Context: an optimization exercise on an open-source flow, tuned for small area, a short achievable clock period and few clock cycles per item. The choices shown serve that exercise and are no tape-out recipe. Not every run is shown, and edits may drop behaviour that the tests do not exercise. Function was not checked in any run shown here: the RTL went through the layout flow alone. Power and IR drop assume default switching activity.

Fig. 1: run 1, port wiring
(4 px per µm)
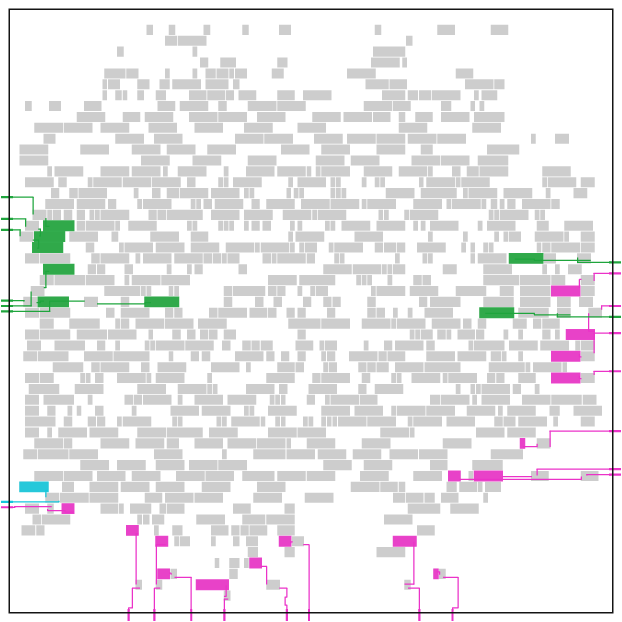
Fig. 2: run 1, signal metal coverage by tile
(2 px per µm) 30 x 30 tiles, from black (low) to pale yellow (high), scaled to the fullest tile. Values are wire area over tile area, all layers added.
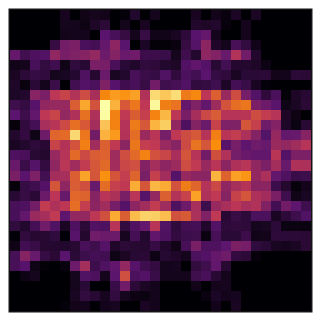
Fig. 3: run 1, PDN straps and rails
(3 px per µm) Pins as bars on the die edge.
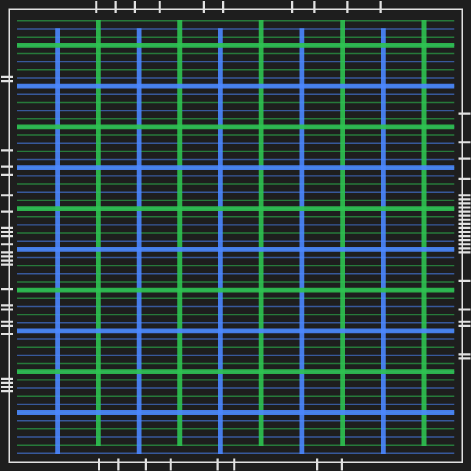
==> flow/design.v, too long to show whole: its modules and the start of the top module <==
// module cnm_top: 1614 lines
// module cnm_fa: 4 lines
// module cnm_ha: 4 lines
// module cnm_hn: 4 lines
// module cnm_xn: 3 lines
// module cnm_or: 3 lines
module cnm_top (
    input  logic               clk,
    input  logic               rst,
    input  logic               in_valid,
    input  logic signed [7:0]  rea,
    input  logic signed [7:0]  ima,
    input  logic signed [7:0]  req,
    input  logic signed [7:0]  imq,
    output logic               out_valid,
    output logic signed [15:0] rep,
    output logic signed [15:0] imp
);
  // ...
==> flow/run.sh <==
#!/bin/bash
# synth_recipe.tcl (not shown) runs the flow's synth.tcl, then flattens the netlist and writes it again
# the make line also repeats each setting of config.mk as NAME=value (left out here)
make -C /OpenROAD-flow-scripts/flow DESIGN_CONFIG=/design/flow/config.mk WORK_HOME=/design/flow/orfs CLKGATE_MAP_FILE= SYNTH_SCRIPT=/design/flow/synth_recipe.tcl finish
==> flow/config.mk <==
export PLATFORM = sky130hd
export DESIGN_NAME = cnm_top
export DESIGN_NICKNAME = cnm_top
export VERILOG_FILES = /design/flow/design.v
export SDC_FILE = /design/flow/constraint.sdc
export NUM_CORES = 4
export LEC_CHECK = 0
export CAP_MARGIN = 20
export CORE_MARGIN = 2
export CORE_UTILIZATION = 40
export SETUP_SLACK_MARGIN = 3.4
export SLEW_MARGIN = 20
export SYNTH_HIERARCHICAL = 1
==> flow/constraint.sdc <==
create_clock -name core_clock -period 7.0 [get_ports {clk}]
set_input_delay 1.4000 -clock core_clock [delete_from_list [all_inputs] [get_ports {clk}]]
set_output_delay 1.4000 -clock core_clock [all_outputs]
set_load 0.01 [all_outputs]
==> results.ini, run 1 <==
[run_status]
status = complete, no violations

[worst_setup_path]
path_buf_inv = 1
crit_arrival_ps = 2430
cp_max_fo = 3
worstPathRequired_ps = 5600
cp_top_family = adder cells
worstSetupPathType = reg2out
path_depth = 8
r2r_slack_ps = 3490
cpMaxStageDelayCell = fa_2
cp_cell_sequence = fa_2 > a211oi_4 > o21ai_4 > and2_4 > o21a_1 > nor2_2 > fa_1 > buf_2
r2r_cells = 8
end_kind = output port
cpPeakStageDelay_ps = 420

[clock_tree]
clockRootBuffer = clkbuf_16
htreeDepth = 3
cts_buffers = 9
cts_tree = done
post_cts_resized = 104
clock_sinks = 92
clockBufferDepth = 2

[synthesis]
synth-seq-cells = 92
synth_mux_area_share_pct = 0
synth_top_area_share_pct = 48.7
yosysTopAreaCell = fa_1
syn_avg_cell_area_um2 = 11.4
yosys-top-cells-area = fa_1 (49%), dfxtp_1 (21%), nand2_1 (7.3%), and2_1 (6.8%), ha_1 (4.2%)
async_flop_share_pct = 0
synth_edf_count = 0
synth_xor_area_share_pct = 3.37
ys.flop_type = dfxtp_1
syn_nets = 1024
synth_common_cells = fa_1 (209), nand2_1 (167), and2_1 (93), dfxtp_1 (92), clkbuf_1 (32)
syn_area_mm2 = 0.00858
synth_most_common_cell = fa_1
synth_cells = 751
synth_adder_area_share_pct = 53.0
synth_cell_types = 26
yosysWarnings = 7
synthSimpleGateAreaFrac_pct = 15.9
synth_compound_area_share_pct = 2.86

[power_and_ir_drop]
powerSeq_w = 0.000835
powerDensity_mw_per_mm2 = 368
pwr-share-seq_pct = 23.0
power_combinational_w = 0.00233
switchingPower_w = 0.00148
p_int_w = 0.00214
switching_share_pct = 40.9
pg_clk_w = 0.000459

[detailed_routing]
m1WireLength_mm = 7.33
vias_per_cell = 4.88
dr.pass1.iters = 5
drc = 0
dr_wl_met3_mm = 1.12

[final_layout]
n_antenna_cell = 0
multi_input_area_mm2 = 0.00654
n_all_inverters = 31
multi_input_area_share_pct = 66.4
regArea_mm2 = 0.00189
clock_buffers = 9
layoutNonFillerInstCount = 1078
design_area_mm2 = 0.00985
final_cell_mix = fa_1 (200), nand2_1 (167), and2_1 (91), dfxtp_1 (59), clkdlybuf4s50_1 (45)
multi_input_gates = 588
final_layout_size_suffix_gt1_share_pct = 12.7
buf_share_pct = 6.92
nFlopsAndLatches = 92
clock_cell_area_share_pct = 2.81
post-route-util_pct = 46.9
fin_nets = 1071
layout_commonest_cell = fa_1
largestClassByArea = multi-input gates

[floorplan]
dieArea_mm2 = 0.0226
rows = 53
fp.dieH_um = 150

[sta]
worst_slack_ps = 3170
slew_headroom_pct = 58.8
max_freq_mhz = 261
period_minus_slack_ps = 3830
finalHoldViolations = 0
slew_violations = 0
hold-worst-slack_ps = 464
setup-violations-final = 0
finalSetupTns_ps = 0
rsz0062_at_grt = true
period_share_pct = 54.8
finClkSkew_ps = 6.82

[global_route]
grt_max_degree = 17
grt-ovfl-total = 0
grt_usage_pct = 17.3
grtUsageMet1_pct = 23.9
use_met3_pct = 3.55
use_met2_pct = 28.6
grt_pass1_vias = 5910
busiest_layer = met2
grt_pass1_wl_mm = 30.0

[placement]
place_ws_ps = 3070
place_inst = 1054
placed_area_mm2 = 0.00943
gp_congestion = 0.776

[min_path]
hold_class = reg2reg
min_path_cells = 1

[job]
drv_cap = 0

Notes on Fig. 1 above:
port	color	bits	direction	end cells	wire
rea	green	8	input	8	145 µm
rep	magenta	16	output	16	268 µm
out_valid	cyan	1	output	1	14.1 µm
I/O pin cnt: 68
port buffer count: 67

Notes on Fig. 2 above:
densest ninth of the die	middle
tiles over half the peak	16%
nearly empty tiles	19%
fullest tile	0.49
emptiest ninth of the die	bottom right
mean over tiles	0.12
routed wire length: 17.4 mm
via count: 5265
routed length per placed instance: 16.2 µm

Notes on Fig. 3 above:
net	color
VDD	green
VSS	blue
met5 straps	10
signal pins	68
met4 straps	10
peak supply drop: 0.000187 V
core area: 0.0210 mm²

==> run 2: too many edits to list; what changed since run 1 <==
flow/design.v: 1632 -> 1665 lines; modules unchanged: 5
  cnm_top: edited, 1614 -> 1638 lines
  cnm_ao: new, 3 lines
  cnm_an: new, 3 lines
  cnm_x2: new, 3 lines
==> module cnm_ao as of run 2 <==
module cnm_ao (input logic g1, input logic p1, input logic g0, output logic y);
    assign y = g1 | (p1 & g0);
endmodule
==> module cnm_x2 as of run 2 <==
module cnm_x2 (input logic a, input logic b, output logic y);
    assign y = a ^ b;
endmodule
==> module cnm_an as of run 2 <==
module cnm_an (input logic a, input logic b, output logic y);
    assign y = a & b;
endmodule
==> run 2 against run 1 <==
- sequential power up 1%
- via count about the same
- routed wire length up 2.6%
- synthesized cell count up 2.7%
- die area up 3.8%
- critical endpoint is now imp[15]
==> results.ini, run 2 <==
[min_path]
hold_class = reg2reg
min_path_cells = 1  ; unchanged

[sta]
rsz0062_at_grt = true
max_freq_mhz = 275  ; +5.4%
hold-worst-slack_ps = 445  ; -19.3 ps
setup-violations-final = 0  ; unchanged
period_share_pct = 51.9  ; -2.8 points
period_minus_slack_ps = 3630  ; -198 ps
worst_slack_ps = 3370  ; +198 ps
tightest_slew_ps = 431
slew_headroom_pct = 71.3  ; +13 points
finalHoldViolations = 0  ; unchanged
slew_violations = 0  ; unchanged
finalSetupTns_ps = 0  ; unchanged
finClkSkew_ps = 8.93  ; +2.11 ps

[floorplan]
core_region_area_mm2 = 0.0218  ; +3.8%
n_tap_cell = 280
dieArea_mm2 = 0.0235  ; +3.8%
rows = 54  ; +1.9%
fp.dieH_um = 153  ; +1.9%
die_width_um = 153
pin_count = 68  ; unchanged
start_util_pct = 40.9

[detailed_routing]
vias_per_cell = 4.88  ; about the same
drtAntennaViolNets = 0
dr_wl_met3_um = 834  ; -26%
drc = 0  ; unchanged
m1WireLength_mm = 7.64  ; +4.2%
drt_wl_total_mm = 17.9  ; +2.6%
wl_met2_mm = 9.20
drtIter0Drc = 227
vias = 5261  ; -0.076%
top_layer = met4
dr.pass1.iters = 7  ; +2
avgRoutedWirePerCell_um = 16.6  ; +2.6%

[worst_setup_path]
path_buf_inv = 3  ; +2
cpPeakStageDelay_ps = 330  ; -90 ps
crit_top_cell = a21o_1
cp_top_family = compound AO/OA/AOI/OAI gates
crit_arrival_ps = 2230  ; -200 ps
worstSetupPathType = reg2out
path_depth = 9  ; +1
cp_cell_sequence = ha_4 > a21o_1 > a21o_4 > a21o_1 > buf_6 > buf_6 > a21o_1 > xnor2_1 > buf_2
r2r_cells = 7  ; -1
worstPathRequired_ps = 5600  ; about the same
cp_max_fo = 3  ; unchanged
end_kind = output port
cpMaxStageDelayCell = dfxtp_2
r2r_slack_ps = 3520  ; +30 ps
crit_path_start_kind = register

[power_and_ir_drop]
clkPwrFrac_pct = 14.3
pwr-share-comb_pct = 64.2
pwr-share-seq_pct = 21.4  ; -1.6 points
pg_clk_w = 0.000563  ; +23%
power_leader = combinational cells
switching_share_pct = 37.4  ; -3.4 points
ir_drop_v = 0.000172  ; -8.4%
power_combinational_w = 0.00252  ; +8%
power_leakage_nw = 4.02
powerSeq_w = 0.000843  ; +1%

[clock_tree]
clock_sinks = 92  ; unchanged
cts_tree = done
post_cts_resized = 62  ; -40%
cts_buffers = 9  ; unchanged
clockRootBuffer = clkbuf_16
post_cts_buffers = 5
holdBufCountCts = 0
worstSkewPairLatency_ps = 360
htreeDepth = 3  ; unchanged
clockBufferDepth = 2  ; unchanged
clk_pin_slew_ps = 70

[final_layout]
fillCellCount = 2041
syn_to_final_growth_pct = 12.0
post-route-util_pct = 45.8  ; -1.1 points
buffers_excl_clock = 75
clock_cell_area_share_pct = 3.42  ; +0.61 points
multi_input_gates = 605  ; +2.9%
layoutNonFillerInstCount = 1078  ; unchanged
seq_share_pct = 18.9
final_cell_mix = fa_1 (201), nand2_1 (165), and2_1 (104), dfxtp_1 (58), clkdlybuf4s50_1 (49)
multi_input_area_mm2 = 0.00667  ; +1.9%
multi_input_area_share_pct = 66.7  ; +0.33 points
n_all_inverters = 10  ; -68%
largestClassByArea = multi-input gates
buf_share_pct = 7.03  ; +0.10 points
layout_commonest_cell = fa_1
design_area_mm2 = 0.00999  ; +1.4%
n_antenna_cell = 0  ; unchanged
regArea_mm2 = 0.00189  ; about the same
nFlopsAndLatches = 92  ; unchanged
clock_buffers = 10  ; +1
final_layout_size_suffix_gt1_share_pct = 11.0  ; -1.7 points
fin_nets = 1062  ; -0.84%

[placement]
gp_congestion = 0.793  ; +2.2%
placed_area_mm2 = 0.00941  ; -0.21%
dp_hpwl_mm = 12.8
place_ws_ps = 3320  ; +251 ps
portBuffers = 67  ; unchanged
place_inst = 1055  ; +0.095%

[synthesis]
syn_area_mm2 = 0.00892  ; +3.9%
synth_mux_area_share_pct = 0  ; unchanged
syn_nets = 1040  ; +1.6%
synthSimpleGateAreaFrac_pct = 15.9  ; +0.022 points
synth_edf_count = 0  ; unchanged
yosysWarnings = 7  ; unchanged
synth-seq-cells = 92  ; unchanged
synth_top_area_share_pct = 45.1  ; -3.6 points
synth_cells = 771  ; +2.7%
async_flop_share_pct = 0  ; unchanged
syn_avg_cell_area_um2 = 11.6  ; +1.2%
synth_common_cells = fa_1 (201), nand2_1 (165), and2_1 (105), dfxtp_1 (92), buf_4 (48)
ys_seq_area_share_pct = 20.7
synth_top_family_by_area = adder cells
synth_most_common_cell = fa_1
synth_xor_area_share_pct = 3.83  ; +0.46 points
yosys-top-cells-area = fa_1 (45%), dfxtp_1 (21%), and2_1 (7.4%), nand2_1 (6.9%), ha_1 (4.6%)
synth_cell_types = 13  ; -50%
synth_adder_area_share_pct = 49.7  ; -3.2 points
yosysTopAreaCell = fa_1
ys.flop_type = dfxtp_1
synth_compound_area_share_pct = 3.37  ; +0.51 points

[global_route]
busiest_layer = met2
grt_pass1_vias = 5952  ; +0.71%
grt_max_degree = 18  ; +1
use_met3_pct = 2.89  ; -0.65 points
antenna_found_initial = 0
use_met2_pct = 28.2  ; -0.36 points
grtUsageMet1_pct = 21.7  ; -2.3 points
grt_usage_pct = 16.4  ; -0.89 points
grt-ovfl-total = 0  ; unchanged
grt_pass1_wl_mm = 30.3  ; +0.99%

[run_status]
status = complete, no violations

[job]
drv_cap = 0  ; unchanged

Fig. 4: run 2, gate families picked out
(4 px per µm)
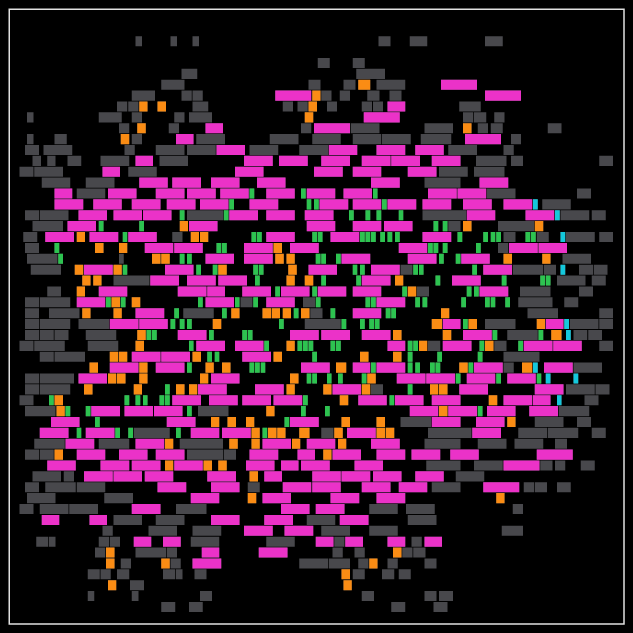
family	color	cells	most used
adder and majority cells	magenta	234	fa_1
NAND gates	green	165	nand2_1
inverters	cyan	10	inv_1
AND and OR gates	orange	125	and2_1

Fig. 5: run 2, supply voltage drop heat map
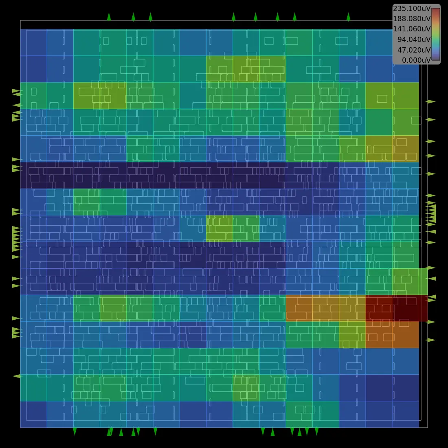
internal power: 0.00246 W
P_sw: 0.00147 W
Cell Pwr Density: 393 mW/mm²
total power: 0.00393 W

Fig. 6: run 2, PDN straps and rails
(3 px per µm) Pins as bars on the die edge.
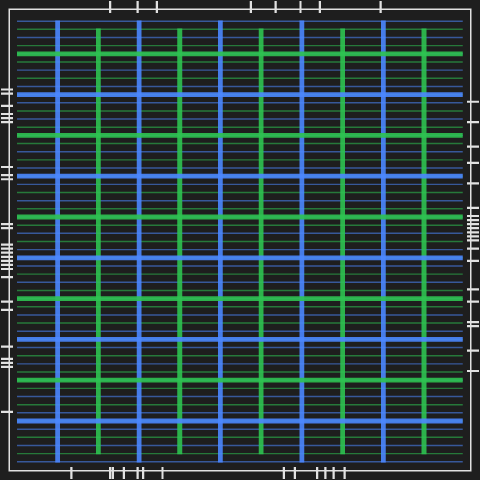
net	color
VDD	green
VSS	blue
met5 straps	10
signal pins	68

==> inputs of run 3 (changes only) <==
--- a/flow/config.mk
+++ b/flow/config.mk
@@ -10,2 +10,3 @@
 export CORE_UTILIZATION = 40
+export CTS_BUF_LIST = sky130_fd_sc_hd__clkbuf_4 sky130_fd_sc_hd__clkbuf_8
 export SETUP_SLACK_MARGIN = 3.4
==> run 3 against run 2 <==
- still clean
- die area stayed put
- utilization is 0.56 points lower
- cell count stayed put
- first-iteration DRC count is 12% lower
- critical path type unchanged
==> results.ini, run 3 <==
[run_status]
status = complete, no violations

[detailed_routing]
top_layer = met4
drtAntennaViolNets = 0  ; unchanged
dr_wl_met3_um = 797  ; -4.4%
drtIter0Drc = 200  ; -12%
m1WireLength_mm = 7.66  ; +0.24%
drt_wl_total_mm = 17.8  ; -0.41%
wl_met2_mm = 9.12  ; -0.83%
vias_per_cell = 4.86  ; -0.48%
vias = 5236  ; -0.48%
dr.pass1.iters = 5  ; -2

[final_layout]
nFlopsAndLatches = 92  ; unchanged
regArea_mm2 = 0.00190  ; +0.20%
largestClassByArea = multi-input gates
clock_cell_area_share_pct = 2.47  ; -0.95 points
syn_to_final_growth_pct = 10.6
buffers_excl_clock = 75  ; unchanged
post-route-util_pct = 45.2  ; -0.56 points
seq_share_pct = 19.2  ; +0.27 points
n_antenna_cell = 0  ; unchanged
final_cell_mix = fa_1 (201), nand2_1 (165), and2_1 (104), dfxtp_1 (57), clkdlybuf4s50_1 (48)
multi_input_gates = 605  ; unchanged
buf_share_pct = 6.90  ; -0.13 points
clock_buffers = 10  ; unchanged
fillCellCount = 2065  ; +1.2%
final_layout_size_suffix_gt1_share_pct = 11.2  ; +0.13 points
multi_input_area_mm2 = 0.00666  ; -0.11%

[floorplan]
fp.dieH_um = 153  ; unchanged
rows = 54  ; unchanged
n_tap_cell = 280  ; unchanged
die_width_um = 153  ; unchanged
core_region_area_mm2 = 0.0218  ; unchanged
pin_count = 68  ; unchanged
dieArea_mm2 = 0.0235  ; unchanged

[clock_tree]
worstSkewPairLatency_ps = 380  ; +20 ps
post_cts_resized = 64  ; +3.2%
cts_tree = done
clk_pin_slew_ps = 90  ; +20 ps
clockRootBuffer = clkbuf_8
post_cts_buffers = 4  ; -1
holdBufCountCts = 0  ; unchanged
htreeDepth = 3  ; unchanged
clockBufferDepth = 2  ; unchanged
cts_buffers = 9  ; unchanged
clock_sinks = 92  ; unchanged

[power_and_ir_drop]
power_combinational_w = 0.00247  ; -2%
switching_share_pct = 38.4  ; +1.0 points
pwr-share-seq_pct = 22.5  ; +1.1 points
power_w = 0.00375  ; -4.7%
power_leader = combinational cells
powerDensity_mw_per_mm2 = 380  ; -3.5%
power_leakage_nw = 3.96  ; -1.5%
clkPwrFrac_pct = 11.6  ; -2.7 points
switchingPower_w = 0.00144  ; -2.1%
p_int_w = 0.00231  ; -6.2%
pwr-share-comb_pct = 65.9  ; +1.7 points
powerSeq_w = 0.000842  ; about the same
ir_drop_v = 0.000166  ; -3.0%

[global_route]
antenna_found_initial = 0  ; unchanged
grtUsageMet1_pct = 21.7  ; about the same
grt-ovfl-total = 0  ; unchanged
grt_max_degree = 18  ; unchanged
grt_usage_pct = 16.4  ; -0.053 points
grt_pass1_wl_mm = 30.3  ; -0.16%
grt_pass1_vias = 5959  ; +0.12%

[worst_setup_path]
path_buf_inv = 2  ; -1
path_depth = 8  ; -1
crit_path_start_kind = register
end_kind = output port
cp_cell_sequence = ha_4 > a21o_1 > a21o_4 > a21o_1 > buf_6 > a21o_1 > xnor2_2 > buf_2
cp_top_family = compound AO/OA/AOI/OAI gates
cpPeakStageDelay_ps = 340  ; about the same
crit_top_cell = a21o_1
cpMaxStageDelayCell = dfxtp_2
crit_arrival_ps = 2170  ; -60 ps
worstPathRequired_ps = 5600  ; about the same
r2r_cells = 7  ; unchanged

[synthesis]
synthSimpleGateAreaFrac_pct = 15.9  ; unchanged
synth_adder_area_share_pct = 49.7  ; unchanged
synth_top_area_share_pct = 45.1  ; unchanged
synth_most_common_cell = fa_1
yosys-top-cells-area = fa_1 (45%), dfxtp_1 (21%), and2_1 (7.4%), nand2_1 (6.9%), ha_1 (4.6%)
synth_xor_area_share_pct = 3.83  ; unchanged
yosysTopAreaCell = fa_1
synth_edf_count = 0  ; unchanged
yosysWarnings = 7  ; unchanged
synth-seq-cells = 92  ; unchanged
ys.flop_type = dfxtp_1
async_flop_share_pct = 0  ; unchanged
synth_mux_area_share_pct = 0  ; unchanged
synth_common_cells = fa_1 (201), nand2_1 (165), and2_1 (105), dfxtp_1 (92), buf_4 (48)
syn_avg_cell_area_um2 = 11.6  ; unchanged
synth_cells = 771  ; unchanged
syn_area_mm2 = 0.00892  ; unchanged
synth_cell_types = 13  ; unchanged
syn_nets = 1040  ; unchanged

[sta]
period_share_pct = 51.0  ; -0.92 points
slew_headroom_pct = 71.0  ; -0.26 points
rsz0062_at_grt = true
hold-worst-slack_ps = 450  ; +5.35 ps
period_minus_slack_ps = 3570  ; -64.4 ps
finalSetupTns_ps = 0  ; unchanged
finalHoldViolations = 0  ; unchanged
slew_violations = 0  ; unchanged
worst_slack_ps = 3430  ; +64.4 ps
tightest_slew_ps = 435  ; +3.83 ps
finClkSkew_ps = 9.24  ; +0.313 ps

[placement]
place_ws_ps = 3320  ; unchanged
gp_congestion = 0.793  ; unchanged
dp_hpwl_mm = 12.8  ; unchanged
placed_area_mm2 = 0.00941  ; unchanged

[job]
drv_cap = 0  ; unchanged

[min_path]
min_path_cells = 1  ; unchanged

Fig. 7: run 3, congestion heat map
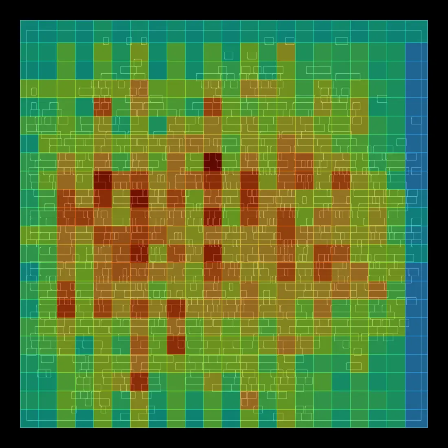
M2 GR Usage: 28.0%
grt met3 use: 2.98%
routed length per placed instance: 16.5 µm

Fig. 8: run 3, gate families picked out
(4 px per µm)
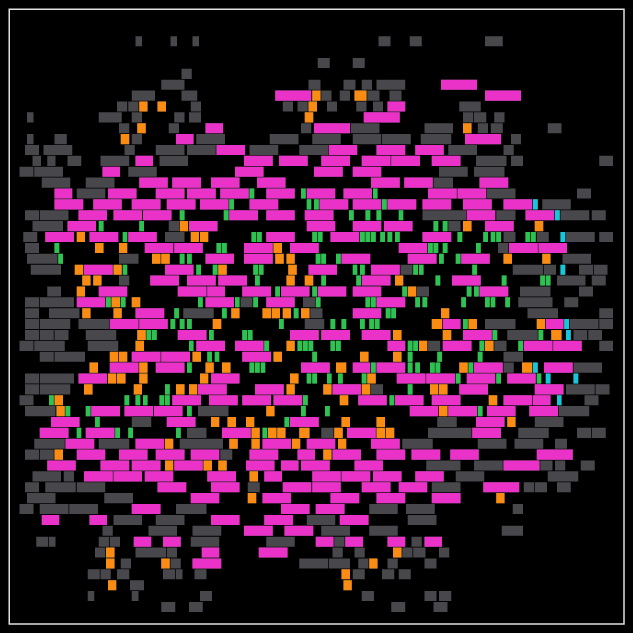
family	color	cells	most used
inverters	cyan	10	inv_1
AND and OR gates	orange	125	and2_1
NAND gates	green	165	nand2_1
adder and majority cells	magenta	234	fa_1
Finished Layout Cells: 1078
multi-input logic portion of the cell area: 67.5%
commonest non-fill, non-tap cell in the layout: fa_1

Fig. 9: run 3, signal metal coverage by tile
(2 px per µm) 31 x 31 tiles, from black (low) to pale yellow (high), scaled to the fullest tile. Values are wire area over tile area, all layers added.
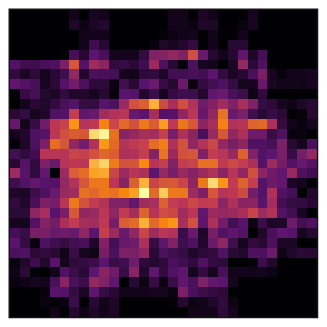
densest ninth of the die	middle
fullest tile	0.52
emptiest ninth of the die	top right
nearly empty tiles	20%
tiles over half the peak	13%
mean over tiles	0.12

==> inputs of run 4 (changes only) <==
==> flow/flow/run.sh (new file) <==
#!/bin/bash
# Own layout flow: the standard flow (standard synthesis, same steps and
# settings), except that the port buffers are the small sky130 buf_1 cell
# instead of the delay cell buffer_ports picks by default. Every input and
# output port still gets its own buffer; repair may resize them.
set -euo pipefail
export BUFFER_PORTS_ARGS="-buffer_cell sky130_fd_sc_hd__buf_1"
bash standard.sh > flow_make.log 2>&1
==> flow/standard.sh (new file) <==
#!/bin/bash
# synth_recipe.tcl (not shown) runs the flow's synth.tcl, then flattens the netlist and writes it again
# the make line also repeats each setting of config.mk as NAME=value (left out here)
make -C /OpenROAD-flow-scripts/flow DESIGN_CONFIG=/design/flow/config.mk WORK_HOME=/design/flow/orfs CLKGATE_MAP_FILE= SYNTH_SCRIPT=/design/flow/synth_recipe.tcl "${@:-finish}"
--- a/flow/config.mk
+++ b/flow/config.mk
@@ -10,3 +10,2 @@
 export CORE_UTILIZATION = 40
-export CTS_BUF_LIST = sky130_fd_sc_hd__clkbuf_4 sky130_fd_sc_hd__clkbuf_8
 export SETUP_SLACK_MARGIN = 3.4
removed: flow/run.sh
==> run 4 against run 3 <==
- flip-flop and latch count unchanged
- non-clock buffer count down 4
- count of clock-buffer cells in the layout grew 1
- cell count is 0.37% lower
- routed wire length is 5.2% lower
- sequential share of layout area grew 0.78 points
- power shrank 6.8%
- register-to-register slack barely moved
- critical path depth shrank 1
- largest power group unchanged
==> results.ini, run 4 <==
[floorplan]
pin_count = 68  ; unchanged
rows = 54  ; unchanged
n_tap_cell = 280  ; unchanged
core_region_area_mm2 = 0.0218  ; unchanged
fp.dieH_um = 153  ; unchanged
start_util_pct = 40.9
die_width_um = 153  ; unchanged
dieArea_mm2 = 0.0235  ; unchanged

[power_and_ir_drop]
power_leader = combinational cells
pwr-share-comb_pct = 62.6  ; -3.3 points
clkPwrFrac_pct = 13.9  ; +2.3 points
ir_drop_v = 0.000161  ; -3.0%
pg_clk_w = 0.000486
powerSeq_w = 0.000822  ; -2%
power_combinational_w = 0.00218  ; -12%
power_leakage_nw = 3.77  ; -4.9%
pwr-share-seq_pct = 23.5  ; +1.0 points
switching_share_pct = 40.5  ; +2.0 points

[global_route]
grt_max_degree = 18  ; unchanged
grt_pass1_vias = 5799  ; -2.7%
use_met3_pct = 3.37  ; +0.40 points
busiest_layer = met2
grtUsageMet1_pct = 21.1  ; -0.53 points
grt-ovfl-total = 0  ; unchanged
use_met2_pct = 26.0  ; -2.0 points
antenna_found_initial = 0  ; unchanged
grt_pass1_wl_mm = 29.2  ; -3.6%

[sta]
finClkSkew_ps = 7.51  ; -1.73 ps
tightest_slew_ps = 651  ; +216 ps
max_freq_mhz = 284
setup-violations-final = 0
slew_violations = 0  ; unchanged
period_share_pct = 50.3  ; -0.73 points
hold-worst-slack_ps = 441  ; -9.58 ps
slew_headroom_pct = 56.6  ; -14 points
finalSetupTns_ps = 0  ; unchanged
rsz0062_at_grt = true
finalHoldViolations = 0  ; unchanged
period_minus_slack_ps = 3520  ; -51.0 ps
worst_slack_ps = 3480  ; +51.0 ps

[worst_setup_path]
cp_max_fo = 5
cp_cell_sequence = ha_1 > a21o_1 > a21o_1 > a21o_1 > a21o_1 > xnor2_1 > buf_1
path_depth = 7  ; -1
crit_arrival_ps = 2120  ; -50 ps
cp_top_family = compound AO/OA/AOI/OAI gates
crit_path_start_kind = register
cpMaxStageDelayCell = dfxtp_1
cpPeakStageDelay_ps = 300  ; -40 ps
r2r_cells = 7  ; unchanged
r2r_slack_ps = 3530
worstPathRequired_ps = 5600  ; about the same
path_buf_inv = 1  ; -1
crit_top_cell = a21o_1
worstSetupPathType = reg2out
end_kind = output port

[detailed_routing]
vias_per_cell = 4.85  ; about the same
dr.pass1.iters = 7  ; +2
drtIter0Drc = 258  ; +29%
drc = 0
drtAntennaViolNets = 0  ; unchanged
top_layer = met4
m1WireLength_mm = 7.27  ; -5.1%
wl_met2_mm = 8.43  ; -7.6%
dr_wl_met3_um = 906  ; +14%

[placement]
portBuffers = 67
place_inst = 1054
placed_area_mm2 = 0.00898  ; -4.5%
dp_hpwl_mm = 12.6  ; -1.3%
place_ws_ps = 3360  ; +34.3 ps
gp_congestion = 0.841  ; +6.0%

[final_layout]
clock_buffers = 11  ; +1
buffers_excl_clock = 71  ; -5.3%
syn_to_final_growth_pct = 5.47
buf_share_pct = 3.07  ; -3.8 points
fin_nets = 1058
post-route-util_pct = 43.1  ; -2.1 points
largestClassByArea = multi-input gates
regArea_mm2 = 0.00188  ; -0.79%
final_layout_size_suffix_gt1_share_pct = 8.31  ; -2.8 points
seq_share_pct = 20.0  ; +0.78 points
n_antenna_cell = 0  ; unchanged
multi_input_area_mm2 = 0.00655  ; -1.6%
final_cell_mix = fa_1 (201), nand2_1 (165), and2_1 (105), dfxtp_1 (61), buf_1 (61)
design_area_mm2 = 0.00941
fillCellCount = 2079  ; +0.68%
clock_cell_area_share_pct = 3.14  ; +0.67 points
n_all_inverters = 10
nFlopsAndLatches = 92  ; unchanged
layout_commonest_cell = fa_1
multi_input_gates = 605  ; unchanged

[clock_tree]
holdBufCountCts = 0  ; unchanged
clk_pin_slew_ps = 70  ; -20 ps
worstSkewPairLatency_ps = 360  ; -20 ps
post_cts_resized = 14  ; -78%
clockRootBuffer = clkbuf_16
cts_buffers = 9  ; unchanged
clock_sinks = 92  ; unchanged
cts_tree = done
post_cts_buffers = 2  ; -2
htreeDepth = 3  ; unchanged
clockBufferDepth = 2  ; unchanged

[synthesis]
async_flop_share_pct = 0  ; unchanged
synth_top_family_by_area = adder cells
synth_adder_area_share_pct = 49.7  ; unchanged
ys_seq_area_share_pct = 20.7
ys.flop_type = dfxtp_1
syn_avg_cell_area_um2 = 11.6  ; unchanged
synth-seq-cells = 92  ; unchanged
syn_nets = 1040  ; unchanged
synth_most_common_cell = fa_1
synth_cell_types = 13  ; unchanged
synth_edf_count = 0  ; unchanged
yosysTopAreaCell = fa_1
yosys-top-cells-area = fa_1 (45%), dfxtp_1 (21%), and2_1 (7.4%), nand2_1 (6.9%), ha_1 (4.6%)
synth_cells = 771  ; unchanged
yosysWarnings = 7  ; unchanged
synth_compound_area_share_pct = 3.37
syn_area_mm2 = 0.00892  ; unchanged
synth_xor_area_share_pct = 3.83  ; unchanged
synth_mux_area_share_pct = 0  ; unchanged
synth_top_area_share_pct = 45.1  ; unchanged
synth_common_cells = fa_1 (201), nand2_1 (165), and2_1 (105), dfxtp_1 (92), buf_4 (48)
synthSimpleGateAreaFrac_pct = 15.9  ; unchanged

[job]
drv_cap = 0  ; unchanged

[min_path]
hold_class = reg2reg
min_path_cells = 1  ; unchanged

[run_status]
status = complete, no violations

Fig. 10: run 4, supply voltage drop heat map
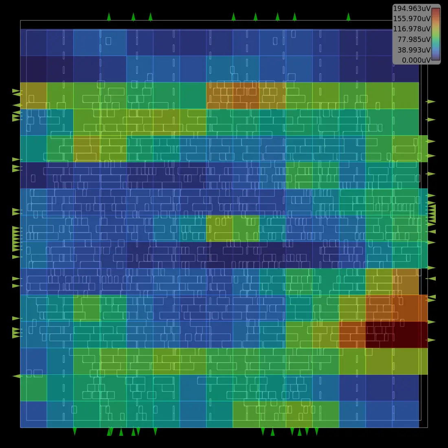
P_sw: 0.00141 W
Cell Pwr Density: 371 mW/mm²
internal power: 0.00208 W
total power: 0.00349 W

Fig. 11: run 4, signal metal coverage by tile
(2 px per µm) 31 x 31 tiles, from black (low) to pale yellow (high), scaled to the fullest tile. Values are wire area over tile area, all layers added.
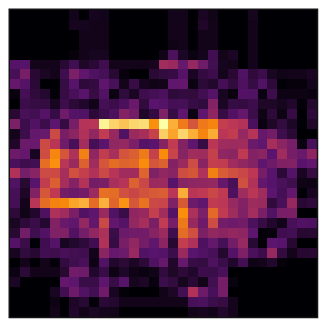
mean over tiles	0.11
densest ninth of the die	middle
emptiest ninth of the die	top right
fullest tile	0.54
global-route usage over all layers: 15.7%
routed length per placed instance: 15.7 µm
via count: 5213
routed wire length: 16.9 mm

Fig. 12: run 4, gate families picked out
(4 px per µm)
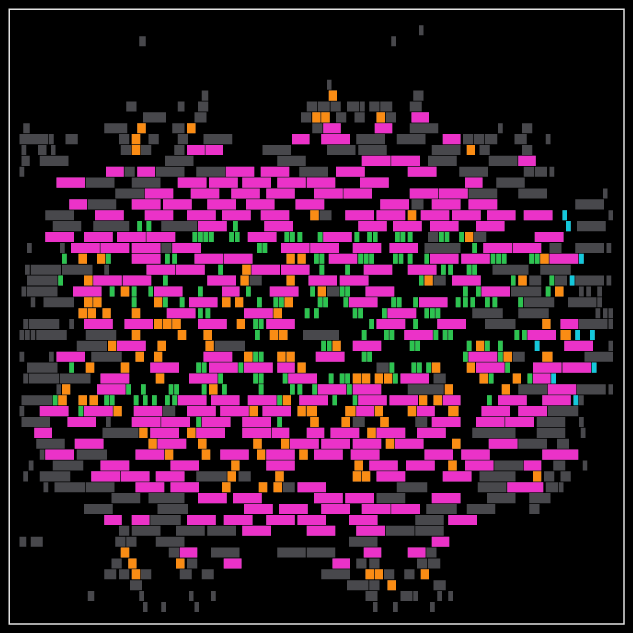
family	color	cells	most used
NAND gates	green	165	nand2_1
AND and OR gates	orange	125	and2_1
inverters	cyan	10	inv_1
adder and majority cells	magenta	234	fa_1
multi-input logic portion of the cell area: 69.7%
Finished Layout Cells: 1074

==> run 5: too many edits to list; what changed since run 4 <==
flow/design.v: 1665 -> 1788 lines; modules unchanged: 5
  cnm_top: edited, 1638 -> 1770 lines
  removed: cnm_ao, cnm_an, cnm_x2
==> flow/run.sh (new file) <==
#!/bin/bash
# synth_recipe.tcl (not shown) runs the flow's synth.tcl, then flattens the netlist and writes it again
# the make line also repeats each setting of config.mk as NAME=value (left out here)
make -C /OpenROAD-flow-scripts/flow DESIGN_CONFIG=/design/flow/config.mk WORK_HOME=/design/flow/orfs CLKGATE_MAP_FILE= SYNTH_SCRIPT=/design/flow/synth_recipe.tcl finish
--- a/flow/config.mk
+++ b/flow/config.mk
@@ -9,5 +9,5 @@
 export CORE_MARGIN = 2
 export CORE_UTILIZATION = 40
-export SETUP_SLACK_MARGIN = 3.4
+export SETUP_SLACK_MARGIN = 3.8
 export SLEW_MARGIN = 20
 export SYNTH_HIERARCHICAL = 1
removed: flow/flow/run.sh
removed: flow/standard.sh
==> run 5 against run 4 <==
- still clean
- sequential power increased by 89%
- critical path depth up 4
- register-to-register slack better by 350 ps
- count of clock-buffer cells in the layout grew 6
- clock power up 97%
- first-iteration DRC count increased by 29%
- routed wire length grew 21%
- flip-flop and latch count rose by 90
- synthesized cell count grew 11%
- cell count is 18% higher
- design area grew 28%
==> results.ini, run 5 <==
[run_status]
status = complete, no violations

[floorplan]
fp.dieH_um = 166  ; +8.0%
n_tap_cell = 335  ; +20%
pin_count = 68  ; unchanged
die_width_um = 166  ; +8.0%
rows = 59  ; +9.3%
start_util_pct = 40.4  ; -0.45 points
core_region_area_mm2 = 0.0258  ; +18%
dieArea_mm2 = 0.0274  ; +17%

[sta]
worst_slack_ps = 3880  ; +402 ps
finClkSkew_ps = 11.3  ; +3.79 ps
hold-worst-slack_ps = 447  ; +5.91 ps
tightest_slew_ps = 913  ; +263 ps
period_share_pct = 44.5  ; -5.7 points
max_freq_mhz = 321  ; +13%
period_minus_slack_ps = 3120  ; -402 ps
rsz0062_at_grt = true
slew_headroom_pct = 39.0  ; -18 points
slew_violations = 0  ; unchanged
finalHoldViolations = 0  ; unchanged
finalSetupTns_ps = 0  ; unchanged
setup-violations-final = 0  ; unchanged

[worst_setup_path]
cp_max_fo = 2  ; -3
crit_path_start_kind = register
crit_arrival_ps = 3460  ; +1340 ps
path_depth = 11  ; +4
r2r_slack_ps = 3880  ; +350 ps
cp_cell_sequence = fa_1 > fa_1 > ha_1 > a21o_1 > a21oi_2 > nand2_1 > and2_4 > o21ai_2 > nand2b_1 > fa_2 > inv_1
worstSetupPathType = reg2reg
cp_top_family = adder cells
cpPeakStageDelay_ps = 550  ; +250 ps
worstPathRequired_ps = 7340  ; +1740 ps
path_buf_inv = 1  ; unchanged
end_kind = register
crit_top_cell = fa_1
r2r_cells = 11  ; +4
cpMaxStageDelayCell = fa_1

[power_and_ir_drop]
powerSeq_w = 0.00155  ; +89%
clkPwrFrac_pct = 16.5  ; +2.6 points
power_leakage_nw = 4.87  ; +29%
power_combinational_w = 0.00330  ; +51%
ir_drop_v = 0.000258  ; +60%
power_leader = combinational cells
pwr-share-comb_pct = 56.9  ; -5.7 points
pwr-share-seq_pct = 26.7  ; +3.2 points
pg_clk_w = 0.000956  ; +97%
switching_share_pct = 39.0  ; -1.4 points

[global_route]
use_met3_pct = 3.15  ; -0.23 points
grt_max_degree = 19  ; +1
grtUsageMet1_pct = 22.1  ; +0.96 points
use_met2_pct = 27.7  ; +1.7 points
busiest_layer = met2
grt_pass1_wl_mm = 34.5  ; +18%
antenna_found_initial = 0  ; unchanged
grt_pass1_vias = 6794  ; +17%
grt-ovfl-total = 0  ; unchanged

[clock_tree]
post_cts_resized = 3  ; -11
cts_tree = done
clk_pin_slew_ps = 80  ; about the same
clockBufferDepth = 2  ; unchanged
holdBufCountCts = 0  ; unchanged
post_cts_buffers = 0  ; -2
cts_buffers = 17  ; +8
clockRootBuffer = clkbuf_16
htreeDepth = 4  ; +1
clock_sinks = 182  ; +98%
worstSkewPairLatency_ps = 440  ; +80 ps

[final_layout]
multi_input_gates = 622  ; +2.8%
final_cell_mix = fa_1 (202), dfxtp_1 (181), nand2_1 (167), and2_1 (92), clkdlybuf4s50_1 (67)
largestClassByArea = multi-input gates
clock_cell_area_share_pct = 4.87  ; +1.7 points
final_layout_size_suffix_gt1_share_pct = 5.26  ; -3.0 points
buf_share_pct = 5.93  ; +2.9 points
nFlopsAndLatches = 182  ; +98%
multi_input_area_mm2 = 0.00663  ; +1.1%
layout_commonest_cell = fa_1
fillCellCount = 2360  ; +14%
design_area_mm2 = 0.0121  ; +28%
regArea_mm2 = 0.00364  ; +94%
n_all_inverters = 22  ; +12
fin_nets = 1191  ; +13%
syn_to_final_growth_pct = 15.6
clock_buffers = 17  ; +6
seq_share_pct = 30.2  ; +10 points
post-route-util_pct = 46.7  ; +3.6 points
buffers_excl_clock = 73  ; +2.8%
n_antenna_cell = 0  ; unchanged

[synthesis]
synth_adder_area_share_pct = 43.2  ; -6.6 points
synth_most_common_cell = fa_1
synth_compound_area_share_pct = 2.98  ; -0.38 points
syn_avg_cell_area_um2 = 12.2  ; +5.2%
synth_cell_types = 35  ; +22
synth-seq-cells = 182  ; +98%
synth_common_cells = fa_1 (204), dfxtp_1 (182), nand2_1 (167), and2_1 (93), ha_1 (34)
ys_seq_area_share_pct = 34.9  ; +14 points
async_flop_share_pct = 0  ; unchanged
ys.flop_type = dfxtp_1
yosysWarnings = 7  ; unchanged
synth_top_area_share_pct = 39.1  ; -6.0 points
syn_nets = 1131  ; +8.8%
synth_mux_area_share_pct = 0  ; unchanged
synth_top_family_by_area = adder cells
synth_cells = 858  ; +11%
synth_xor_area_share_pct = 2.94  ; -0.89 points
synthSimpleGateAreaFrac_pct = 14.1  ; -1.9 points
yosys-top-cells-area = fa_1 (39%), dfxtp_1 (35%), nand2_1 (6.0%), and2_1 (5.6%), ha_1 (4.1%)
syn_area_mm2 = 0.0104  ; +17%
yosysTopAreaCell = fa_1
synth_edf_count = 0  ; unchanged

[job]
drv_cap = 0  ; unchanged

[placement]
dp_hpwl_mm = 14.2  ; +13%
place_ws_ps = 3720  ; +368 ps
place_inst = 1231  ; +17%
gp_congestion = 0.766  ; -8.9%
portBuffers = 67  ; unchanged
placed_area_mm2 = 0.0114  ; +27%

[min_path]
hold_class = reg2reg
min_path_cells = 1  ; unchanged

[detailed_routing]
drc = 0  ; unchanged
drtAntennaViolNets = 0  ; unchanged
dr_wl_met3_um = 988  ; +9.1%
wl_met2_mm = 10.1  ; +20%
dr.pass1.iters = 6  ; -1
top_layer = met4
m1WireLength_mm = 8.99  ; +24%
vias_per_cell = 4.85  ; -0.15%
drtIter0Drc = 333  ; +29%

Fig. 13: run 5, gate families picked out
(4 px per µm)
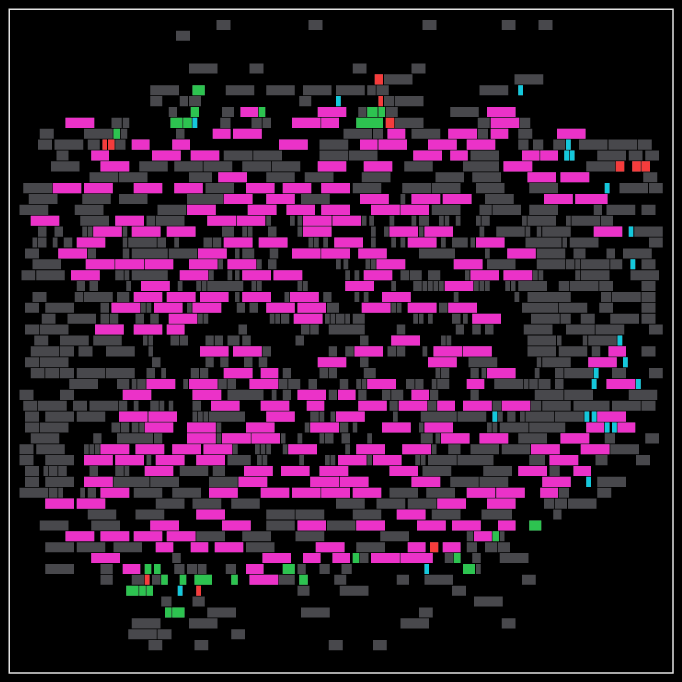
family	color	cells	most used
inverting AOI/OAI gates	green	27	a21oi_1
NOR gates	red	11	nor2b_1
inverters	cyan	22	inv_1
adder and majority cells	magenta	238	fa_1
Finished Layout Cells: 1266
multi-input logic portion of the cell area: 54.9%

Fig. 14: run 5, supply voltage drop heat map
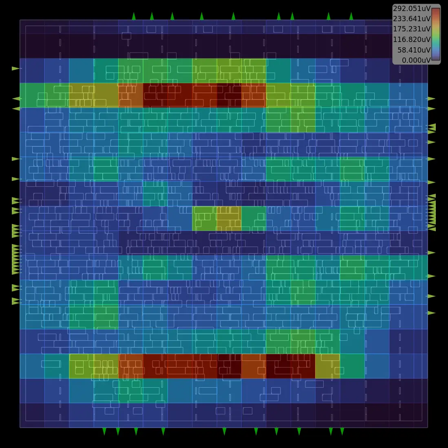
Cell Pwr Density: 481 mW/mm²
total power: 0.00581 W
P_sw: 0.00227 W
internal power: 0.00354 W

Fig. 15: run 5, signal metal coverage by tile
(2 px per µm) 33 x 33 tiles, from black (low) to pale yellow (high), scaled to the fullest tile. Values are wire area over tile area, all layers added.
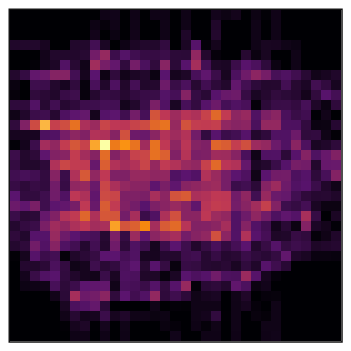
mean over tiles	0.12
tiles over half the peak	6.9%
densest ninth of the die	middle
fullest tile	0.63
routed wire length: 20.3 mm
via count: 6136
routed length per placed instance: 16.1 µm
global-route usage over all layers: 16.6%

==> run 6: too many edits to list; what changed since run 5 <==
flow/design.v: 1788 -> 1826 lines; modules unchanged: 5
  cnm_top: edited, 1770 -> 1799 lines
  cnm_ao: new, 3 lines
  cnm_an: new, 3 lines
  cnm_x2: new, 3 lines
==> module cnm_ao as of run 6 <==
module cnm_ao (input logic g1, input logic p1, input logic g0, output logic y);
    assign y = g1 | (p1 & g0);
endmodule
==> module cnm_an as of run 6 <==
module cnm_an (input logic a, input logic b, output logic y);
    assign y = a & b;
endmodule
==> module cnm_x2 as of run 6 <==
module cnm_x2 (input logic a, input logic b, output logic y);
    assign y = a ^ b;
endmodule
--- a/flow/config.mk
+++ b/flow/config.mk
@@ -9,5 +9,5 @@
 export CORE_MARGIN = 2
 export CORE_UTILIZATION = 40
-export SETUP_SLACK_MARGIN = 3.8
+export SETUP_SLACK_MARGIN = 4.2
 export SLEW_MARGIN = 20
 export SYNTH_HIERARCHICAL = 1
==> run 6 against run 5 <==
- sequential share of layout area rose by 0.18 points
- die area up 1.8%
- count of clock-buffer cells in the layout rose by 3
- design area hardly changed
- global-route usage is 0.87 points lower
- sequential power about the same
- via count shrank 1.6%
- synthesized cell count down 0.58%
- flip-flop and latch count stayed put
- largest power group unchanged
==> results.ini, run 6 <==
[global_route]
grtUsageMet1_pct = 20.8  ; -1.3 points
use_met3_pct = 3.07  ; -0.081 points
antenna_found_initial = 0  ; unchanged
busiest_layer = met2
grt_usage_pct = 15.7  ; -0.87 points
grt_pass1_vias = 6786  ; -0.12%
grt_pass1_wl_mm = 34.3  ; -0.46%
use_met2_pct = 26.4  ; -1.3 points

[sta]
slew_headroom_pct = 45.3  ; +6.3 points
rsz0062_at_grt = true
hold-worst-slack_ps = 439  ; -7.64 ps
max_freq_mhz = 366  ; +14%
finClkSkew_ps = 13.3  ; +1.96 ps
worst_slack_ps = 4270  ; +388 ps
slew_violations = 0  ; unchanged
period_minus_slack_ps = 2730  ; -388 ps
setup-violations-final = 0  ; unchanged
period_share_pct = 39.0  ; -5.5 points

[power_and_ir_drop]
powerDensity_mw_per_mm2 = 488  ; +1.4%
clkPwrFrac_pct = 15.3  ; -1.2 points
powerSeq_w = 0.00155  ; about the same
pwr-share-seq_pct = 26.4  ; -0.3 points
pwr-share-comb_pct = 58.3  ; +1.4 points
power_leader = combinational cells
power_combinational_w = 0.00344  ; +4%
p_int_w = 0.00375  ; +6.1%
power_leakage_nw = 4.93  ; +1.2%
ir_drop_v = 0.000258  ; -0.12%

[detailed_routing]
vias = 6038  ; -1.6%
m1WireLength_mm = 8.59  ; -4.5%
drtIter0Drc = 261  ; -22%
top_layer = met4
drt_wl_total_mm = 20.1  ; -1.1%
dr.pass1.iters = 4  ; -2
vias_per_cell = 4.80  ; -0.97%
dr_wl_met3_mm = 1.10  ; +11%

[worst_setup_path]
cpMaxStageDelayCell = dfxtp_1
end_kind = register
worstSetupPathType = reg2reg
cp_max_fo = 16  ; +14
r2r_slack_ps = 4270  ; +390 ps
r2r_cells = 5  ; -6
crit_path_start_kind = register
crit_top_cell = fa_1
cp_cell_sequence = and2_1 > fa_1 > fa_1 > fa_1 > fa_1
cp_top_family = adder cells
path_buf_inv = 0  ; -1
worstPathRequired_ps = 7310  ; -30 ps
cpPeakStageDelay_ps = 530  ; -20 ps

[final_layout]
post-route-util_pct = 46.3  ; -0.39 points
fillCellCount = 2374  ; +0.59%
fin_nets = 1180  ; -0.92%
syn_to_final_growth_pct = 13.6
n_all_inverters = 7  ; -68%
regArea_mm2 = 0.00367  ; +0.62%
n_antenna_cell = 0  ; unchanged
design_area_mm2 = 0.0121  ; about the same
seq_share_pct = 30.4  ; +0.18 points
clock_cell_area_share_pct = 4.55  ; -0.32 points
nFlopsAndLatches = 182  ; unchanged
layout_commonest_cell = fa_1
largestClassByArea = multi-input gates
final_cell_mix = fa_1 (196), nand2_1 (165), dfxtp_1 (163), and2_1 (107), clkdlybuf4s50_1 (67)

[floorplan]
die_width_um = 167  ; +0.88%
start_util_pct = 40.8  ; +0.39 points
n_tap_cell = 335  ; unchanged
rows = 59  ; unchanged
core_region_area_mm2 = 0.0261  ; +0.86%
pin_count = 68  ; unchanged

[clock_tree]
clk_pin_slew_ps = 70  ; about the same
clockBufferDepth = 2  ; unchanged
post_cts_buffers = 0  ; unchanged
holdBufCountCts = 0  ; unchanged
clockRootBuffer = clkbuf_16
worstSkewPairLatency_ps = 430  ; about the same
cts_buffers = 17  ; unchanged
htreeDepth = 4  ; unchanged

[synthesis]
synth_cells = 853  ; -0.58%
yosysTopAreaCell = fa_1
synth_top_area_share_pct = 36.9  ; -2.2 points
yosys-top-cells-area = fa_1 (37%), dfxtp_1 (34%), and2_1 (6.3%), nand2_1 (5.8%), ha_1 (4.5%)
synth_compound_area_share_pct = 3.74  ; +0.76 points
syn_area_mm2 = 0.0106  ; +1.8%
syn_avg_cell_area_um2 = 12.5  ; +2.4%
synth_mux_area_share_pct = 0  ; unchanged
synth_common_cells = fa_1 (196), dfxtp_1 (182), nand2_1 (165), and2_1 (107), a21o_1 (53)
synth_xor_area_share_pct = 3.62  ; +0.69 points
synth_most_common_cell = fa_1
yosysWarnings = 7  ; unchanged
synthSimpleGateAreaFrac_pct = 14.0  ; -0.11 points
synth-seq-cells = 182  ; unchanged
synth_adder_area_share_pct = 41.4  ; -1.8 points
async_flop_share_pct = 0  ; unchanged

[placement]
gp_congestion = 0.801  ; +4.6%
placed_area_mm2 = 0.0114  ; about the same
portBuffers = 67  ; unchanged
place_inst = 1225  ; -0.49%

[job]
drv_cap = 0  ; unchanged

[min_path]
min_path_cells = 1  ; unchanged

[run_status]
status = complete, no violations

Fig. 16: run 6, supply voltage drop heat map
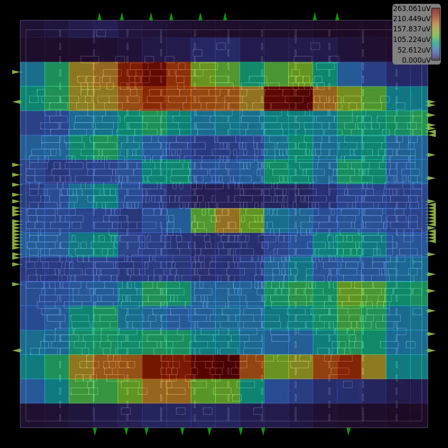
total power: 0.00589 W
P_sw: 0.00214 W

Fig. 17: run 6, port wiring
(3 px per µm)
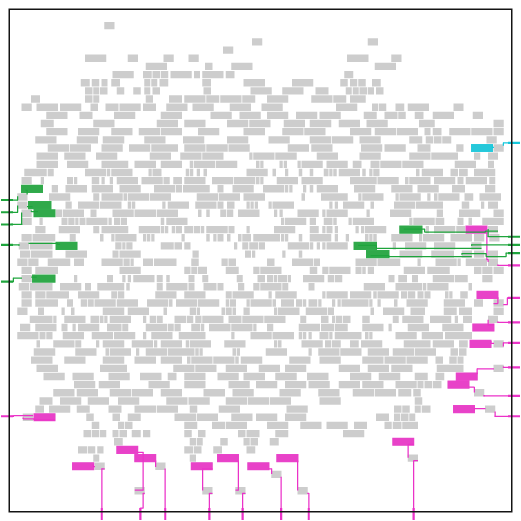
port	color	bits	direction	end cells	wire
rea	green	8	input	8	191 µm
rep	magenta	16	output	16	230 µm
out_valid	cyan	1	output	1	4.20 µm

Fig. 18: run 6, gate families picked out
(4 px per µm)
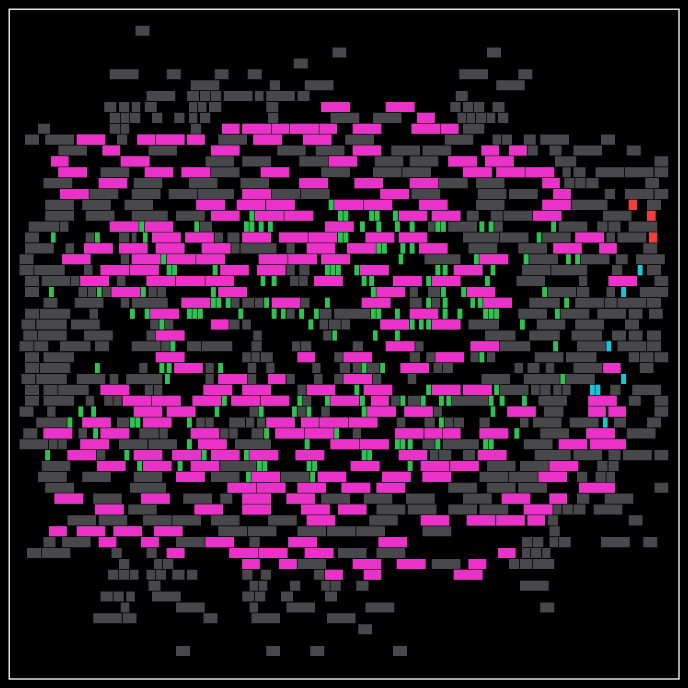
family	color	cells	most used
NOR gates	red	3	nor2b_1
adder and majority cells	magenta	234	fa_1
inverters	cyan	7	inv_1
NAND gates	green	165	nand2_1
multi-input logic portion of the cell area: 55.6%
Finished Layout Cells: 1258

## Run 7: large edit since run 6, in outline
flow/design.v: 1826 -> 1430 lines; modules unchanged: 8
  cnm_top: edited, 1799 -> 1403 lines
==> flow/flow/run.sh (new file) <==
#!/bin/bash
# Own layout flow: the standard flow (standard synthesis, same steps and
# settings) with two changes:
#  - the port buffers are the small sky130 buf_1 cell instead of the delay
#    cell buffer_ports picks by default (every input and output port still
#    gets its own buffer; repair may resize them);
#  - clock tree synthesis adds no dummy loads.
set -euo pipefail
export BUFFER_PORTS_ARGS="-buffer_cell sky130_fd_sc_hd__buf_1"
export CTS_ARGS="-sink_clustering_enable -repair_clock_nets -dont_use_dummy_load -buf_list {sky130_fd_sc_hd__clkbuf_4 sky130_fd_sc_hd__clkbuf_8}"
bash standard.sh > flow_make.log 2>&1
==> flow/standard.sh (new file) <==
#!/bin/bash
# synth_recipe.tcl (not shown) runs the flow's synth.tcl, then flattens the netlist and writes it again
# the make line also repeats each setting of config.mk as NAME=value (left out here)
make -C /OpenROAD-flow-scripts/flow DESIGN_CONFIG=/design/flow/config.mk WORK_HOME=/design/flow/orfs CLKGATE_MAP_FILE= SYNTH_SCRIPT=/design/flow/synth_recipe.tcl "${@:-finish}"
--- a/flow/config.mk
+++ b/flow/config.mk
@@ -9,5 +9,6 @@
 export CORE_MARGIN = 2
 export CORE_UTILIZATION = 40
-export SETUP_SLACK_MARGIN = 4.2
+export CTS_BUF_LIST = sky130_fd_sc_hd__clkbuf_4 sky130_fd_sc_hd__clkbuf_8
+export SETUP_SLACK_MARGIN = 4.5
 export SLEW_MARGIN = 20
 export SYNTH_HIERARCHICAL = 1
removed: flow/run.sh
==> run 7 against run 6 <==
- via count is 6.2% higher
- critical path type unchanged
- fmax is 11% higher
- count of clock-buffer cells in the layout is 3 lower
- highest routed layer unchanged
- critical path depth is 1 higher
- critical endpoint is now imp_s532_q1_708$_DFF_P_
- largest cell class unchanged
- still clean
==> results.ini, run 7 <==
[final_layout]
multi_input_area_share_pct = 57.8  ; +2.2 points
post-route-util_pct = 44.3  ; -2.1 points
largestClassByArea = multi-input gates
layoutNonFillerInstCount = 1230  ; -2.2%
layout_commonest_cell = xnor2_1
fillCellCount = 2318  ; -2.4%
n_all_inverters = 28  ; +21
syn_to_final_growth_pct = 8.15
seq_share_pct = 30.1  ; -0.26 points
fin_nets = 1087  ; -7.9%

[worst_setup_path]
cp_max_fo = 19  ; +3
end_kind = register
cpPeakStageDelay_ps = 460  ; -70 ps
r2r_cells = 6  ; +1
path_buf_inv = 1  ; +1
worstPathRequired_ps = 7310  ; about the same
cp_top_family = adder cells

[clock_tree]
worstSkewPairLatency_ps = 460  ; +30 ps
clockRootBuffer = clkbuf_8
clk_pin_slew_ps = 80  ; about the same
clockBufferDepth = 2  ; unchanged
htreeDepth = 4  ; unchanged
post_cts_buffers = 0  ; unchanged

[floorplan]
core_region_area_mm2 = 0.0235  ; -9.7%
start_util_pct = 40.9  ; +0.14 points
n_tap_cell = 319  ; -4.8%

[synthesis]
syn_avg_cell_area_um2 = 11.1  ; -11%
async_flop_share_pct = 0  ; unchanged
synthSimpleGateAreaFrac_pct = 5.71  ; -8.2 points
synth_top_area_share_pct = 31.4  ; -5.5 points
yosysTopAreaCell = dfxtp_1
yosys-top-cells-area = dfxtp_1 (31%), fa_1 (22%), xnor2_1 (13%), a22oi_1 (6.5%), ha_1 (4.7%)
synth_common_cells = dfxtp_1 (151), xnor2_1 (148), fa_1 (104), a22oi_1 (83), a21o_1 (40)
synth_most_common_cell = dfxtp_1

[power_and_ir_drop]
ir_drop_v = 0.000237  ; -8.2%
power_leader = combinational cells
clkPwrFrac_pct = 11.1  ; -4.2 points
switchingPower_w = 0.00172  ; -19%
power_w = 0.00449  ; -24%
powerDensity_mw_per_mm2 = 431  ; -12%
power_combinational_w = 0.00257  ; -25%
power_leakage_nw = 3.97  ; -20%

[detailed_routing]
top_layer = met4
drtIter0Drc = 597  ; +130%
dr.pass1.iters = 7  ; +3
drt_wl_total_mm = 21.0  ; +4.2%
dr_wl_met3_mm = 1.62  ; +48%
vias = 6413  ; +6.2%

[global_route]
busiest_layer = met2
antenna_found_initial = 0  ; unchanged
grt_pass1_wl_mm = 33.3  ; -2.9%
grt_pass1_vias = 6225  ; -8.3%

[sta]
hold-worst-slack_ps = 328  ; -111 ps
period_share_pct = 35.2  ; -3.8 points
slew_violations = 0  ; unchanged
max_freq_mhz = 406  ; +11%

[placement]
place_inst = 1189  ; -2.9%
portBuffers = 67  ; unchanged

[run_status]
status = complete, no violations

[min_path]
min_path_cells = 0  ; -1

Fig. 19: run 7, signal metal coverage by tile
(2 px per µm) 32 x 32 tiles, from black (low) to pale yellow (high), scaled to the fullest tile. Values are wire area over tile area, all layers added.
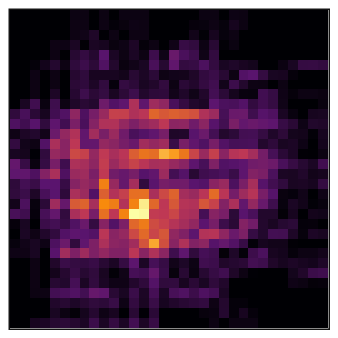
emptiest ninth of the die	top right
fullest tile	0.81
tiles over half the peak	5.8%

Fig. 20: run 7, congestion heat map
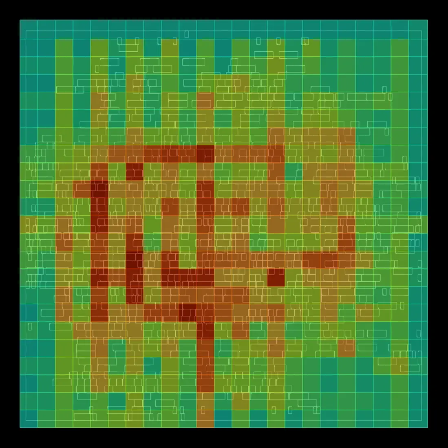
grt met3 use: 3.62%
routed length per placed instance: 17.0 µm
global-route usage over all layers: 16.8%
met1 GRT Util: 22.8%
M2 GR Usage: 26.6%

Fig. 21: run 7, PDN straps and rails
(3 px per µm) Pins as bars on the die edge.
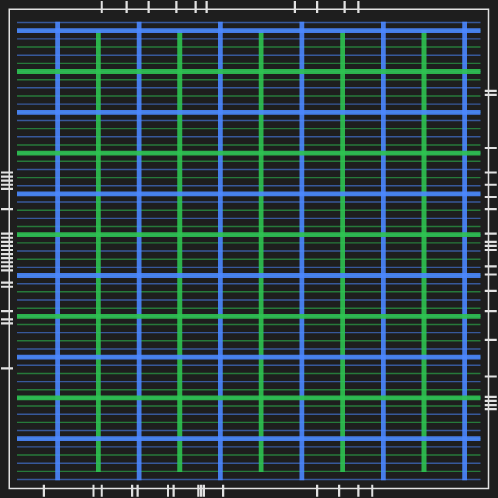
net	color
VSS	blue
VDD	green
met5 straps	11
met4 straps	11
signal pins	68

==> inputs of run 8 (changes only) <==
--- a/flow/design.v
+++ b/flow/design.v
@@ -1407,2 +1407,29 @@
 endmodule
+module cnm_fx (input logic a, input logic b, input logic c, output logic s, output logic co);
+    logic x;
+    cnm_x2 u_ab (.a(a), .b(b), .y(x));
+    cnm_x2 u_xc (.a(x), .b(c), .y(s));
+    cnm_mj u_mj (.a(a), .b(b), .c(c), .y(co));
+endmodule
+module cnm_mj (input logic a, input logic b, input logic c, output logic y);
+    assign y = (a & b) | (a & c) | (b & c);
+endmodule
+module cnm_aoi (input logic a1, input logic a2, input logic b1, input logic b2, output logic y);
+    assign y = ~((a1 & a2) | (b1 & b2));
+endmodule
+module cnm_nd (input logic a, input logic b, output logic y);
+    assign y = ~(a & b);
+endmodule
+module cnm_bs (input logic one, input logic two, input logic ng, input logic x, input logic xm, output logic y);
+    assign y = ((one & x) | (two & xm)) ^ ng;
+endmodule
+module cnm_bsn (input logic one, input logic two, input logic ng, input logic x, input logic xm, output logic y);
+    assign y = ~(((one & x) | (two & xm)) ^ ng);
+endmodule
+module cnm_b0 (input logic one, input logic two, input logic ng, input logic x, output logic y);
+    assign y = (one & x) ^ ng;
+endmodule
+module cnm_b0n (input logic one, input logic two, input logic ng, input logic x, output logic y);
+    assign y = ~((one & x) ^ ng);
+endmodule
 module cnm_ha (input logic a, input logic b, output logic s, output logic co);
--- a/flow/flow/run.sh
+++ b/flow/flow/run.sh
@@ -2,3 +2,6 @@
 # Own layout flow: the standard flow (standard synthesis, same steps and
-# settings) with two changes:
+# settings) with these changes:
+#  - after the floorplan step, combinational cells that synthesis mapped at a
+#    larger drive strength are set back to drive strength 1 (downsize.tcl);
+#    the standard repair steps that follow upsize where timing needs it;
 #  - the port buffers are the small sky130 buf_1 cell instead of the delay
@@ -10,2 +13,7 @@
 export CTS_ARGS="-sink_clustering_enable -repair_clock_nets -dont_use_dummy_load -buf_list {sky130_fd_sc_hd__clkbuf_4 sky130_fd_sc_hd__clkbuf_8}"
+bash standard.sh floorplan > flow_make_floorplan.log 2>&1
+RESULTS=orfs/results/$FLOW_PLATFORM/cnm_top/base \
+LIB=$FLOW_HOME/platforms/$FLOW_PLATFORM/lib/sky130_fd_sc_hd__tt_025C_1v80.lib \
+  openroad -no_init -exit flow/downsize.tcl > downsize.log 2>&1
+touch orfs/results/$FLOW_PLATFORM/cnm_top/base/2_floorplan.odb
 bash standard.sh > flow_make.log 2>&1
==> flow/flow/downsize.tcl (new file) <==
# Set every combinational cell of the synthesized, floorplanned design to its
# drive-strength-1 variant (same function and footprint family). The flow's
# later repair steps upsize again where timing needs it. Registers, clock and
# tap cells are left alone.
set results $::env(RESULTS)
read_liberty $::env(LIB)
read_db $results/2_floorplan.odb
set n 0
foreach inst [get_cells *] {
  set ref [get_property $inst ref_name]
  if {![regexp {^(sky130_fd_sc_hd__([a-z0-9]+))_([0-9]+)$} $ref -> base fn drive]} continue
  if {$drive <= 1} continue
  if {[regexp {^(df|ed|sd|dl|clk|tap|fill|decap|conb|probe|lpflow|buf|inv|bufinv|dly)} $fn]} continue
  set lc [get_lib_cells -quiet ${base}_1]
  if {$lc eq ""} continue
  replace_cell $inst $lc
  incr n
}
puts "downsized $n cells"
write_db $results/2_floorplan.odb
==> run 8 against run 7 <==
- routed wire length is essentially flat
- critical path depth decreased by 1
- still clean on timing, DRC and antenna
- clock power hardly changed
- non-clock buffer count is 3 higher
- cell count up 0.16%
==> results.ini, run 8 <==
[power_and_ir_drop]
power_leader = combinational cells
switching_share_pct = 38.1
pwr-share-comb_pct = 56.9
power_leakage_nw = 3.99  ; +0.55%
clkPwrFrac_pct = 11.2  ; about the same
power_combinational_w = 0.00254  ; about the same
power_w = 0.00446  ; -0.71%
switchingPower_w = 0.00170  ; -1.4%
powerDensity_mw_per_mm2 = 427  ; -0.98%
ir_drop_v = 0.000208  ; -12%
pwr-share-seq_pct = 31.8
powerSeq_w = 0.00142

[final_layout]
fillCellCount = 2298  ; -0.86%
layout_commonest_cell = xnor2_1
largestClassByArea = multi-input gates
final_cell_mix = xnor2_1 (146), dfxtp_1 (114), fa_1 (104), a22oi_1 (81), buf_1 (67)
multi_input_area_share_pct = 57.9  ; about the same
n_all_inverters = 28  ; unchanged
nFlopsAndLatches = 151
clock_buffers = 17
seq_share_pct = 30.1  ; -0.047 points
fin_nets = 1090  ; +0.28%
regArea_mm2 = 0.00314
syn_to_final_growth_pct = 8.45
design_area_mm2 = 0.0105
multi_input_area_mm2 = 0.00605
post-route-util_pct = 44.4  ; +0.12 points
buf_share_pct = 4.84
layoutNonFillerInstCount = 1232  ; +0.16%

[detailed_routing]
vias_per_cell = 5.24
dr.pass1.iters = 5  ; -2
drtIter0Drc = 457  ; -23%
drtAntennaViolNets = 0
top_layer = met4
dr_wl_met3_mm = 1.48  ; -8.9%
drt_wl_total_mm = 21.0  ; about the same
drc = 0

[synthesis]
synth_cell_types = 29
synth_cells = 865
syn_avg_cell_area_um2 = 11.1  ; unchanged
synth_compound_area_share_pct = 16.1
yosys-top-cells-area = dfxtp_1 (31%), fa_1 (22%), xnor2_1 (13%), a22oi_1 (6.5%), ha_1 (4.7%)
synth_common_cells = dfxtp_1 (151), xnor2_1 (148), fa_1 (104), a22oi_1 (83), a21o_1 (40)
synth_top_area_share_pct = 31.4  ; unchanged
yosysTopAreaCell = dfxtp_1
yosysWarnings = 7
synth_top_family_by_area = adder cells
ys_seq_area_share_pct = 31.4
syn_area_mm2 = 0.00964
synthSimpleGateAreaFrac_pct = 5.71  ; unchanged
synth_most_common_cell = dfxtp_1
ys.flop_type = dfxtp_1
async_flop_share_pct = 0  ; unchanged
synth_xor_area_share_pct = 14.4
synth_adder_area_share_pct = 26.3
synth_mux_area_share_pct = 0

[sta]
period_share_pct = 34.7  ; -0.51 points
period_minus_slack_ps = 2430
finalSetupTns_ps = 0
finClkSkew_ps = 22.5
max_freq_mhz = 412  ; +1.5%
worst_slack_ps = 4570
rsz0062_at_grt = true
setup-violations-final = 0
hold-worst-slack_ps = 327  ; -1.27 ps
slew_headroom_pct = 65.3
slew_violations = 0  ; unchanged
finalHoldViolations = 0
tightest_slew_ps = 515

[global_route]
grt_pass1_wl_mm = 33.9  ; +1.8%
busiest_layer = met2
antenna_found_initial = 0  ; unchanged
grt_pass1_vias = 6395  ; +2.7%
grt_max_degree = 22

[run_status]
status = complete, no violations

[worst_setup_path]
crit_top_cell = fa_1
r2r_slack_ps = 4570
end_kind = register
worstPathRequired_ps = 7330  ; +20 ps
r2r_cells = 5  ; -1
cp_max_fo = 11  ; -8
cp_top_family = adder cells
path_buf_inv = 1  ; unchanged
cpMaxStageDelayCell = fa_1
cpPeakStageDelay_ps = 480  ; +20 ps
crit_path_start_kind = register
worstSetupPathType = reg2reg

[placement]
portBuffers = 67  ; unchanged
gp_congestion = 0.876
place_ws_ps = 4000
place_inst = 1189  ; unchanged
dp_hpwl_mm = 15.0

[floorplan]
start_util_pct = 40.9  ; unchanged
core_region_area_mm2 = 0.0235  ; unchanged
die_width_um = 159
n_tap_cell = 319  ; unchanged
pin_count = 68

[clock_tree]
clk_pin_slew_ps = 80  ; about the same
htreeDepth = 4  ; unchanged
holdBufCountCts = 0
post_cts_buffers = 3  ; +3
clockBufferDepth = 2  ; unchanged
worstSkewPairLatency_ps = 460  ; about the same
post_cts_resized = 61
clockRootBuffer = clkbuf_8

[min_path]
min_path_cells = 0  ; unchanged

Fig. 22: run 8, gate families picked out
(4 px per µm)
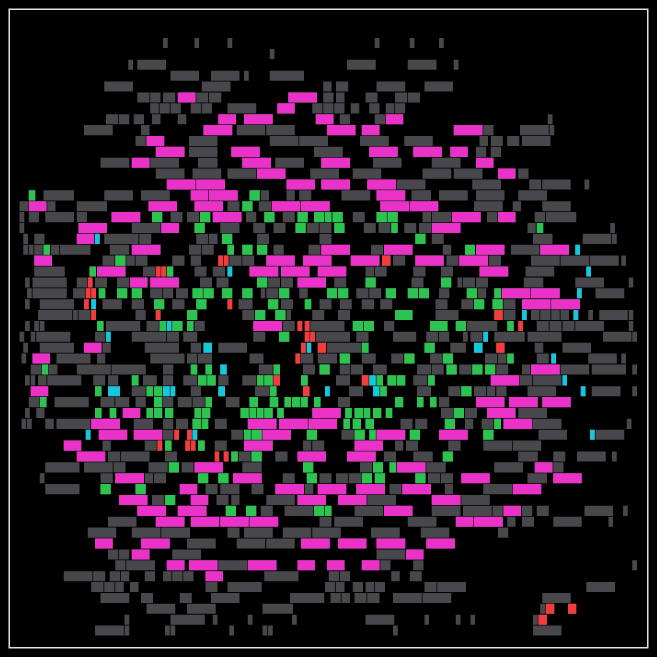
family	color	cells	most used
adder and majority cells	magenta	140	fa_1
inverters	cyan	28	inv_1
inverting AOI/OAI gates	green	161	a22oi_1
NOR gates	red	35	nor2_1

Fig. 23: run 8, signal metal coverage by tile
(2 px per µm) 32 x 32 tiles, from black (low) to pale yellow (high), scaled to the fullest tile. Values are wire area over tile area, all layers added.
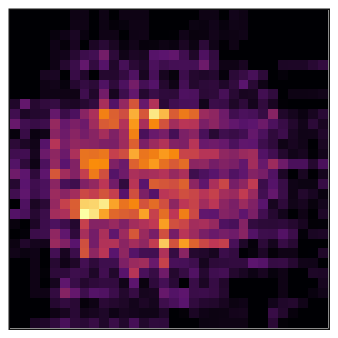
nearly empty tiles	21%
densest ninth of the die	middle
fullest tile	0.69
tiles over half the peak	9.8%
emptiest ninth of the die	top right
mean over tiles	0.13
via count: 6456
routed length per placed instance: 17.0 µm
global-route usage over all layers: 17.0%

Fig. 24: run 8, congestion heat map
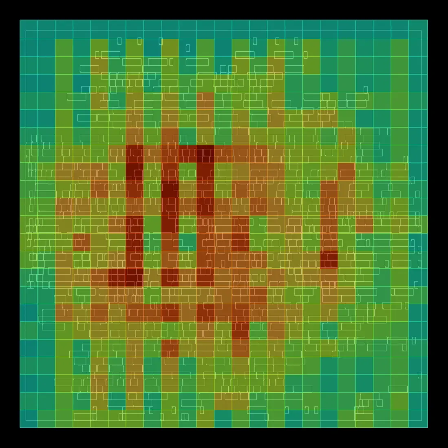
M2 GR Usage: 27.2%
grt met3 use: 3.65%
met1 GRT Util: 23.2%

## Run 9: large edit since run 8, in outline
flow/design.v: 1457 -> 1549 lines; modules unchanged: 16
  cnm_top: edited, 1403 -> 1495 lines
==> flow/flow/run.sh (replaced) <==
#!/bin/bash
# Own layout flow: the standard flow (standard synthesis, same steps and
# settings) with two changes:
#  - the port buffers are the small sky130 buf_1 cell instead of the delay
#    cell buffer_ports picks by default (every input and output port still
#    gets its own buffer; repair may resize them);
#  - clock tree synthesis adds no dummy loads.
set -euo pipefail
export BUFFER_PORTS_ARGS="-buffer_cell sky130_fd_sc_hd__buf_1"
export CTS_ARGS="-sink_clustering_enable -repair_clock_nets -dont_use_dummy_load -buf_list {sky130_fd_sc_hd__clkbuf_4 sky130_fd_sc_hd__clkbuf_8}"
bash standard.sh > flow_make.log 2>&1
removed: flow/flow/downsize.tcl
==> run 9 against run 8 <==
- still clean on timing, DRC and antenna
- power up 3.3%
- design area grew 4.5%
- critical path depth increased by 1
==> results.ini, run 9 <==
[run_status]
status = complete, no violations

[power_and_ir_drop]
power_leader = combinational cells
powerSeq_w = 0.00146  ; +3%
clkPwrFrac_pct = 10.8  ; -0.4 points
powerDensity_mw_per_mm2 = 422  ; -1.1%
power_combinational_w = 0.00265  ; +4%
power_leakage_nw = 4.03  ; +1.0%
switching_share_pct = 38.6  ; +0.52 points

[global_route]
grt_max_degree = 25  ; +14%
use_met2_pct = 28.2  ; +1.0 points

[clock_tree]
post_cts_buffers = 1  ; -2
post_cts_resized = 36  ; -41%
clk_pin_slew_ps = 100  ; +20 ps
holdBufCountCts = 0  ; unchanged
worstSkewPairLatency_ps = 460  ; about the same

[sta]
slew_headroom_pct = 64.8  ; -0.55 points
finalSetupTns_ps = 0  ; unchanged
finClkSkew_ps = 45.4  ; +22.8 ps
slew_violations = 0  ; unchanged
hold-worst-slack_ps = 318  ; -8.99 ps
tightest_slew_ps = 528  ; +13.6 ps
worst_slack_ps = 4570  ; -0.410 ps
max_freq_mhz = 412  ; about the same

[synthesis]
async_flop_share_pct = 0  ; unchanged
synthSimpleGateAreaFrac_pct = 4.45  ; -1.3 points
synth_top_area_share_pct = 31.0  ; -0.35 points
ys.flop_type = dfxtp_1
synth_mux_area_share_pct = 0  ; unchanged
yosys-top-cells-area = dfxtp_1 (31%), fa_1 (22%), a22oi_2 (17%), xnor2_1 (13%), xor2_1 (4.6%)
synth_xor_area_share_pct = 18.0  ; +3.6 points
synth_cells = 752  ; -13%
synth_common_cells = dfxtp_1 (149), xnor2_1 (148), a22oi_2 (128), fa_1 (104), xor2_1 (50)
syn_avg_cell_area_um2 = 12.8  ; +15%
synth_adder_area_share_pct = 25.5  ; -0.73 points
synth_cell_types = 17  ; -41%
yosysWarnings = 7  ; unchanged
syn_area_mm2 = 0.00962  ; -0.21%

[floorplan]
start_util_pct = 40.9  ; -0.085 points
pin_count = 68  ; unchanged
die_width_um = 159  ; -0.10%
core_region_area_mm2 = 0.0235  ; unchanged
n_tap_cell = 319  ; unchanged

[worst_setup_path]
r2r_slack_ps = 4570  ; about the same
cp_max_fo = 17  ; +6
r2r_cells = 6  ; +1
cpMaxStageDelayCell = dfxtp_4
worstPathRequired_ps = 7300  ; -30 ps
cp_top_family = adder cells
path_buf_inv = 1  ; unchanged
end_kind = register
crit_path_start_kind = register

[final_layout]
multi_input_area_share_pct = 60.0  ; +2.1 points
nFlopsAndLatches = 149  ; -1.3%
seq_share_pct = 28.5  ; -1.6 points
n_all_inverters = 22  ; -21%
clock_buffers = 17  ; unchanged
fin_nets = 1038  ; -4.8%
fillCellCount = 2180  ; -5.1%
largestClassByArea = multi-input gates

[detailed_routing]
drc = 0  ; unchanged
dr_wl_met3_um = 781  ; -47%
vias_per_cell = 4.93  ; -5.9%
vias = 5847  ; -9.4%
top_layer = met4

[placement]
dp_hpwl_mm = 13.8  ; -7.9%
gp_congestion = 0.752  ; -14%
place_inst = 1143  ; -3.9%

Fig. 25: run 9, congestion heat map
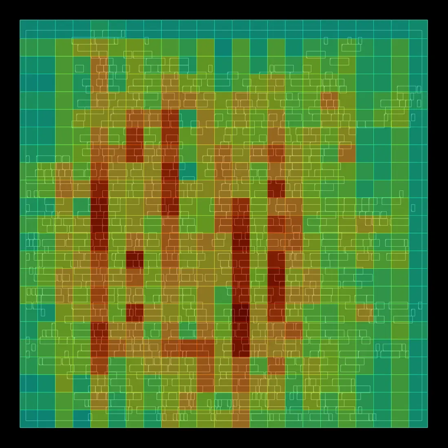
final core occ: 46.4%
grt met3 use: 3.26%
global-route usage over all layers: 17.4%
routed length per placed instance: 17.7 µm

Fig. 26: run 9, gate families picked out
(4 px per µm)
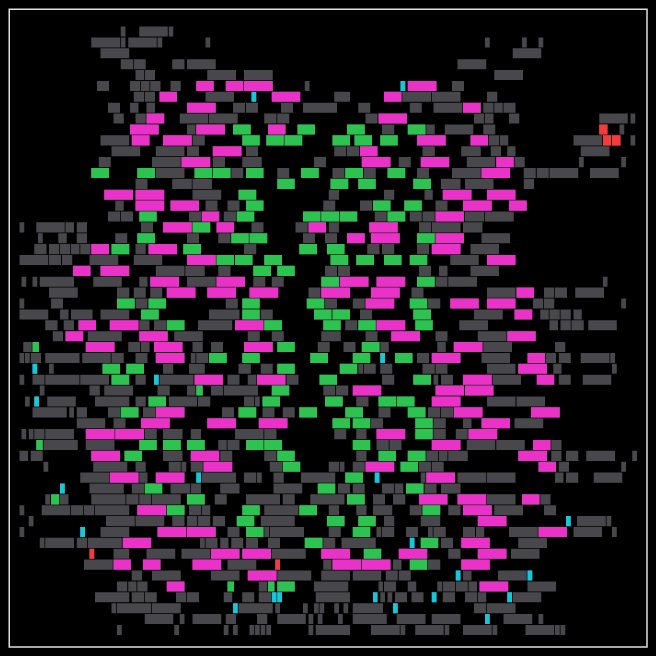
family	color	cells	most used
adder and majority cells	magenta	134	fa_1
NOR gates	red	5	nor2b_1
inverting AOI/OAI gates	green	134	a22oi_2
inverters	cyan	22	inv_1

Fig. 27: run 9, supply voltage drop heat map
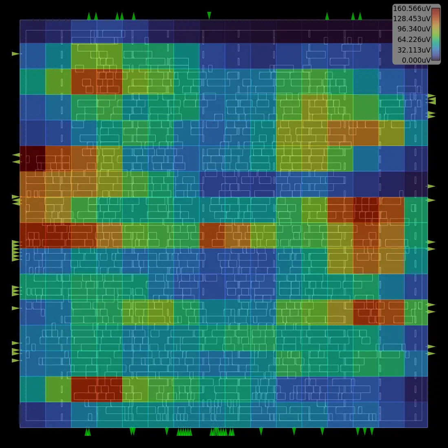
internal power: 0.00283 W
total power: 0.00461 W

## Run 10: large edit since run 9, in outline
flow/design.v: 1549 -> 1293 lines; modules unchanged: 9
  cnm_top: edited, 1495 -> 1251 lines
  cnm_aoi21: new, 3 lines
  cnm_oai21: new, 3 lines
  cnm_nr: new, 3 lines
  removed: cnm_aoi, cnm_bs, cnm_bsn, cnm_b0, cnm_b0n, cnm_ao, cnm_an
==> module cnm_oai21 as of run 10 <==
module cnm_oai21 (input logic g1, input logic p1, input logic g0, output logic y);
    assign y = ~(g1 & (p1 | g0));
endmodule
==> module cnm_nr as of run 10 <==
module cnm_nr (input logic a, input logic b, output logic y);
    assign y = ~(a | b);
endmodule
==> module cnm_aoi21 as of run 10 <==
module cnm_aoi21 (input logic g1, input logic p1, input logic g0, output logic y);
    assign y = ~(g1 | (p1 & g0));
endmodule
==> flow/flow/run.sh (replaced) <==
#!/bin/bash
# Own layout flow: the standard flow (standard synthesis, same steps and
# settings) with these changes:
#  - after the floorplan step, combinational cells that synthesis mapped at a
#    larger drive strength are set back to drive strength 1 (downsize.tcl);
#    the standard repair steps that follow upsize where timing needs it;
#  - the port buffers are the small sky130 buf_1 cell instead of the delay
#    cell buffer_ports picks by default (every input and output port still
#    gets its own buffer; repair may resize them);
#  - clock tree synthesis adds no dummy loads.
set -euo pipefail
export BUFFER_PORTS_ARGS="-buffer_cell sky130_fd_sc_hd__buf_1"
export CTS_ARGS="-sink_clustering_enable -repair_clock_nets -dont_use_dummy_load -buf_list {sky130_fd_sc_hd__clkbuf_4 sky130_fd_sc_hd__clkbuf_8}"
bash standard.sh floorplan > flow_make_floorplan.log 2>&1
RESULTS=orfs/results/$FLOW_PLATFORM/cnm_top/base \
LIB=$FLOW_HOME/platforms/$FLOW_PLATFORM/lib/sky130_fd_sc_hd__tt_025C_1v80.lib \
  openroad -no_init -exit flow/downsize.tcl > downsize.log 2>&1
touch orfs/results/$FLOW_PLATFORM/cnm_top/base/2_floorplan.odb
bash standard.sh > flow_make.log 2>&1
==> flow/flow/downsize.tcl (new file) <==
# Set every combinational cell of the synthesized, floorplanned design to its
# drive-strength-1 variant (same function and footprint family). The flow's
# later repair steps upsize again where timing needs it. Registers, clock and
# tap cells are left alone.
set results $::env(RESULTS)
read_liberty $::env(LIB)
read_db $results/2_floorplan.odb
set n 0
foreach inst [get_cells *] {
  set ref [get_property $inst ref_name]
  if {![regexp {^(sky130_fd_sc_hd__([a-z0-9]+))_([0-9]+)$} $ref -> base fn drive]} continue
  if {$drive <= 1} continue
  if {[regexp {^(df|ed|sd|dl|clk|tap|fill|decap|conb|probe|lpflow|buf|inv|bufinv|dly)} $fn]} continue
  set lc [get_lib_cells -quiet ${base}_1]
  if {$lc eq ""} continue
  replace_cell $inst $lc
  incr n
}
puts "downsized $n cells"
write_db $results/2_floorplan.odb
==> run 10 against run 9 <==
- cell count grew 3.1%
- combinational power grew 2%
- worst hold slack gained 9.5 ps
- die area grew 3.9%
- count of clock-buffer cells in the layout is the same
- fmax shrank 1.3%
- largest power group unchanged
==> results.ini, run 10 <==
[run_status]
status = complete, no violations

[detailed_routing]
dr_wl_met3_mm = 1.43  ; +83%
vias_per_cell = 5.00  ; +1.4%
drc = 0  ; unchanged
top_layer = met4
drtAntennaViolNets = 0
wl_met2_mm = 9.83

[power_and_ir_drop]
powerDensity_mw_per_mm2 = 460  ; +8.9%
power_leader = combinational cells
ir_drop_v = 0.000303
power_combinational_w = 0.00271  ; +2%
powerSeq_w = 0.00147  ; about the same
p_int_w = 0.00276  ; -2.5%
clkPwrFrac_pct = 10.5  ; -0.3 points
switching_share_pct = 40.9  ; +2.3 points
pg_clk_w = 0.000490
power_w = 0.00467  ; +1.2%
power_leakage_nw = 3.73  ; -7.3%

[worst_setup_path]
cp_cell_sequence = o21ai_0 > xor2_1 > fa_1 > fa_1 > maj3_1
crit_arrival_ps = 2770
cpPeakStageDelay_ps = 570
cp_max_fo = 16  ; -1
cp_top_family = adder cells
worstPathRequired_ps = 7300  ; about the same
worstSetupPathType = reg2reg
r2r_cells = 5  ; -1
end_kind = register
cpMaxStageDelayCell = dfxtp_2
crit_path_start_kind = register
r2r_slack_ps = 4540  ; -30 ps
path_buf_inv = 0  ; -1

[synthesis]
syn_avg_cell_area_um2 = 11.5  ; -10%
syn_area_mm2 = 0.0100  ; +4.0%
synth-seq-cells = 153
ys.flop_type = dfxtp_1
synth_xor_area_share_pct = 20.7  ; +2.6 points
yosysWarnings = 7  ; unchanged
yosys-top-cells-area = dfxtp_1 (31%), fa_1 (17%), xnor2_1 (15%), xor2_1 (5.4%), a22oi_2 (5.4%)
synth_mux_area_share_pct = 0  ; unchanged
synth_top_family_by_area = adder cells
async_flop_share_pct = 0  ; unchanged
synth_cells = 873  ; +16%
synth_most_common_cell = xnor2_1
synth_top_area_share_pct = 30.6  ; -0.40 points
synth_common_cells = xnor2_1 (174), dfxtp_1 (153), fa_1 (86), a22oi_1 (69), xor2_1 (62)
ys_seq_area_share_pct = 30.6
synth_adder_area_share_pct = 23.0  ; -2.6 points
synth_cell_types = 26  ; +9
synthSimpleGateAreaFrac_pct = 3.83  ; -0.62 points
synth_edf_count = 0

[sta]
hold-worst-slack_ps = 328  ; +9.54 ps
max_freq_mhz = 406  ; -1.3%
finClkSkew_ps = 26.1  ; -19.3 ps
finalSetupTns_ps = 0  ; unchanged
slew_headroom_pct = 54.2  ; -11 points
rsz0062_at_grt = true
worst_slack_ps = 4540  ; -32.7 ps
slew_violations = 0  ; unchanged
tightest_slew_ps = 686  ; +157 ps
period_share_pct = 35.2
period_minus_slack_ps = 2460

[final_layout]
final_cell_mix = xnor2_1 (174), dfxtp_1 (118), a22oi_1 (112), fa_1 (85), buf_1 (67)
largestClassByArea = multi-input gates
fin_nets = 1052  ; +1.3%
clock_cell_area_share_pct = 2.31
buf_share_pct = 3.15
seq_share_pct = 31.0  ; +2.5 points
clock_buffers = 17  ; unchanged
n_all_inverters = 34  ; +55%
multi_input_area_mm2 = 0.00590
nFlopsAndLatches = 153  ; +2.7%
post-route-util_pct = 41.5  ; -4.9 points
regArea_mm2 = 0.00315
fillCellCount = 2385  ; +9.4%
buffers_excl_clock = 76

[min_path]
hold_class = reg2reg

[clock_tree]
post_cts_buffers = 2  ; +1
clk_pin_slew_ps = 80  ; -20 ps
htreeDepth = 4
cts_tree = done
worstSkewPairLatency_ps = 450  ; about the same
holdBufCountCts = 0  ; unchanged
post_cts_resized = 39  ; +8.3%

[global_route]
use_met3_pct = 4.14  ; +0.88 points
grtUsageMet1_pct = 21.9
grt-ovfl-total = 0
grt_max_degree = 24  ; -4.0%
grt_pass1_vias = 6522
use_met2_pct = 27.4  ; -0.75 points

[floorplan]
n_tap_cell = 324  ; +1.6%
pin_count = 68  ; unchanged
core_region_area_mm2 = 0.0245  ; +3.9%
die_width_um = 162  ; +1.9%
rows = 57
dieArea_mm2 = 0.0263
start_util_pct = 40.9  ; +0.045 points

[placement]
place_inst = 1202  ; +5.2%
portBuffers = 67
placed_area_mm2 = 0.00977
gp_congestion = 0.805  ; +7.1%
dp_hpwl_mm = 14.7  ; +6.1%

Fig. 28: run 10, PDN straps and rails
(3 px per µm) Pins as bars on the die edge.
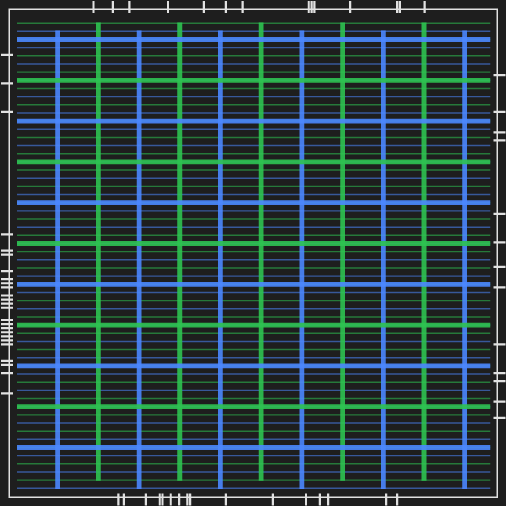
net	color
VSS	blue
VDD	green
met4 straps	11
met5 straps	11

Fig. 29: run 10, signal metal coverage by tile
(2 px per µm) 32 x 32 tiles, from black (low) to pale yellow (high), scaled to the fullest tile. Values are wire area over tile area, all layers added.
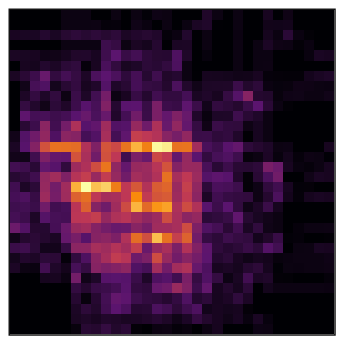
fullest tile	0.81
densest ninth of the die	middle
tiles over half the peak	6.2%
nearly empty tiles	22%
routed length per placed instance: 17.2 µm
via count: 6112
routed wire length: 21.1 mm
global-route usage over all layers: 17.3%

Fig. 30: run 10, gate families picked out
(4 px per µm)
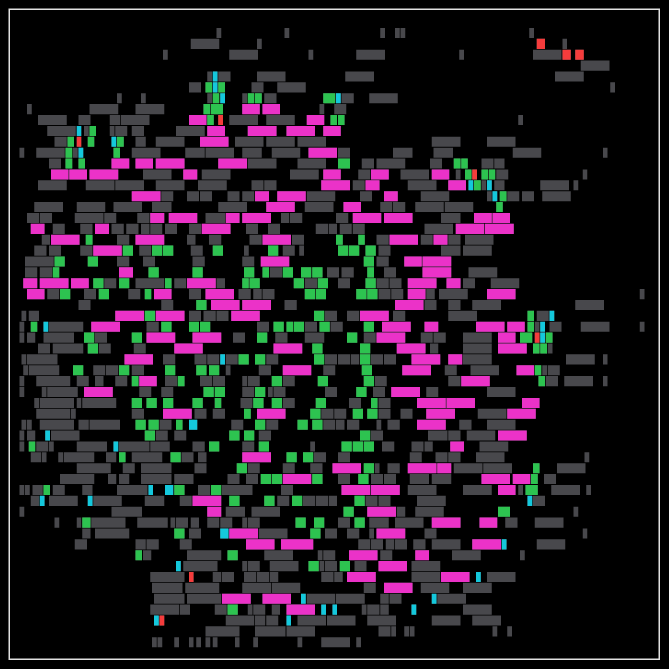
family	color	cells	most used
inverting AOI/OAI gates	green	174	a22oi_1
adder and majority cells	magenta	134	fa_1
NOR gates	red	9	nor2_1
inverters	cyan	34	inv_1
multi-input logic portion of the cell area: 58.2%
commonest non-fill, non-tap cell in the layout: xnor2_1
Finished Layout Cells: 1223

==> inputs of run 11 (changes only) <==
--- a/flow/config.mk
+++ b/flow/config.mk
@@ -11,3 +11,3 @@
 export CTS_BUF_LIST = sky130_fd_sc_hd__clkbuf_4 sky130_fd_sc_hd__clkbuf_8
-export SETUP_SLACK_MARGIN = 4.5
+export SETUP_SLACK_MARGIN = 4.65
 export SLEW_MARGIN = 20
==> run 11 against run 10 <==
- still clean
- utilization rose by 2.1 points
- fmax is 5.9% higher
- routed wire length rose by 1.8%
- power increased by 2.8%
- non-clock buffer count grew 40
- sequential share of layout area shrank 1.1 points
- cell count is 3.3% higher
- synthesized area is the same
- flip-flop and latch count is the same
- worst hold slack better by 0.76 ps
==> results.ini, run 11 <==
[run_status]
status = complete, no violations

[final_layout]
clock_buffers = 17  ; unchanged
fin_nets = 1092  ; +3.8%
n_antenna_cell = 0
multi_input_gates = 619
largestClassByArea = multi-input gates
syn_to_final_growth_pct = 6.47
final_cell_mix = xnor2_1 (173), dfxtp_1 (112), a22oi_1 (110), fa_1 (80), xor2_1 (61)
buf_share_pct = 6.74  ; +3.6 points
post-route-util_pct = 43.5  ; +2.1 points
clock_cell_area_share_pct = 2.20  ; -0.11 points
design_area_mm2 = 0.0107
regArea_mm2 = 0.00319  ; +1.4%
n_all_inverters = 34  ; unchanged
layout_commonest_cell = xnor2_1
fillCellCount = 2343  ; -1.8%
final_layout_size_suffix_gt1_share_pct = 16.6
nFlopsAndLatches = 153  ; unchanged
multi_input_area_mm2 = 0.00596  ; +1.0%
buffers_excl_clock = 116  ; +53%
seq_share_pct = 30.0  ; -1.1 points

[detailed_routing]
wl_met2_mm = 10.2  ; +3.6%
top_layer = met4
drtIter0Drc = 393
drtAntennaViolNets = 0  ; unchanged
dr.pass1.iters = 6
drt_wl_total_mm = 21.4  ; +1.8%
avgRoutedWirePerCell_um = 17.0  ; -1.4%
drc = 0  ; unchanged
m1WireLength_mm = 9.21
dr_wl_met3_mm = 1.35  ; -5.2%
vias_per_cell = 4.97  ; -0.58%
vias = 6275  ; +2.7%

[placement]
place_inst = 1202  ; unchanged
place_ws_ps = 4150
gp_congestion = 0.805  ; unchanged
dp_hpwl_mm = 14.7  ; unchanged
placed_area_mm2 = 0.00977  ; unchanged
portBuffers = 67  ; unchanged

[floorplan]
fp.dieH_um = 162
n_tap_cell = 324  ; unchanged
pin_count = 68  ; unchanged
rows = 57  ; unchanged
start_util_pct = 40.9  ; unchanged
dieArea_mm2 = 0.0263  ; unchanged
core_region_area_mm2 = 0.0245  ; unchanged
die_width_um = 162  ; unchanged

[global_route]
use_met3_pct = 4.37  ; +0.23 points
antenna_found_initial = 0
grt-ovfl-total = 0  ; unchanged
grt_usage_pct = 17.3  ; about the same
grt_pass1_wl_mm = 35.0
grt_pass1_vias = 6517  ; -0.077%
grtUsageMet1_pct = 21.9  ; about the same
use_met2_pct = 27.5  ; +0.058 points
grt_max_degree = 24  ; unchanged
busiest_layer = met2

[synthesis]
synth_most_common_cell = xnor2_1
synth-seq-cells = 153  ; unchanged
synth_top_area_share_pct = 30.6  ; unchanged
ys.flop_type = dfxtp_1
synth_xor_area_share_pct = 20.7  ; unchanged
synthSimpleGateAreaFrac_pct = 3.83  ; unchanged
synth_adder_area_share_pct = 23.0  ; unchanged
synth_cell_types = 26  ; unchanged
yosysTopAreaCell = dfxtp_1
synth_common_cells = xnor2_1 (174), dfxtp_1 (153), fa_1 (86), a22oi_1 (69), xor2_1 (62)
synth_cells = 873  ; unchanged
syn_avg_cell_area_um2 = 11.5  ; unchanged
async_flop_share_pct = 0  ; unchanged
syn_nets = 1024
ys_seq_area_share_pct = 30.6  ; unchanged
synth_edf_count = 0  ; unchanged
yosysWarnings = 7  ; unchanged
syn_area_mm2 = 0.0100  ; unchanged
synth_mux_area_share_pct = 0  ; unchanged
synth_compound_area_share_pct = 14.6
yosys-top-cells-area = dfxtp_1 (31%), fa_1 (17%), xnor2_1 (15%), xor2_1 (5.4%), a22oi_2 (5.4%)
synth_top_family_by_area = adder cells

[clock_tree]
cts_buffers = 17
clock_sinks = 153
cts_tree = done
clk_pin_slew_ps = 80  ; about the same
post_cts_resized = 90  ; +130%
htreeDepth = 4  ; unchanged
worstSkewPairLatency_ps = 450  ; about the same
clockRootBuffer = clkbuf_8
clockBufferDepth = 2
post_cts_buffers = 3  ; +1
holdBufCountCts = 0  ; unchanged

[power_and_ir_drop]
power_leakage_nw = 4.04  ; +8.2%
clkPwrFrac_pct = 10.2  ; -0.3 points
p_int_w = 0.00284  ; +3.1%
ir_drop_v = 0.000275  ; -9.5%
pwr-share-seq_pct = 30.4
power_leader = combinational cells
power_combinational_w = 0.00285  ; +5%
powerDensity_mw_per_mm2 = 450  ; -2.1%
pg_clk_w = 0.000489  ; about the same
switching_share_pct = 40.7  ; -0.21 points
powerSeq_w = 0.00146  ; about the same
power_w = 0.00479  ; +2.8%
pwr-share-comb_pct = 59.4
switchingPower_w = 0.00195

[worst_setup_path]
path_buf_inv = 1  ; +1
r2r_cells = 5  ; unchanged
path_depth = 5
cpPeakStageDelay_ps = 500  ; -70 ps
cp_max_fo = 20  ; +4
r2r_slack_ps = 4680  ; +140 ps
cp_cell_sequence = buf_6 > xnor2_1 > fa_1 > fa_1 > maj3_1
end_kind = register
crit_path_start_kind = register
crit_arrival_ps = 2630  ; -140 ps
crit_top_cell = fa_1
worstPathRequired_ps = 7300  ; about the same
worstSetupPathType = reg2reg
cp_top_family = adder cells
cpMaxStageDelayCell = fa_1

[min_path]
hold_class = reg2reg
min_path_cells = 0

[sta]
tightest_slew_ps = 444  ; -241 ps
hold-worst-slack_ps = 329  ; +0.762 ps
max_freq_mhz = 430  ; +5.9%
finClkSkew_ps = 29.3  ; +3.16 ps
finalSetupTns_ps = 0  ; unchanged
setup-violations-final = 0
period_share_pct = 33.2  ; -2.0 points
finalHoldViolations = 0
rsz0062_at_grt = true
worst_slack_ps = 4680  ; +137 ps
slew_headroom_pct = 70.4  ; +16 points
slew_violations = 0  ; unchanged
period_minus_slack_ps = 2320  ; -137 ps

[job]
drv_cap = 0

Fig. 31: run 11, gate families picked out
(4 px per µm)
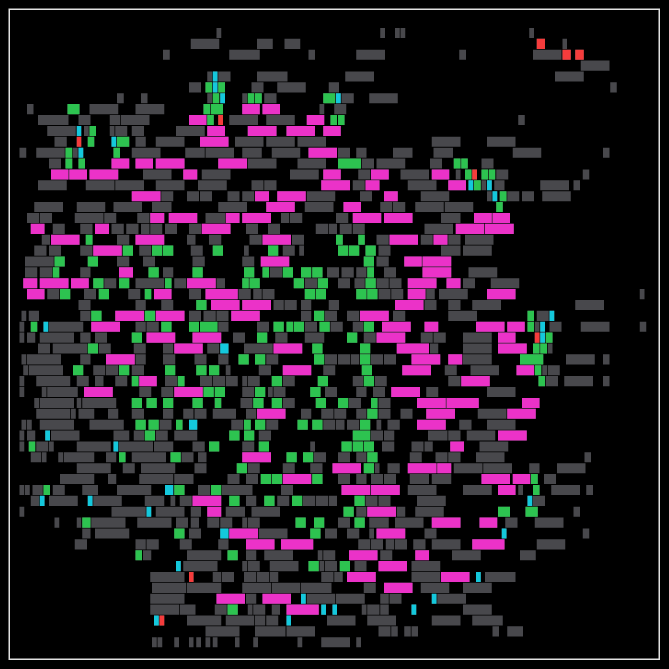
family	color	cells	most used
inverters	cyan	34	inv_1
adder and majority cells	magenta	134	fa_1
NOR gates	red	9	nor2_1
inverting AOI/OAI gates	green	174	a22oi_1
Finished Layout Cells: 1263
multi-input logic portion of the cell area: 56.0%

Fig. 32: run 11, port wiring
(4 px per µm)
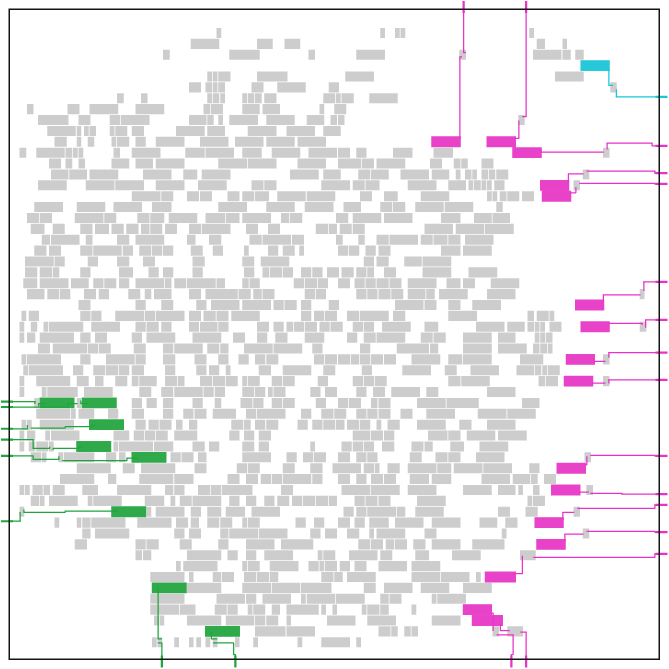
port	color	bits	direction	end cells	wire
out_valid	cyan	1	output	1	16.8 µm
rep	magenta	16	output	16	354 µm
rea	green	8	input	8	162 µm

Fig. 33: run 11, signal metal coverage by tile
(2 px per µm) 32 x 32 tiles, from black (low) to pale yellow (high), scaled to the fullest tile. Values are wire area over tile area, all layers added.
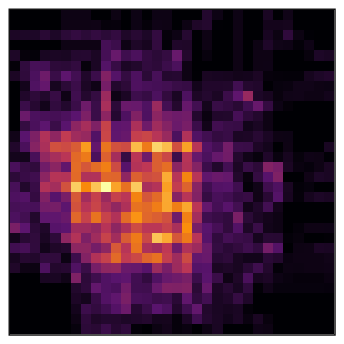
mean over tiles	0.13
nearly empty tiles	22%
tiles over half the peak	9.5%

==> inputs of run 12 (changes only) <==
--- a/flow/design.v
+++ b/flow/design.v
@@ -600,4 +600,4 @@
     logic rep_c156_q1_587;
-    logic rep_s157_q1_588;
-    logic rep_s120_q1_589;
+    logic rep_s120_q1_588;
+    logic rep_s157_q1_589;
     logic rep_s124_q1_590;
@@ -609,7 +609,7 @@
     logic rep_s132_q1_596;
-    logic rep_s163_q1_597;
-    logic rep_c162_q1_598;
+    logic rep_c162_q1_597;
+    logic rep_s163_q1_598;
     logic rep_c133_q1_599;
-    logic rep_s165_q1_600;
-    logic rep_c164_q1_601;
+    logic rep_c164_q1_600;
+    logic rep_s165_q1_601;
     logic rep_c137_q1_602;
@@ -638,4 +638,4 @@
     logic imp_c440_q1_625;
-    logic imp_s441_q1_626;
-    logic imp_s405_q1_627;
+    logic imp_s405_q1_626;
+    logic imp_s441_q1_627;
     logic imp_s409_q1_628;
@@ -647,7 +647,7 @@
     logic imp_s417_q1_634;
-    logic imp_s447_q1_635;
-    logic imp_c446_q1_636;
+    logic imp_c446_q1_635;
+    logic imp_s447_q1_636;
     logic imp_c418_q1_637;
-    logic imp_s449_q1_638;
-    logic imp_c448_q1_639;
+    logic imp_c448_q1_638;
+    logic imp_s449_q1_639;
     logic imp_c422_q1_640;
@@ -791,8 +791,8 @@
     cnm_fa u_rep_s155 (.a(rep_c113), .b(rep_c111), .c(rep_s114), .s(rep_s155), .co(rep_c156));
-    cnm_fx u_rep_s157 (.a(rep_c115), .b(rep_s118), .c(rep_c117), .s(rep_s157), .co(rep_c158));
-    cnm_fx u_rep_s159 (.a(rep_c119), .b(rep_s122), .c(rep_c121), .s(rep_s159), .co(rep_c160));
-    cnm_fx u_rep_s161 (.a(rep_c123), .b(rep_s126), .c(rep_c125), .s(rep_s161), .co(rep_c162));
-    cnm_fx u_rep_s163 (.a(rep_c127), .b(rep_s130), .c(rep_c129), .s(rep_s163), .co(rep_c164));
-    cnm_fx u_rep_s165 (.a(rep_c131), .b(rep_s134), .c(rep_s136), .s(rep_s165), .co(rep_c166));
-    cnm_fx u_rep_s167 (.a(rep_s138), .b(rep_c135), .c(rep_s140), .s(rep_s167), .co(rep_c168));
+    cnm_fa u_rep_s157 (.a(rep_c115), .b(rep_s118), .c(rep_c117), .s(rep_s157), .co(rep_c158));
+    cnm_fa u_rep_s159 (.a(rep_c119), .b(rep_s122), .c(rep_c121), .s(rep_s159), .co(rep_c160));
+    cnm_fa u_rep_s161 (.a(rep_c123), .b(rep_s126), .c(rep_c125), .s(rep_s161), .co(rep_c162));
+    cnm_fa u_rep_s163 (.a(rep_c127), .b(rep_s130), .c(rep_c129), .s(rep_s163), .co(rep_c164));
+    cnm_fa u_rep_s165 (.a(rep_c131), .b(rep_s134), .c(rep_s136), .s(rep_s165), .co(rep_c166));
+    cnm_fa u_rep_s167 (.a(rep_s138), .b(rep_c135), .c(rep_s140), .s(rep_s167), .co(rep_c168));
     cnm_fa u_rep_s169 (.a(rep_s144), .b(rep_s142), .c(rep_c139), .s(rep_s169), .co(rep_c170));
@@ -802,15 +802,15 @@
     cnm_fa u_rep_s177 (.a(rep_b46), .b(rep_s149), .c(rep_s106), .s(rep_s177), .co(rep_c178));
-    cnm_fx u_rep_s179 (.a(rep_c150), .b(rep_c107), .c(rep_s151), .s(rep_s179), .co(rep_c180));
+    cnm_fa u_rep_s179 (.a(rep_c150), .b(rep_c107), .c(rep_s151), .s(rep_s179), .co(rep_c180));
     cnm_fa u_rep_s181 (.a(rep_s110_q1_581), .b(rep_c152_q1_582), .c(rep_s153_q1_583), .s(rep_s181), .co(rep_c182));
     cnm_fa u_rep_s183 (.a(rep_s116_q1_584), .b(rep_c154_q1_585), .c(rep_s155_q1_586), .s(rep_s183), .co(rep_c184));
-    cnm_fa u_rep_s185 (.a(rep_c156_q1_587), .b(rep_s157_q1_588), .c(rep_s120_q1_589), .s(rep_s185), .co(rep_c186));
+    cnm_fa u_rep_s185 (.a(rep_c156_q1_587), .b(rep_s120_q1_588), .c(rep_s157_q1_589), .s(rep_s185), .co(rep_c186));
     cnm_fa u_rep_s187 (.a(rep_s124_q1_590), .b(rep_c158_q1_591), .c(rep_s159_q1_592), .s(rep_s187), .co(rep_c188));
     cnm_fa u_rep_s189 (.a(rep_s128_q1_593), .b(rep_c160_q1_594), .c(rep_s161_q1_595), .s(rep_s189), .co(rep_c190));
-    cnm_fa u_rep_s191 (.a(rep_s132_q1_596), .b(rep_s163_q1_597), .c(rep_c162_q1_598), .s(rep_s191), .co(rep_c192));
-    cnm_fa u_rep_s193 (.a(rep_c133_q1_599), .b(rep_s165_q1_600), .c(rep_c164_q1_601), .s(rep_s193), .co(rep_c194));
+    cnm_fa u_rep_s191 (.a(rep_s132_q1_596), .b(rep_c162_q1_597), .c(rep_s163_q1_598), .s(rep_s191), .co(rep_c192));
+    cnm_fa u_rep_s193 (.a(rep_c133_q1_599), .b(rep_c164_q1_600), .c(rep_s165_q1_601), .s(rep_s193), .co(rep_c194));
     cnm_fa u_rep_s195 (.a(rep_c137_q1_602), .b(rep_s167_q1_603), .c(rep_c166_q1_604), .s(rep_s195), .co(rep_c196));
     cnm_fa u_rep_s197 (.a(rep_c141_q1_605), .b(rep_s169_q1_606), .c(rep_c168_q1_607), .s(rep_s197), .co(rep_c198));
-    cnm_fx u_rep_s199 (.a(rep_c145), .b(rep_s171), .c(rep_c170), .s(rep_s199), .co(rep_c200));
+    cnm_fa u_rep_s199 (.a(rep_c145), .b(rep_s171), .c(rep_c170), .s(rep_s199), .co(rep_c200));
     assign n201 = ~rep_b36;
-    cnm_fx u_rep_s202 (.a(rep_b72), .b(n201), .c(rep_c172), .s(rep_s202), .co(rep_c203));
+    cnm_fa u_rep_s202 (.a(rep_b72), .b(n201), .c(rep_c172), .s(rep_s202), .co(rep_c203));
     cnm_hn u_repl_s204 (.a(rep_b37), .b(rep_s173), .s(repl_s204), .co(repl_c205));
@@ -996,8 +996,8 @@
     cnm_fa u_imp_s439 (.a(imp_c398), .b(imp_c396), .c(imp_s399), .s(imp_s439), .co(imp_c440));
-    cnm_fx u_imp_s441 (.a(imp_c400), .b(imp_s403), .c(imp_c402), .s(imp_s441), .co(imp_c442));
-    cnm_fx u_imp_s443 (.a(imp_c404), .b(imp_s407), .c(imp_c406), .s(imp_s443), .co(imp_c444));
-    cnm_fx u_imp_s445 (.a(imp_c408), .b(imp_s411), .c(imp_c410), .s(imp_s445), .co(imp_c446));
-    cnm_fx u_imp_s447 (.a(imp_c412), .b(imp_s415), .c(imp_c414), .s(imp_s447), .co(imp_c448));
-    cnm_fx u_imp_s449 (.a(imp_c416), .b(imp_s419), .c(imp_s421), .s(imp_s449), .co(imp_c450));
-    cnm_fx u_imp_s451 (.a(imp_s423), .b(imp_c420), .c(imp_s425), .s(imp_s451), .co(imp_c452));
+    cnm_fa u_imp_s441 (.a(imp_c400), .b(imp_s403), .c(imp_c402), .s(imp_s441), .co(imp_c442));
+    cnm_fa u_imp_s443 (.a(imp_c404), .b(imp_s407), .c(imp_c406), .s(imp_s443), .co(imp_c444));
+    cnm_fa u_imp_s445 (.a(imp_c408), .b(imp_s411), .c(imp_c410), .s(imp_s445), .co(imp_c446));
+    cnm_fa u_imp_s447 (.a(imp_c412), .b(imp_s415), .c(imp_c414), .s(imp_s447), .co(imp_c448));
+    cnm_fa u_imp_s449 (.a(imp_c416), .b(imp_s419), .c(imp_s421), .s(imp_s449), .co(imp_c450));
+    cnm_fa u_imp_s451 (.a(imp_s423), .b(imp_c420), .c(imp_s425), .s(imp_s451), .co(imp_c452));
     cnm_fa u_imp_s453 (.a(imp_s429), .b(imp_s427), .c(imp_c424), .s(imp_s453), .co(imp_c454));
@@ -1007,15 +1007,15 @@
     cnm_fa u_imp_s461 (.a(imp_b334), .b(imp_s433), .c(imp_s391), .s(imp_s461), .co(imp_c462));
-    cnm_fx u_imp_s463 (.a(imp_c434), .b(imp_c392), .c(imp_s435), .s(imp_s463), .co(imp_c464));
+    cnm_fa u_imp_s463 (.a(imp_c434), .b(imp_c392), .c(imp_s435), .s(imp_s463), .co(imp_c464));
     cnm_fa u_imp_s465 (.a(imp_s395_q1_619), .b(imp_c436_q1_620), .c(imp_s437_q1_621), .s(imp_s465), .co(imp_c466));
     cnm_fa u_imp_s467 (.a(imp_s401_q1_622), .b(imp_c438_q1_623), .c(imp_s439_q1_624), .s(imp_s467), .co(imp_c468));
-    cnm_fa u_imp_s469 (.a(imp_c440_q1_625), .b(imp_s441_q1_626), .c(imp_s405_q1_627), .s(imp_s469), .co(imp_c470));
+    cnm_fa u_imp_s469 (.a(imp_c440_q1_625), .b(imp_s405_q1_626), .c(imp_s441_q1_627), .s(imp_s469), .co(imp_c470));
     cnm_fa u_imp_s471 (.a(imp_s409_q1_628), .b(imp_c442_q1_629), .c(imp_s443_q1_630), .s(imp_s471), .co(imp_c472));
     cnm_fa u_imp_s473 (.a(imp_s413_q1_631), .b(imp_c444_q1_632), .c(imp_s445_q1_633), .s(imp_s473), .co(imp_c474));
-    cnm_fa u_imp_s475 (.a(imp_s417_q1_634), .b(imp_s447_q1_635), .c(imp_c446_q1_636), .s(imp_s475), .co(imp_c476));
-    cnm_fa u_imp_s477 (.a(imp_c418_q1_637), .b(imp_s449_q1_638), .c(imp_c448_q1_639), .s(imp_s477), .co(imp_c478));
+    cnm_fa u_imp_s475 (.a(imp_s417_q1_634), .b(imp_c446_q1_635), .c(imp_s447_q1_636), .s(imp_s475), .co(imp_c476));
+    cnm_fa u_imp_s477 (.a(imp_c418_q1_637), .b(imp_c448_q1_638), .c(imp_s449_q1_639), .s(imp_s477), .co(imp_c478));
     cnm_fa u_imp_s479 (.a(imp_c422_q1_640), .b(imp_s451_q1_641), .c(imp_c450_q1_642), .s(imp_s479), .co(imp_c480));
     cnm_fa u_imp_s481 (.a(imp_c426_q1_643), .b(imp_s453_q1_644), .c(imp_c452_q1_645), .s(imp_s481), .co(imp_c482));
-    cnm_fx u_imp_s483 (.a(imp_c430), .b(imp_s455), .c(imp_c454), .s(imp_s483), .co(imp_c484));
+    cnm_fa u_imp_s483 (.a(imp_c430), .b(imp_s455), .c(imp_c454), .s(imp_s483), .co(imp_c484));
     assign n485 = ~imp_b324;
-    cnm_fx u_imp_s486 (.a(imp_b360), .b(n485), .c(imp_c456), .s(imp_s486), .co(imp_c487));
+    cnm_fa u_imp_s486 (.a(imp_b360), .b(n485), .c(imp_c456), .s(imp_s486), .co(imp_c487));
     cnm_hn u_impl_s488 (.a(imp_b325), .b(imp_s457), .s(impl_s488), .co(impl_c489));
@@ -1172,4 +1172,4 @@
         rep_c156_q1_587 <= rep_c156;
-        rep_s157_q1_588 <= rep_s157;
-        rep_s120_q1_589 <= rep_s120;
+        rep_s120_q1_588 <= rep_s120;
+        rep_s157_q1_589 <= rep_s157;
         rep_s124_q1_590 <= rep_s124;
@@ -1181,7 +1181,7 @@
         rep_s132_q1_596 <= rep_s132;
-        rep_s163_q1_597 <= rep_s163;
-        rep_c162_q1_598 <= rep_c162;
+        rep_c162_q1_597 <= rep_c162;
+        rep_s163_q1_598 <= rep_s163;
         rep_c133_q1_599 <= rep_c133;
-        rep_s165_q1_600 <= rep_s165;
-        rep_c164_q1_601 <= rep_c164;
+        rep_c164_q1_600 <= rep_c164;
+        rep_s165_q1_601 <= rep_s165;
         rep_c137_q1_602 <= rep_c137;
@@ -1210,4 +1210,4 @@
         imp_c440_q1_625 <= imp_c440;
-        imp_s441_q1_626 <= imp_s441;
-        imp_s405_q1_627 <= imp_s405;
+        imp_s405_q1_626 <= imp_s405;
+        imp_s441_q1_627 <= imp_s441;
         imp_s409_q1_628 <= imp_s409;
@@ -1219,7 +1219,7 @@
         imp_s417_q1_634 <= imp_s417;
-        imp_s447_q1_635 <= imp_s447;
-        imp_c446_q1_636 <= imp_c446;
+        imp_c446_q1_635 <= imp_c446;
+        imp_s447_q1_636 <= imp_s447;
         imp_c418_q1_637 <= imp_c418;
-        imp_s449_q1_638 <= imp_s449;
-        imp_c448_q1_639 <= imp_c448;
+        imp_c448_q1_638 <= imp_c448;
+        imp_s449_q1_639 <= imp_s449;
         imp_c422_q1_640 <= imp_c422;
@@ -1255,11 +1255,2 @@
 endmodule
-module cnm_fx (input logic a, input logic b, input logic c, output logic s, output logic co);
-    logic x;
-    cnm_x2 u_ab (.a(a), .b(b), .y(x));
-    cnm_x2 u_xc (.a(x), .b(c), .y(s));
-    cnm_mj u_mj (.a(a), .b(b), .c(c), .y(co));
-endmodule
-module cnm_mj (input logic a, input logic b, input logic c, output logic y);
-    assign y = (a & b) | (a & c) | (b & c);
-endmodule
 module cnm_aoi21 (input logic g1, input logic p1, input logic g0, output logic y);
--- a/flow/config.mk
+++ b/flow/config.mk
@@ -11,3 +11,3 @@
 export CTS_BUF_LIST = sky130_fd_sc_hd__clkbuf_4 sky130_fd_sc_hd__clkbuf_8
-export SETUP_SLACK_MARGIN = 4.65
+export SETUP_SLACK_MARGIN = 4.5
 export SLEW_MARGIN = 20
==> run 12 against run 11 <==
- worst hold slack better by 3.9 ps
- fmax is 5.0% lower
- sequential share of layout area is 1.3 points higher
- utilization is 1.9 points lower
- sequential power hardly changed
- largest power group unchanged
- critical path depth stayed put
- still clean
- register-to-register slack worse by 120 ps
==> results.ini, run 12 <==
[global_route]
grt_usage_pct = 16.6  ; -0.69 points
grt_pass1_vias = 6110  ; -6.2%
grtUsageMet1_pct = 21.1  ; -0.78 points
grt_pass1_wl_mm = 33.1  ; -5.2%
antenna_found_initial = 0  ; unchanged
use_met2_pct = 27.5  ; +0.041 points
grt_max_degree = 24  ; unchanged
grt-ovfl-total = 0  ; unchanged
use_met3_pct = 3.62  ; -0.75 points
busiest_layer = met2

[placement]
dp_hpwl_mm = 14.3  ; -2.3%
portBuffers = 67  ; unchanged
gp_congestion = 0.840  ; +4.3%
place_ws_ps = 4120  ; -34.8 ps
place_inst = 1169  ; -2.7%
placed_area_mm2 = 0.00966  ; -1.2%

[clock_tree]
worstSkewPairLatency_ps = 440  ; about the same
cts_tree = done
htreeDepth = 4  ; unchanged
cts_buffers = 17  ; unchanged
holdBufCountCts = 0  ; unchanged
post_cts_buffers = 1  ; -2
clockBufferDepth = 2  ; unchanged
post_cts_resized = 37  ; -59%
clock_sinks = 153  ; unchanged
clk_pin_slew_ps = 80  ; about the same
clockRootBuffer = clkbuf_8

[worst_setup_path]
end_kind = register
worstSetupPathType = reg2reg
cpMaxStageDelayCell = dfxtp_2
crit_arrival_ps = 2760  ; +130 ps
path_buf_inv = 0  ; -1
crit_top_cell = fa_1
cp_max_fo = 16  ; -20%
r2r_slack_ps = 4550  ; -120 ps
crit_path_start_kind = register
r2r_cells = 5  ; unchanged
cpPeakStageDelay_ps = 580  ; +80 ps
worstPathRequired_ps = 7310  ; about the same
path_depth = 5  ; unchanged
cp_top_family = adder cells
cp_cell_sequence = a22oi_1 > xnor2_1 > fa_1 > fa_1 > fa_1

[final_layout]
final_layout_size_suffix_gt1_share_pct = 8.73  ; -7.9 points
post-route-util_pct = 41.6  ; -1.9 points
multi_input_gates = 583  ; -5.8%
design_area_mm2 = 0.0101  ; -5.3%
fillCellCount = 2390  ; +2.0%
nFlopsAndLatches = 153  ; unchanged
multi_input_area_share_pct = 57.3  ; +1.3 points
clock_cell_area_share_pct = 2.32  ; +0.12 points
layout_commonest_cell = xnor2_1
largestClassByArea = multi-input gates
n_all_inverters = 34  ; unchanged
regArea_mm2 = 0.00315  ; -1.3%
seq_share_pct = 31.2  ; +1.3 points
layoutNonFillerInstCount = 1195  ; -5.4%
fin_nets = 1042  ; -4.6%
buf_share_pct = 3.79  ; -2.9 points
buffers_excl_clock = 84  ; -28%
clock_buffers = 17  ; unchanged
syn_to_final_growth_pct = 2.49
n_antenna_cell = 0  ; unchanged
final_cell_mix = xnor2_1 (173), dfxtp_1 (122), a22oi_1 (111), fa_1 (104), buf_1 (67)
multi_input_area_mm2 = 0.00578  ; -3.0%

[power_and_ir_drop]
power_leader = combinational cells
switching_share_pct = 40.9  ; +0.27 points
clkPwrFrac_pct = 10.6  ; +0.4 points
pwr-share-seq_pct = 31.8  ; +1.4 points
power_w = 0.00459  ; -4.3%
power_combinational_w = 0.00264  ; -7.4%
powerSeq_w = 0.00146  ; about the same
power_leakage_nw = 3.72  ; -7.9%
switchingPower_w = 0.00188  ; -3.7%
p_int_w = 0.00271  ; -4.7%
powerDensity_mw_per_mm2 = 455  ; +1.0%
pwr-share-comb_pct = 57.6  ; -1.8 points
pg_clk_w = 0.000485  ; -0.8%

[synthesis]
synth_compound_area_share_pct = 14.9  ; +0.23 points
ys_seq_area_share_pct = 31.1  ; +0.49 points
synth_top_area_share_pct = 31.1  ; +0.49 points
synth_most_common_cell = xnor2_1
synth_xor_area_share_pct = 17.8  ; -2.9 points
synth_adder_area_share_pct = 25.0  ; +2.0 points
syn_area_mm2 = 0.00985  ; -1.6%
yosysWarnings = 7  ; unchanged
synth_edf_count = 0  ; unchanged
synth_top_family_by_area = adder cells
yosys-top-cells-area = dfxtp_1 (31%), fa_1 (21%), xnor2_1 (15%), a22oi_2 (5.5%), a22oi_1 (5.3%)
synth_common_cells = xnor2_1 (174), dfxtp_1 (153), fa_1 (104), a22oi_1 (69), a22oi_2 (43)
syn_avg_cell_area_um2 = 11.8  ; +2.7%
synth_mux_area_share_pct = 0  ; unchanged
synth_cell_types = 25  ; -3.8%
async_flop_share_pct = 0  ; unchanged
synthSimpleGateAreaFrac_pct = 3.89  ; +0.061 points
synth-seq-cells = 153  ; unchanged
ys.flop_type = dfxtp_1
synth_cells = 837  ; -4.1%
yosysTopAreaCell = dfxtp_1
syn_nets = 1006  ; -1.8%

[detailed_routing]
wl_met2_mm = 9.89  ; -2.8%
drtIter0Drc = 372  ; -5.3%
vias = 5999  ; -4.4%
m1WireLength_mm = 8.91  ; -3.2%
dr_wl_met3_mm = 1.23  ; -9.2%
avgRoutedWirePerCell_um = 17.3  ; +1.9%
top_layer = met4
drtAntennaViolNets = 0  ; unchanged
dr.pass1.iters = 5  ; -1
vias_per_cell = 5.02  ; +1.0%
drc = 0  ; unchanged
drt_wl_total_mm = 20.7  ; -3.6%

[sta]
period_minus_slack_ps = 2450  ; +123 ps
finClkSkew_ps = 35.2  ; +5.94 ps
hold-worst-slack_ps = 332  ; +3.86 ps
finalHoldViolations = 0  ; unchanged
worst_slack_ps = 4550  ; -123 ps
period_share_pct = 34.9  ; +1.8 points
slew_headroom_pct = 54.0  ; -16 points
tightest_slew_ps = 690  ; +245 ps
rsz0062_at_grt = false
finalSetupTns_ps = 0  ; unchanged
setup-violations-final = 0  ; unchanged
slew_violations = 0  ; unchanged
max_freq_mhz = 409  ; -5.0%

[floorplan]
pin_count = 68  ; unchanged
start_util_pct = 40.6  ; -0.29 points
core_region_area_mm2 = 0.0242  ; -0.87%
rows = 57  ; unchanged
die_width_um = 161  ; -0.77%
dieArea_mm2 = 0.0259  ; -1.5%
n_tap_cell = 324  ; unchanged

[min_path]
min_path_cells = 0  ; unchanged
hold_class = reg2reg

[job]
drv_cap = 0  ; unchanged

[run_status]
status = complete, no violations

Fig. 34: run 12, gate families picked out
(4 px per µm)
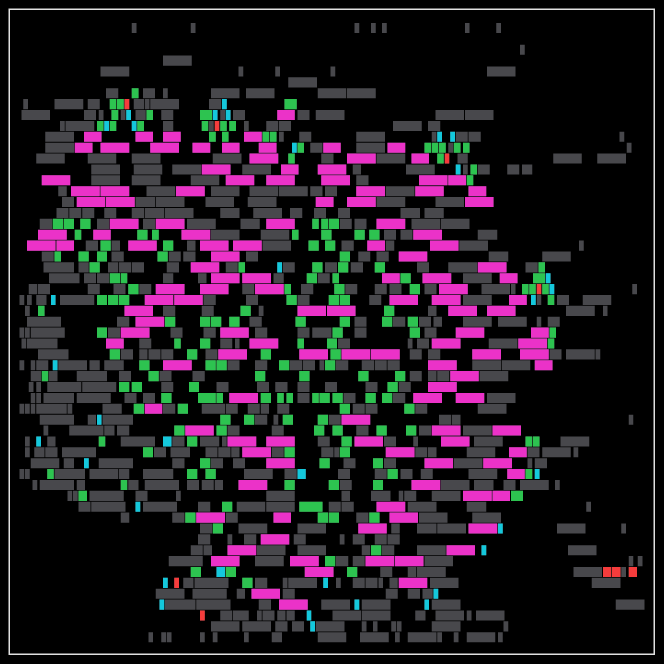
family	color	cells	most used
inverting AOI/OAI gates	green	174	a22oi_1
adder and majority cells	magenta	134	fa_1
inverters	cyan	34	inv_1
NOR gates	red	9	nor2_1

Fig. 35: run 12, port wiring
(4 px per µm)
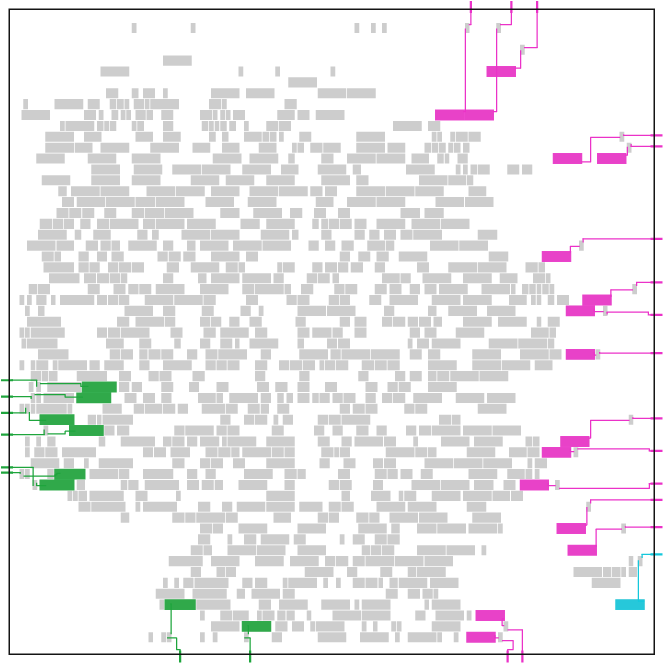
port	color	bits	direction	end cells	wire
out_valid	cyan	1	output	1	15.0 µm
rep	magenta	16	output	16	293 µm
rea	green	8	input	8	112 µm

Fig. 36: run 12, PDN straps and rails
(3 px per µm) Pins as bars on the die edge.
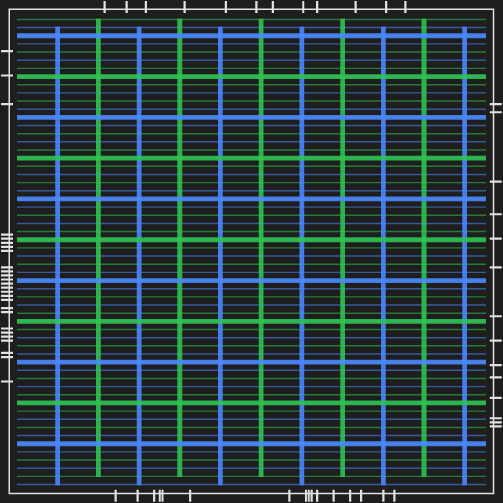
net	color
VSS	blue
VDD	green
met5 straps	11
signal pins	68
peak supply drop: 0.000273 V
die span in y: 161 µm

==> static timing again, ports no longer ideal <==
How much do the figures lean on ideal ports? The routed layouts below were timed once more, with nothing changed but the port constraints. Step 1, drivers: a clkbuf_16 drives clk and a buf_2 each remaining input, both assumed. Step 2 also shifts input and output timing later by t, the mid clock arrival at the registers, as if the neighbouring blocks saw the same clock. a / b / c = ideal ports / drivers / drivers and shift; a / b = the first two.
run	t, ns	setup WS [ns]	slew at the worst register clock pin (ns)	worst data-port slew with drivers (ns)
run 1	0.389	3.167 / 3.124 / 3.490	0.07 / 0.07	0.05
run 2	0.402	3.365 / 3.320 / 3.521	0.07 / 0.07	0.03
run 3	0.419	3.430 / 3.390 / 3.519	0.09 / 0.09	0.03
run 4	0.395	3.481 / 3.437 / 3.525	0.07 / 0.07	0.03
run 5	0.481	3.883 / 3.883 / 3.883	0.08 / 0.08	0.04
run 6	0.475	4.271 / 4.270 / 4.271	0.07 / 0.07	0.06
run 7	0.485	4.537 / 4.537 / 4.537	0.09 / 0.09	0.04
run 8	0.483	4.572 / 4.572 / 4.572	0.08 / 0.08	0.03
run 9	0.481	4.572 / 4.572 / 4.572	0.10 / 0.10	0.03
run 10	0.474	4.539 / 4.539 / 4.539	0.08 / 0.08	0.04
run 11	0.474	4.677 / 4.677 / 4.677	0.08 / 0.08	0.04
run 12	0.469	4.554 / 4.554 / 4.554	0.09 / 0.09	0.04
After both steps setup and hold are still met in every run listed.
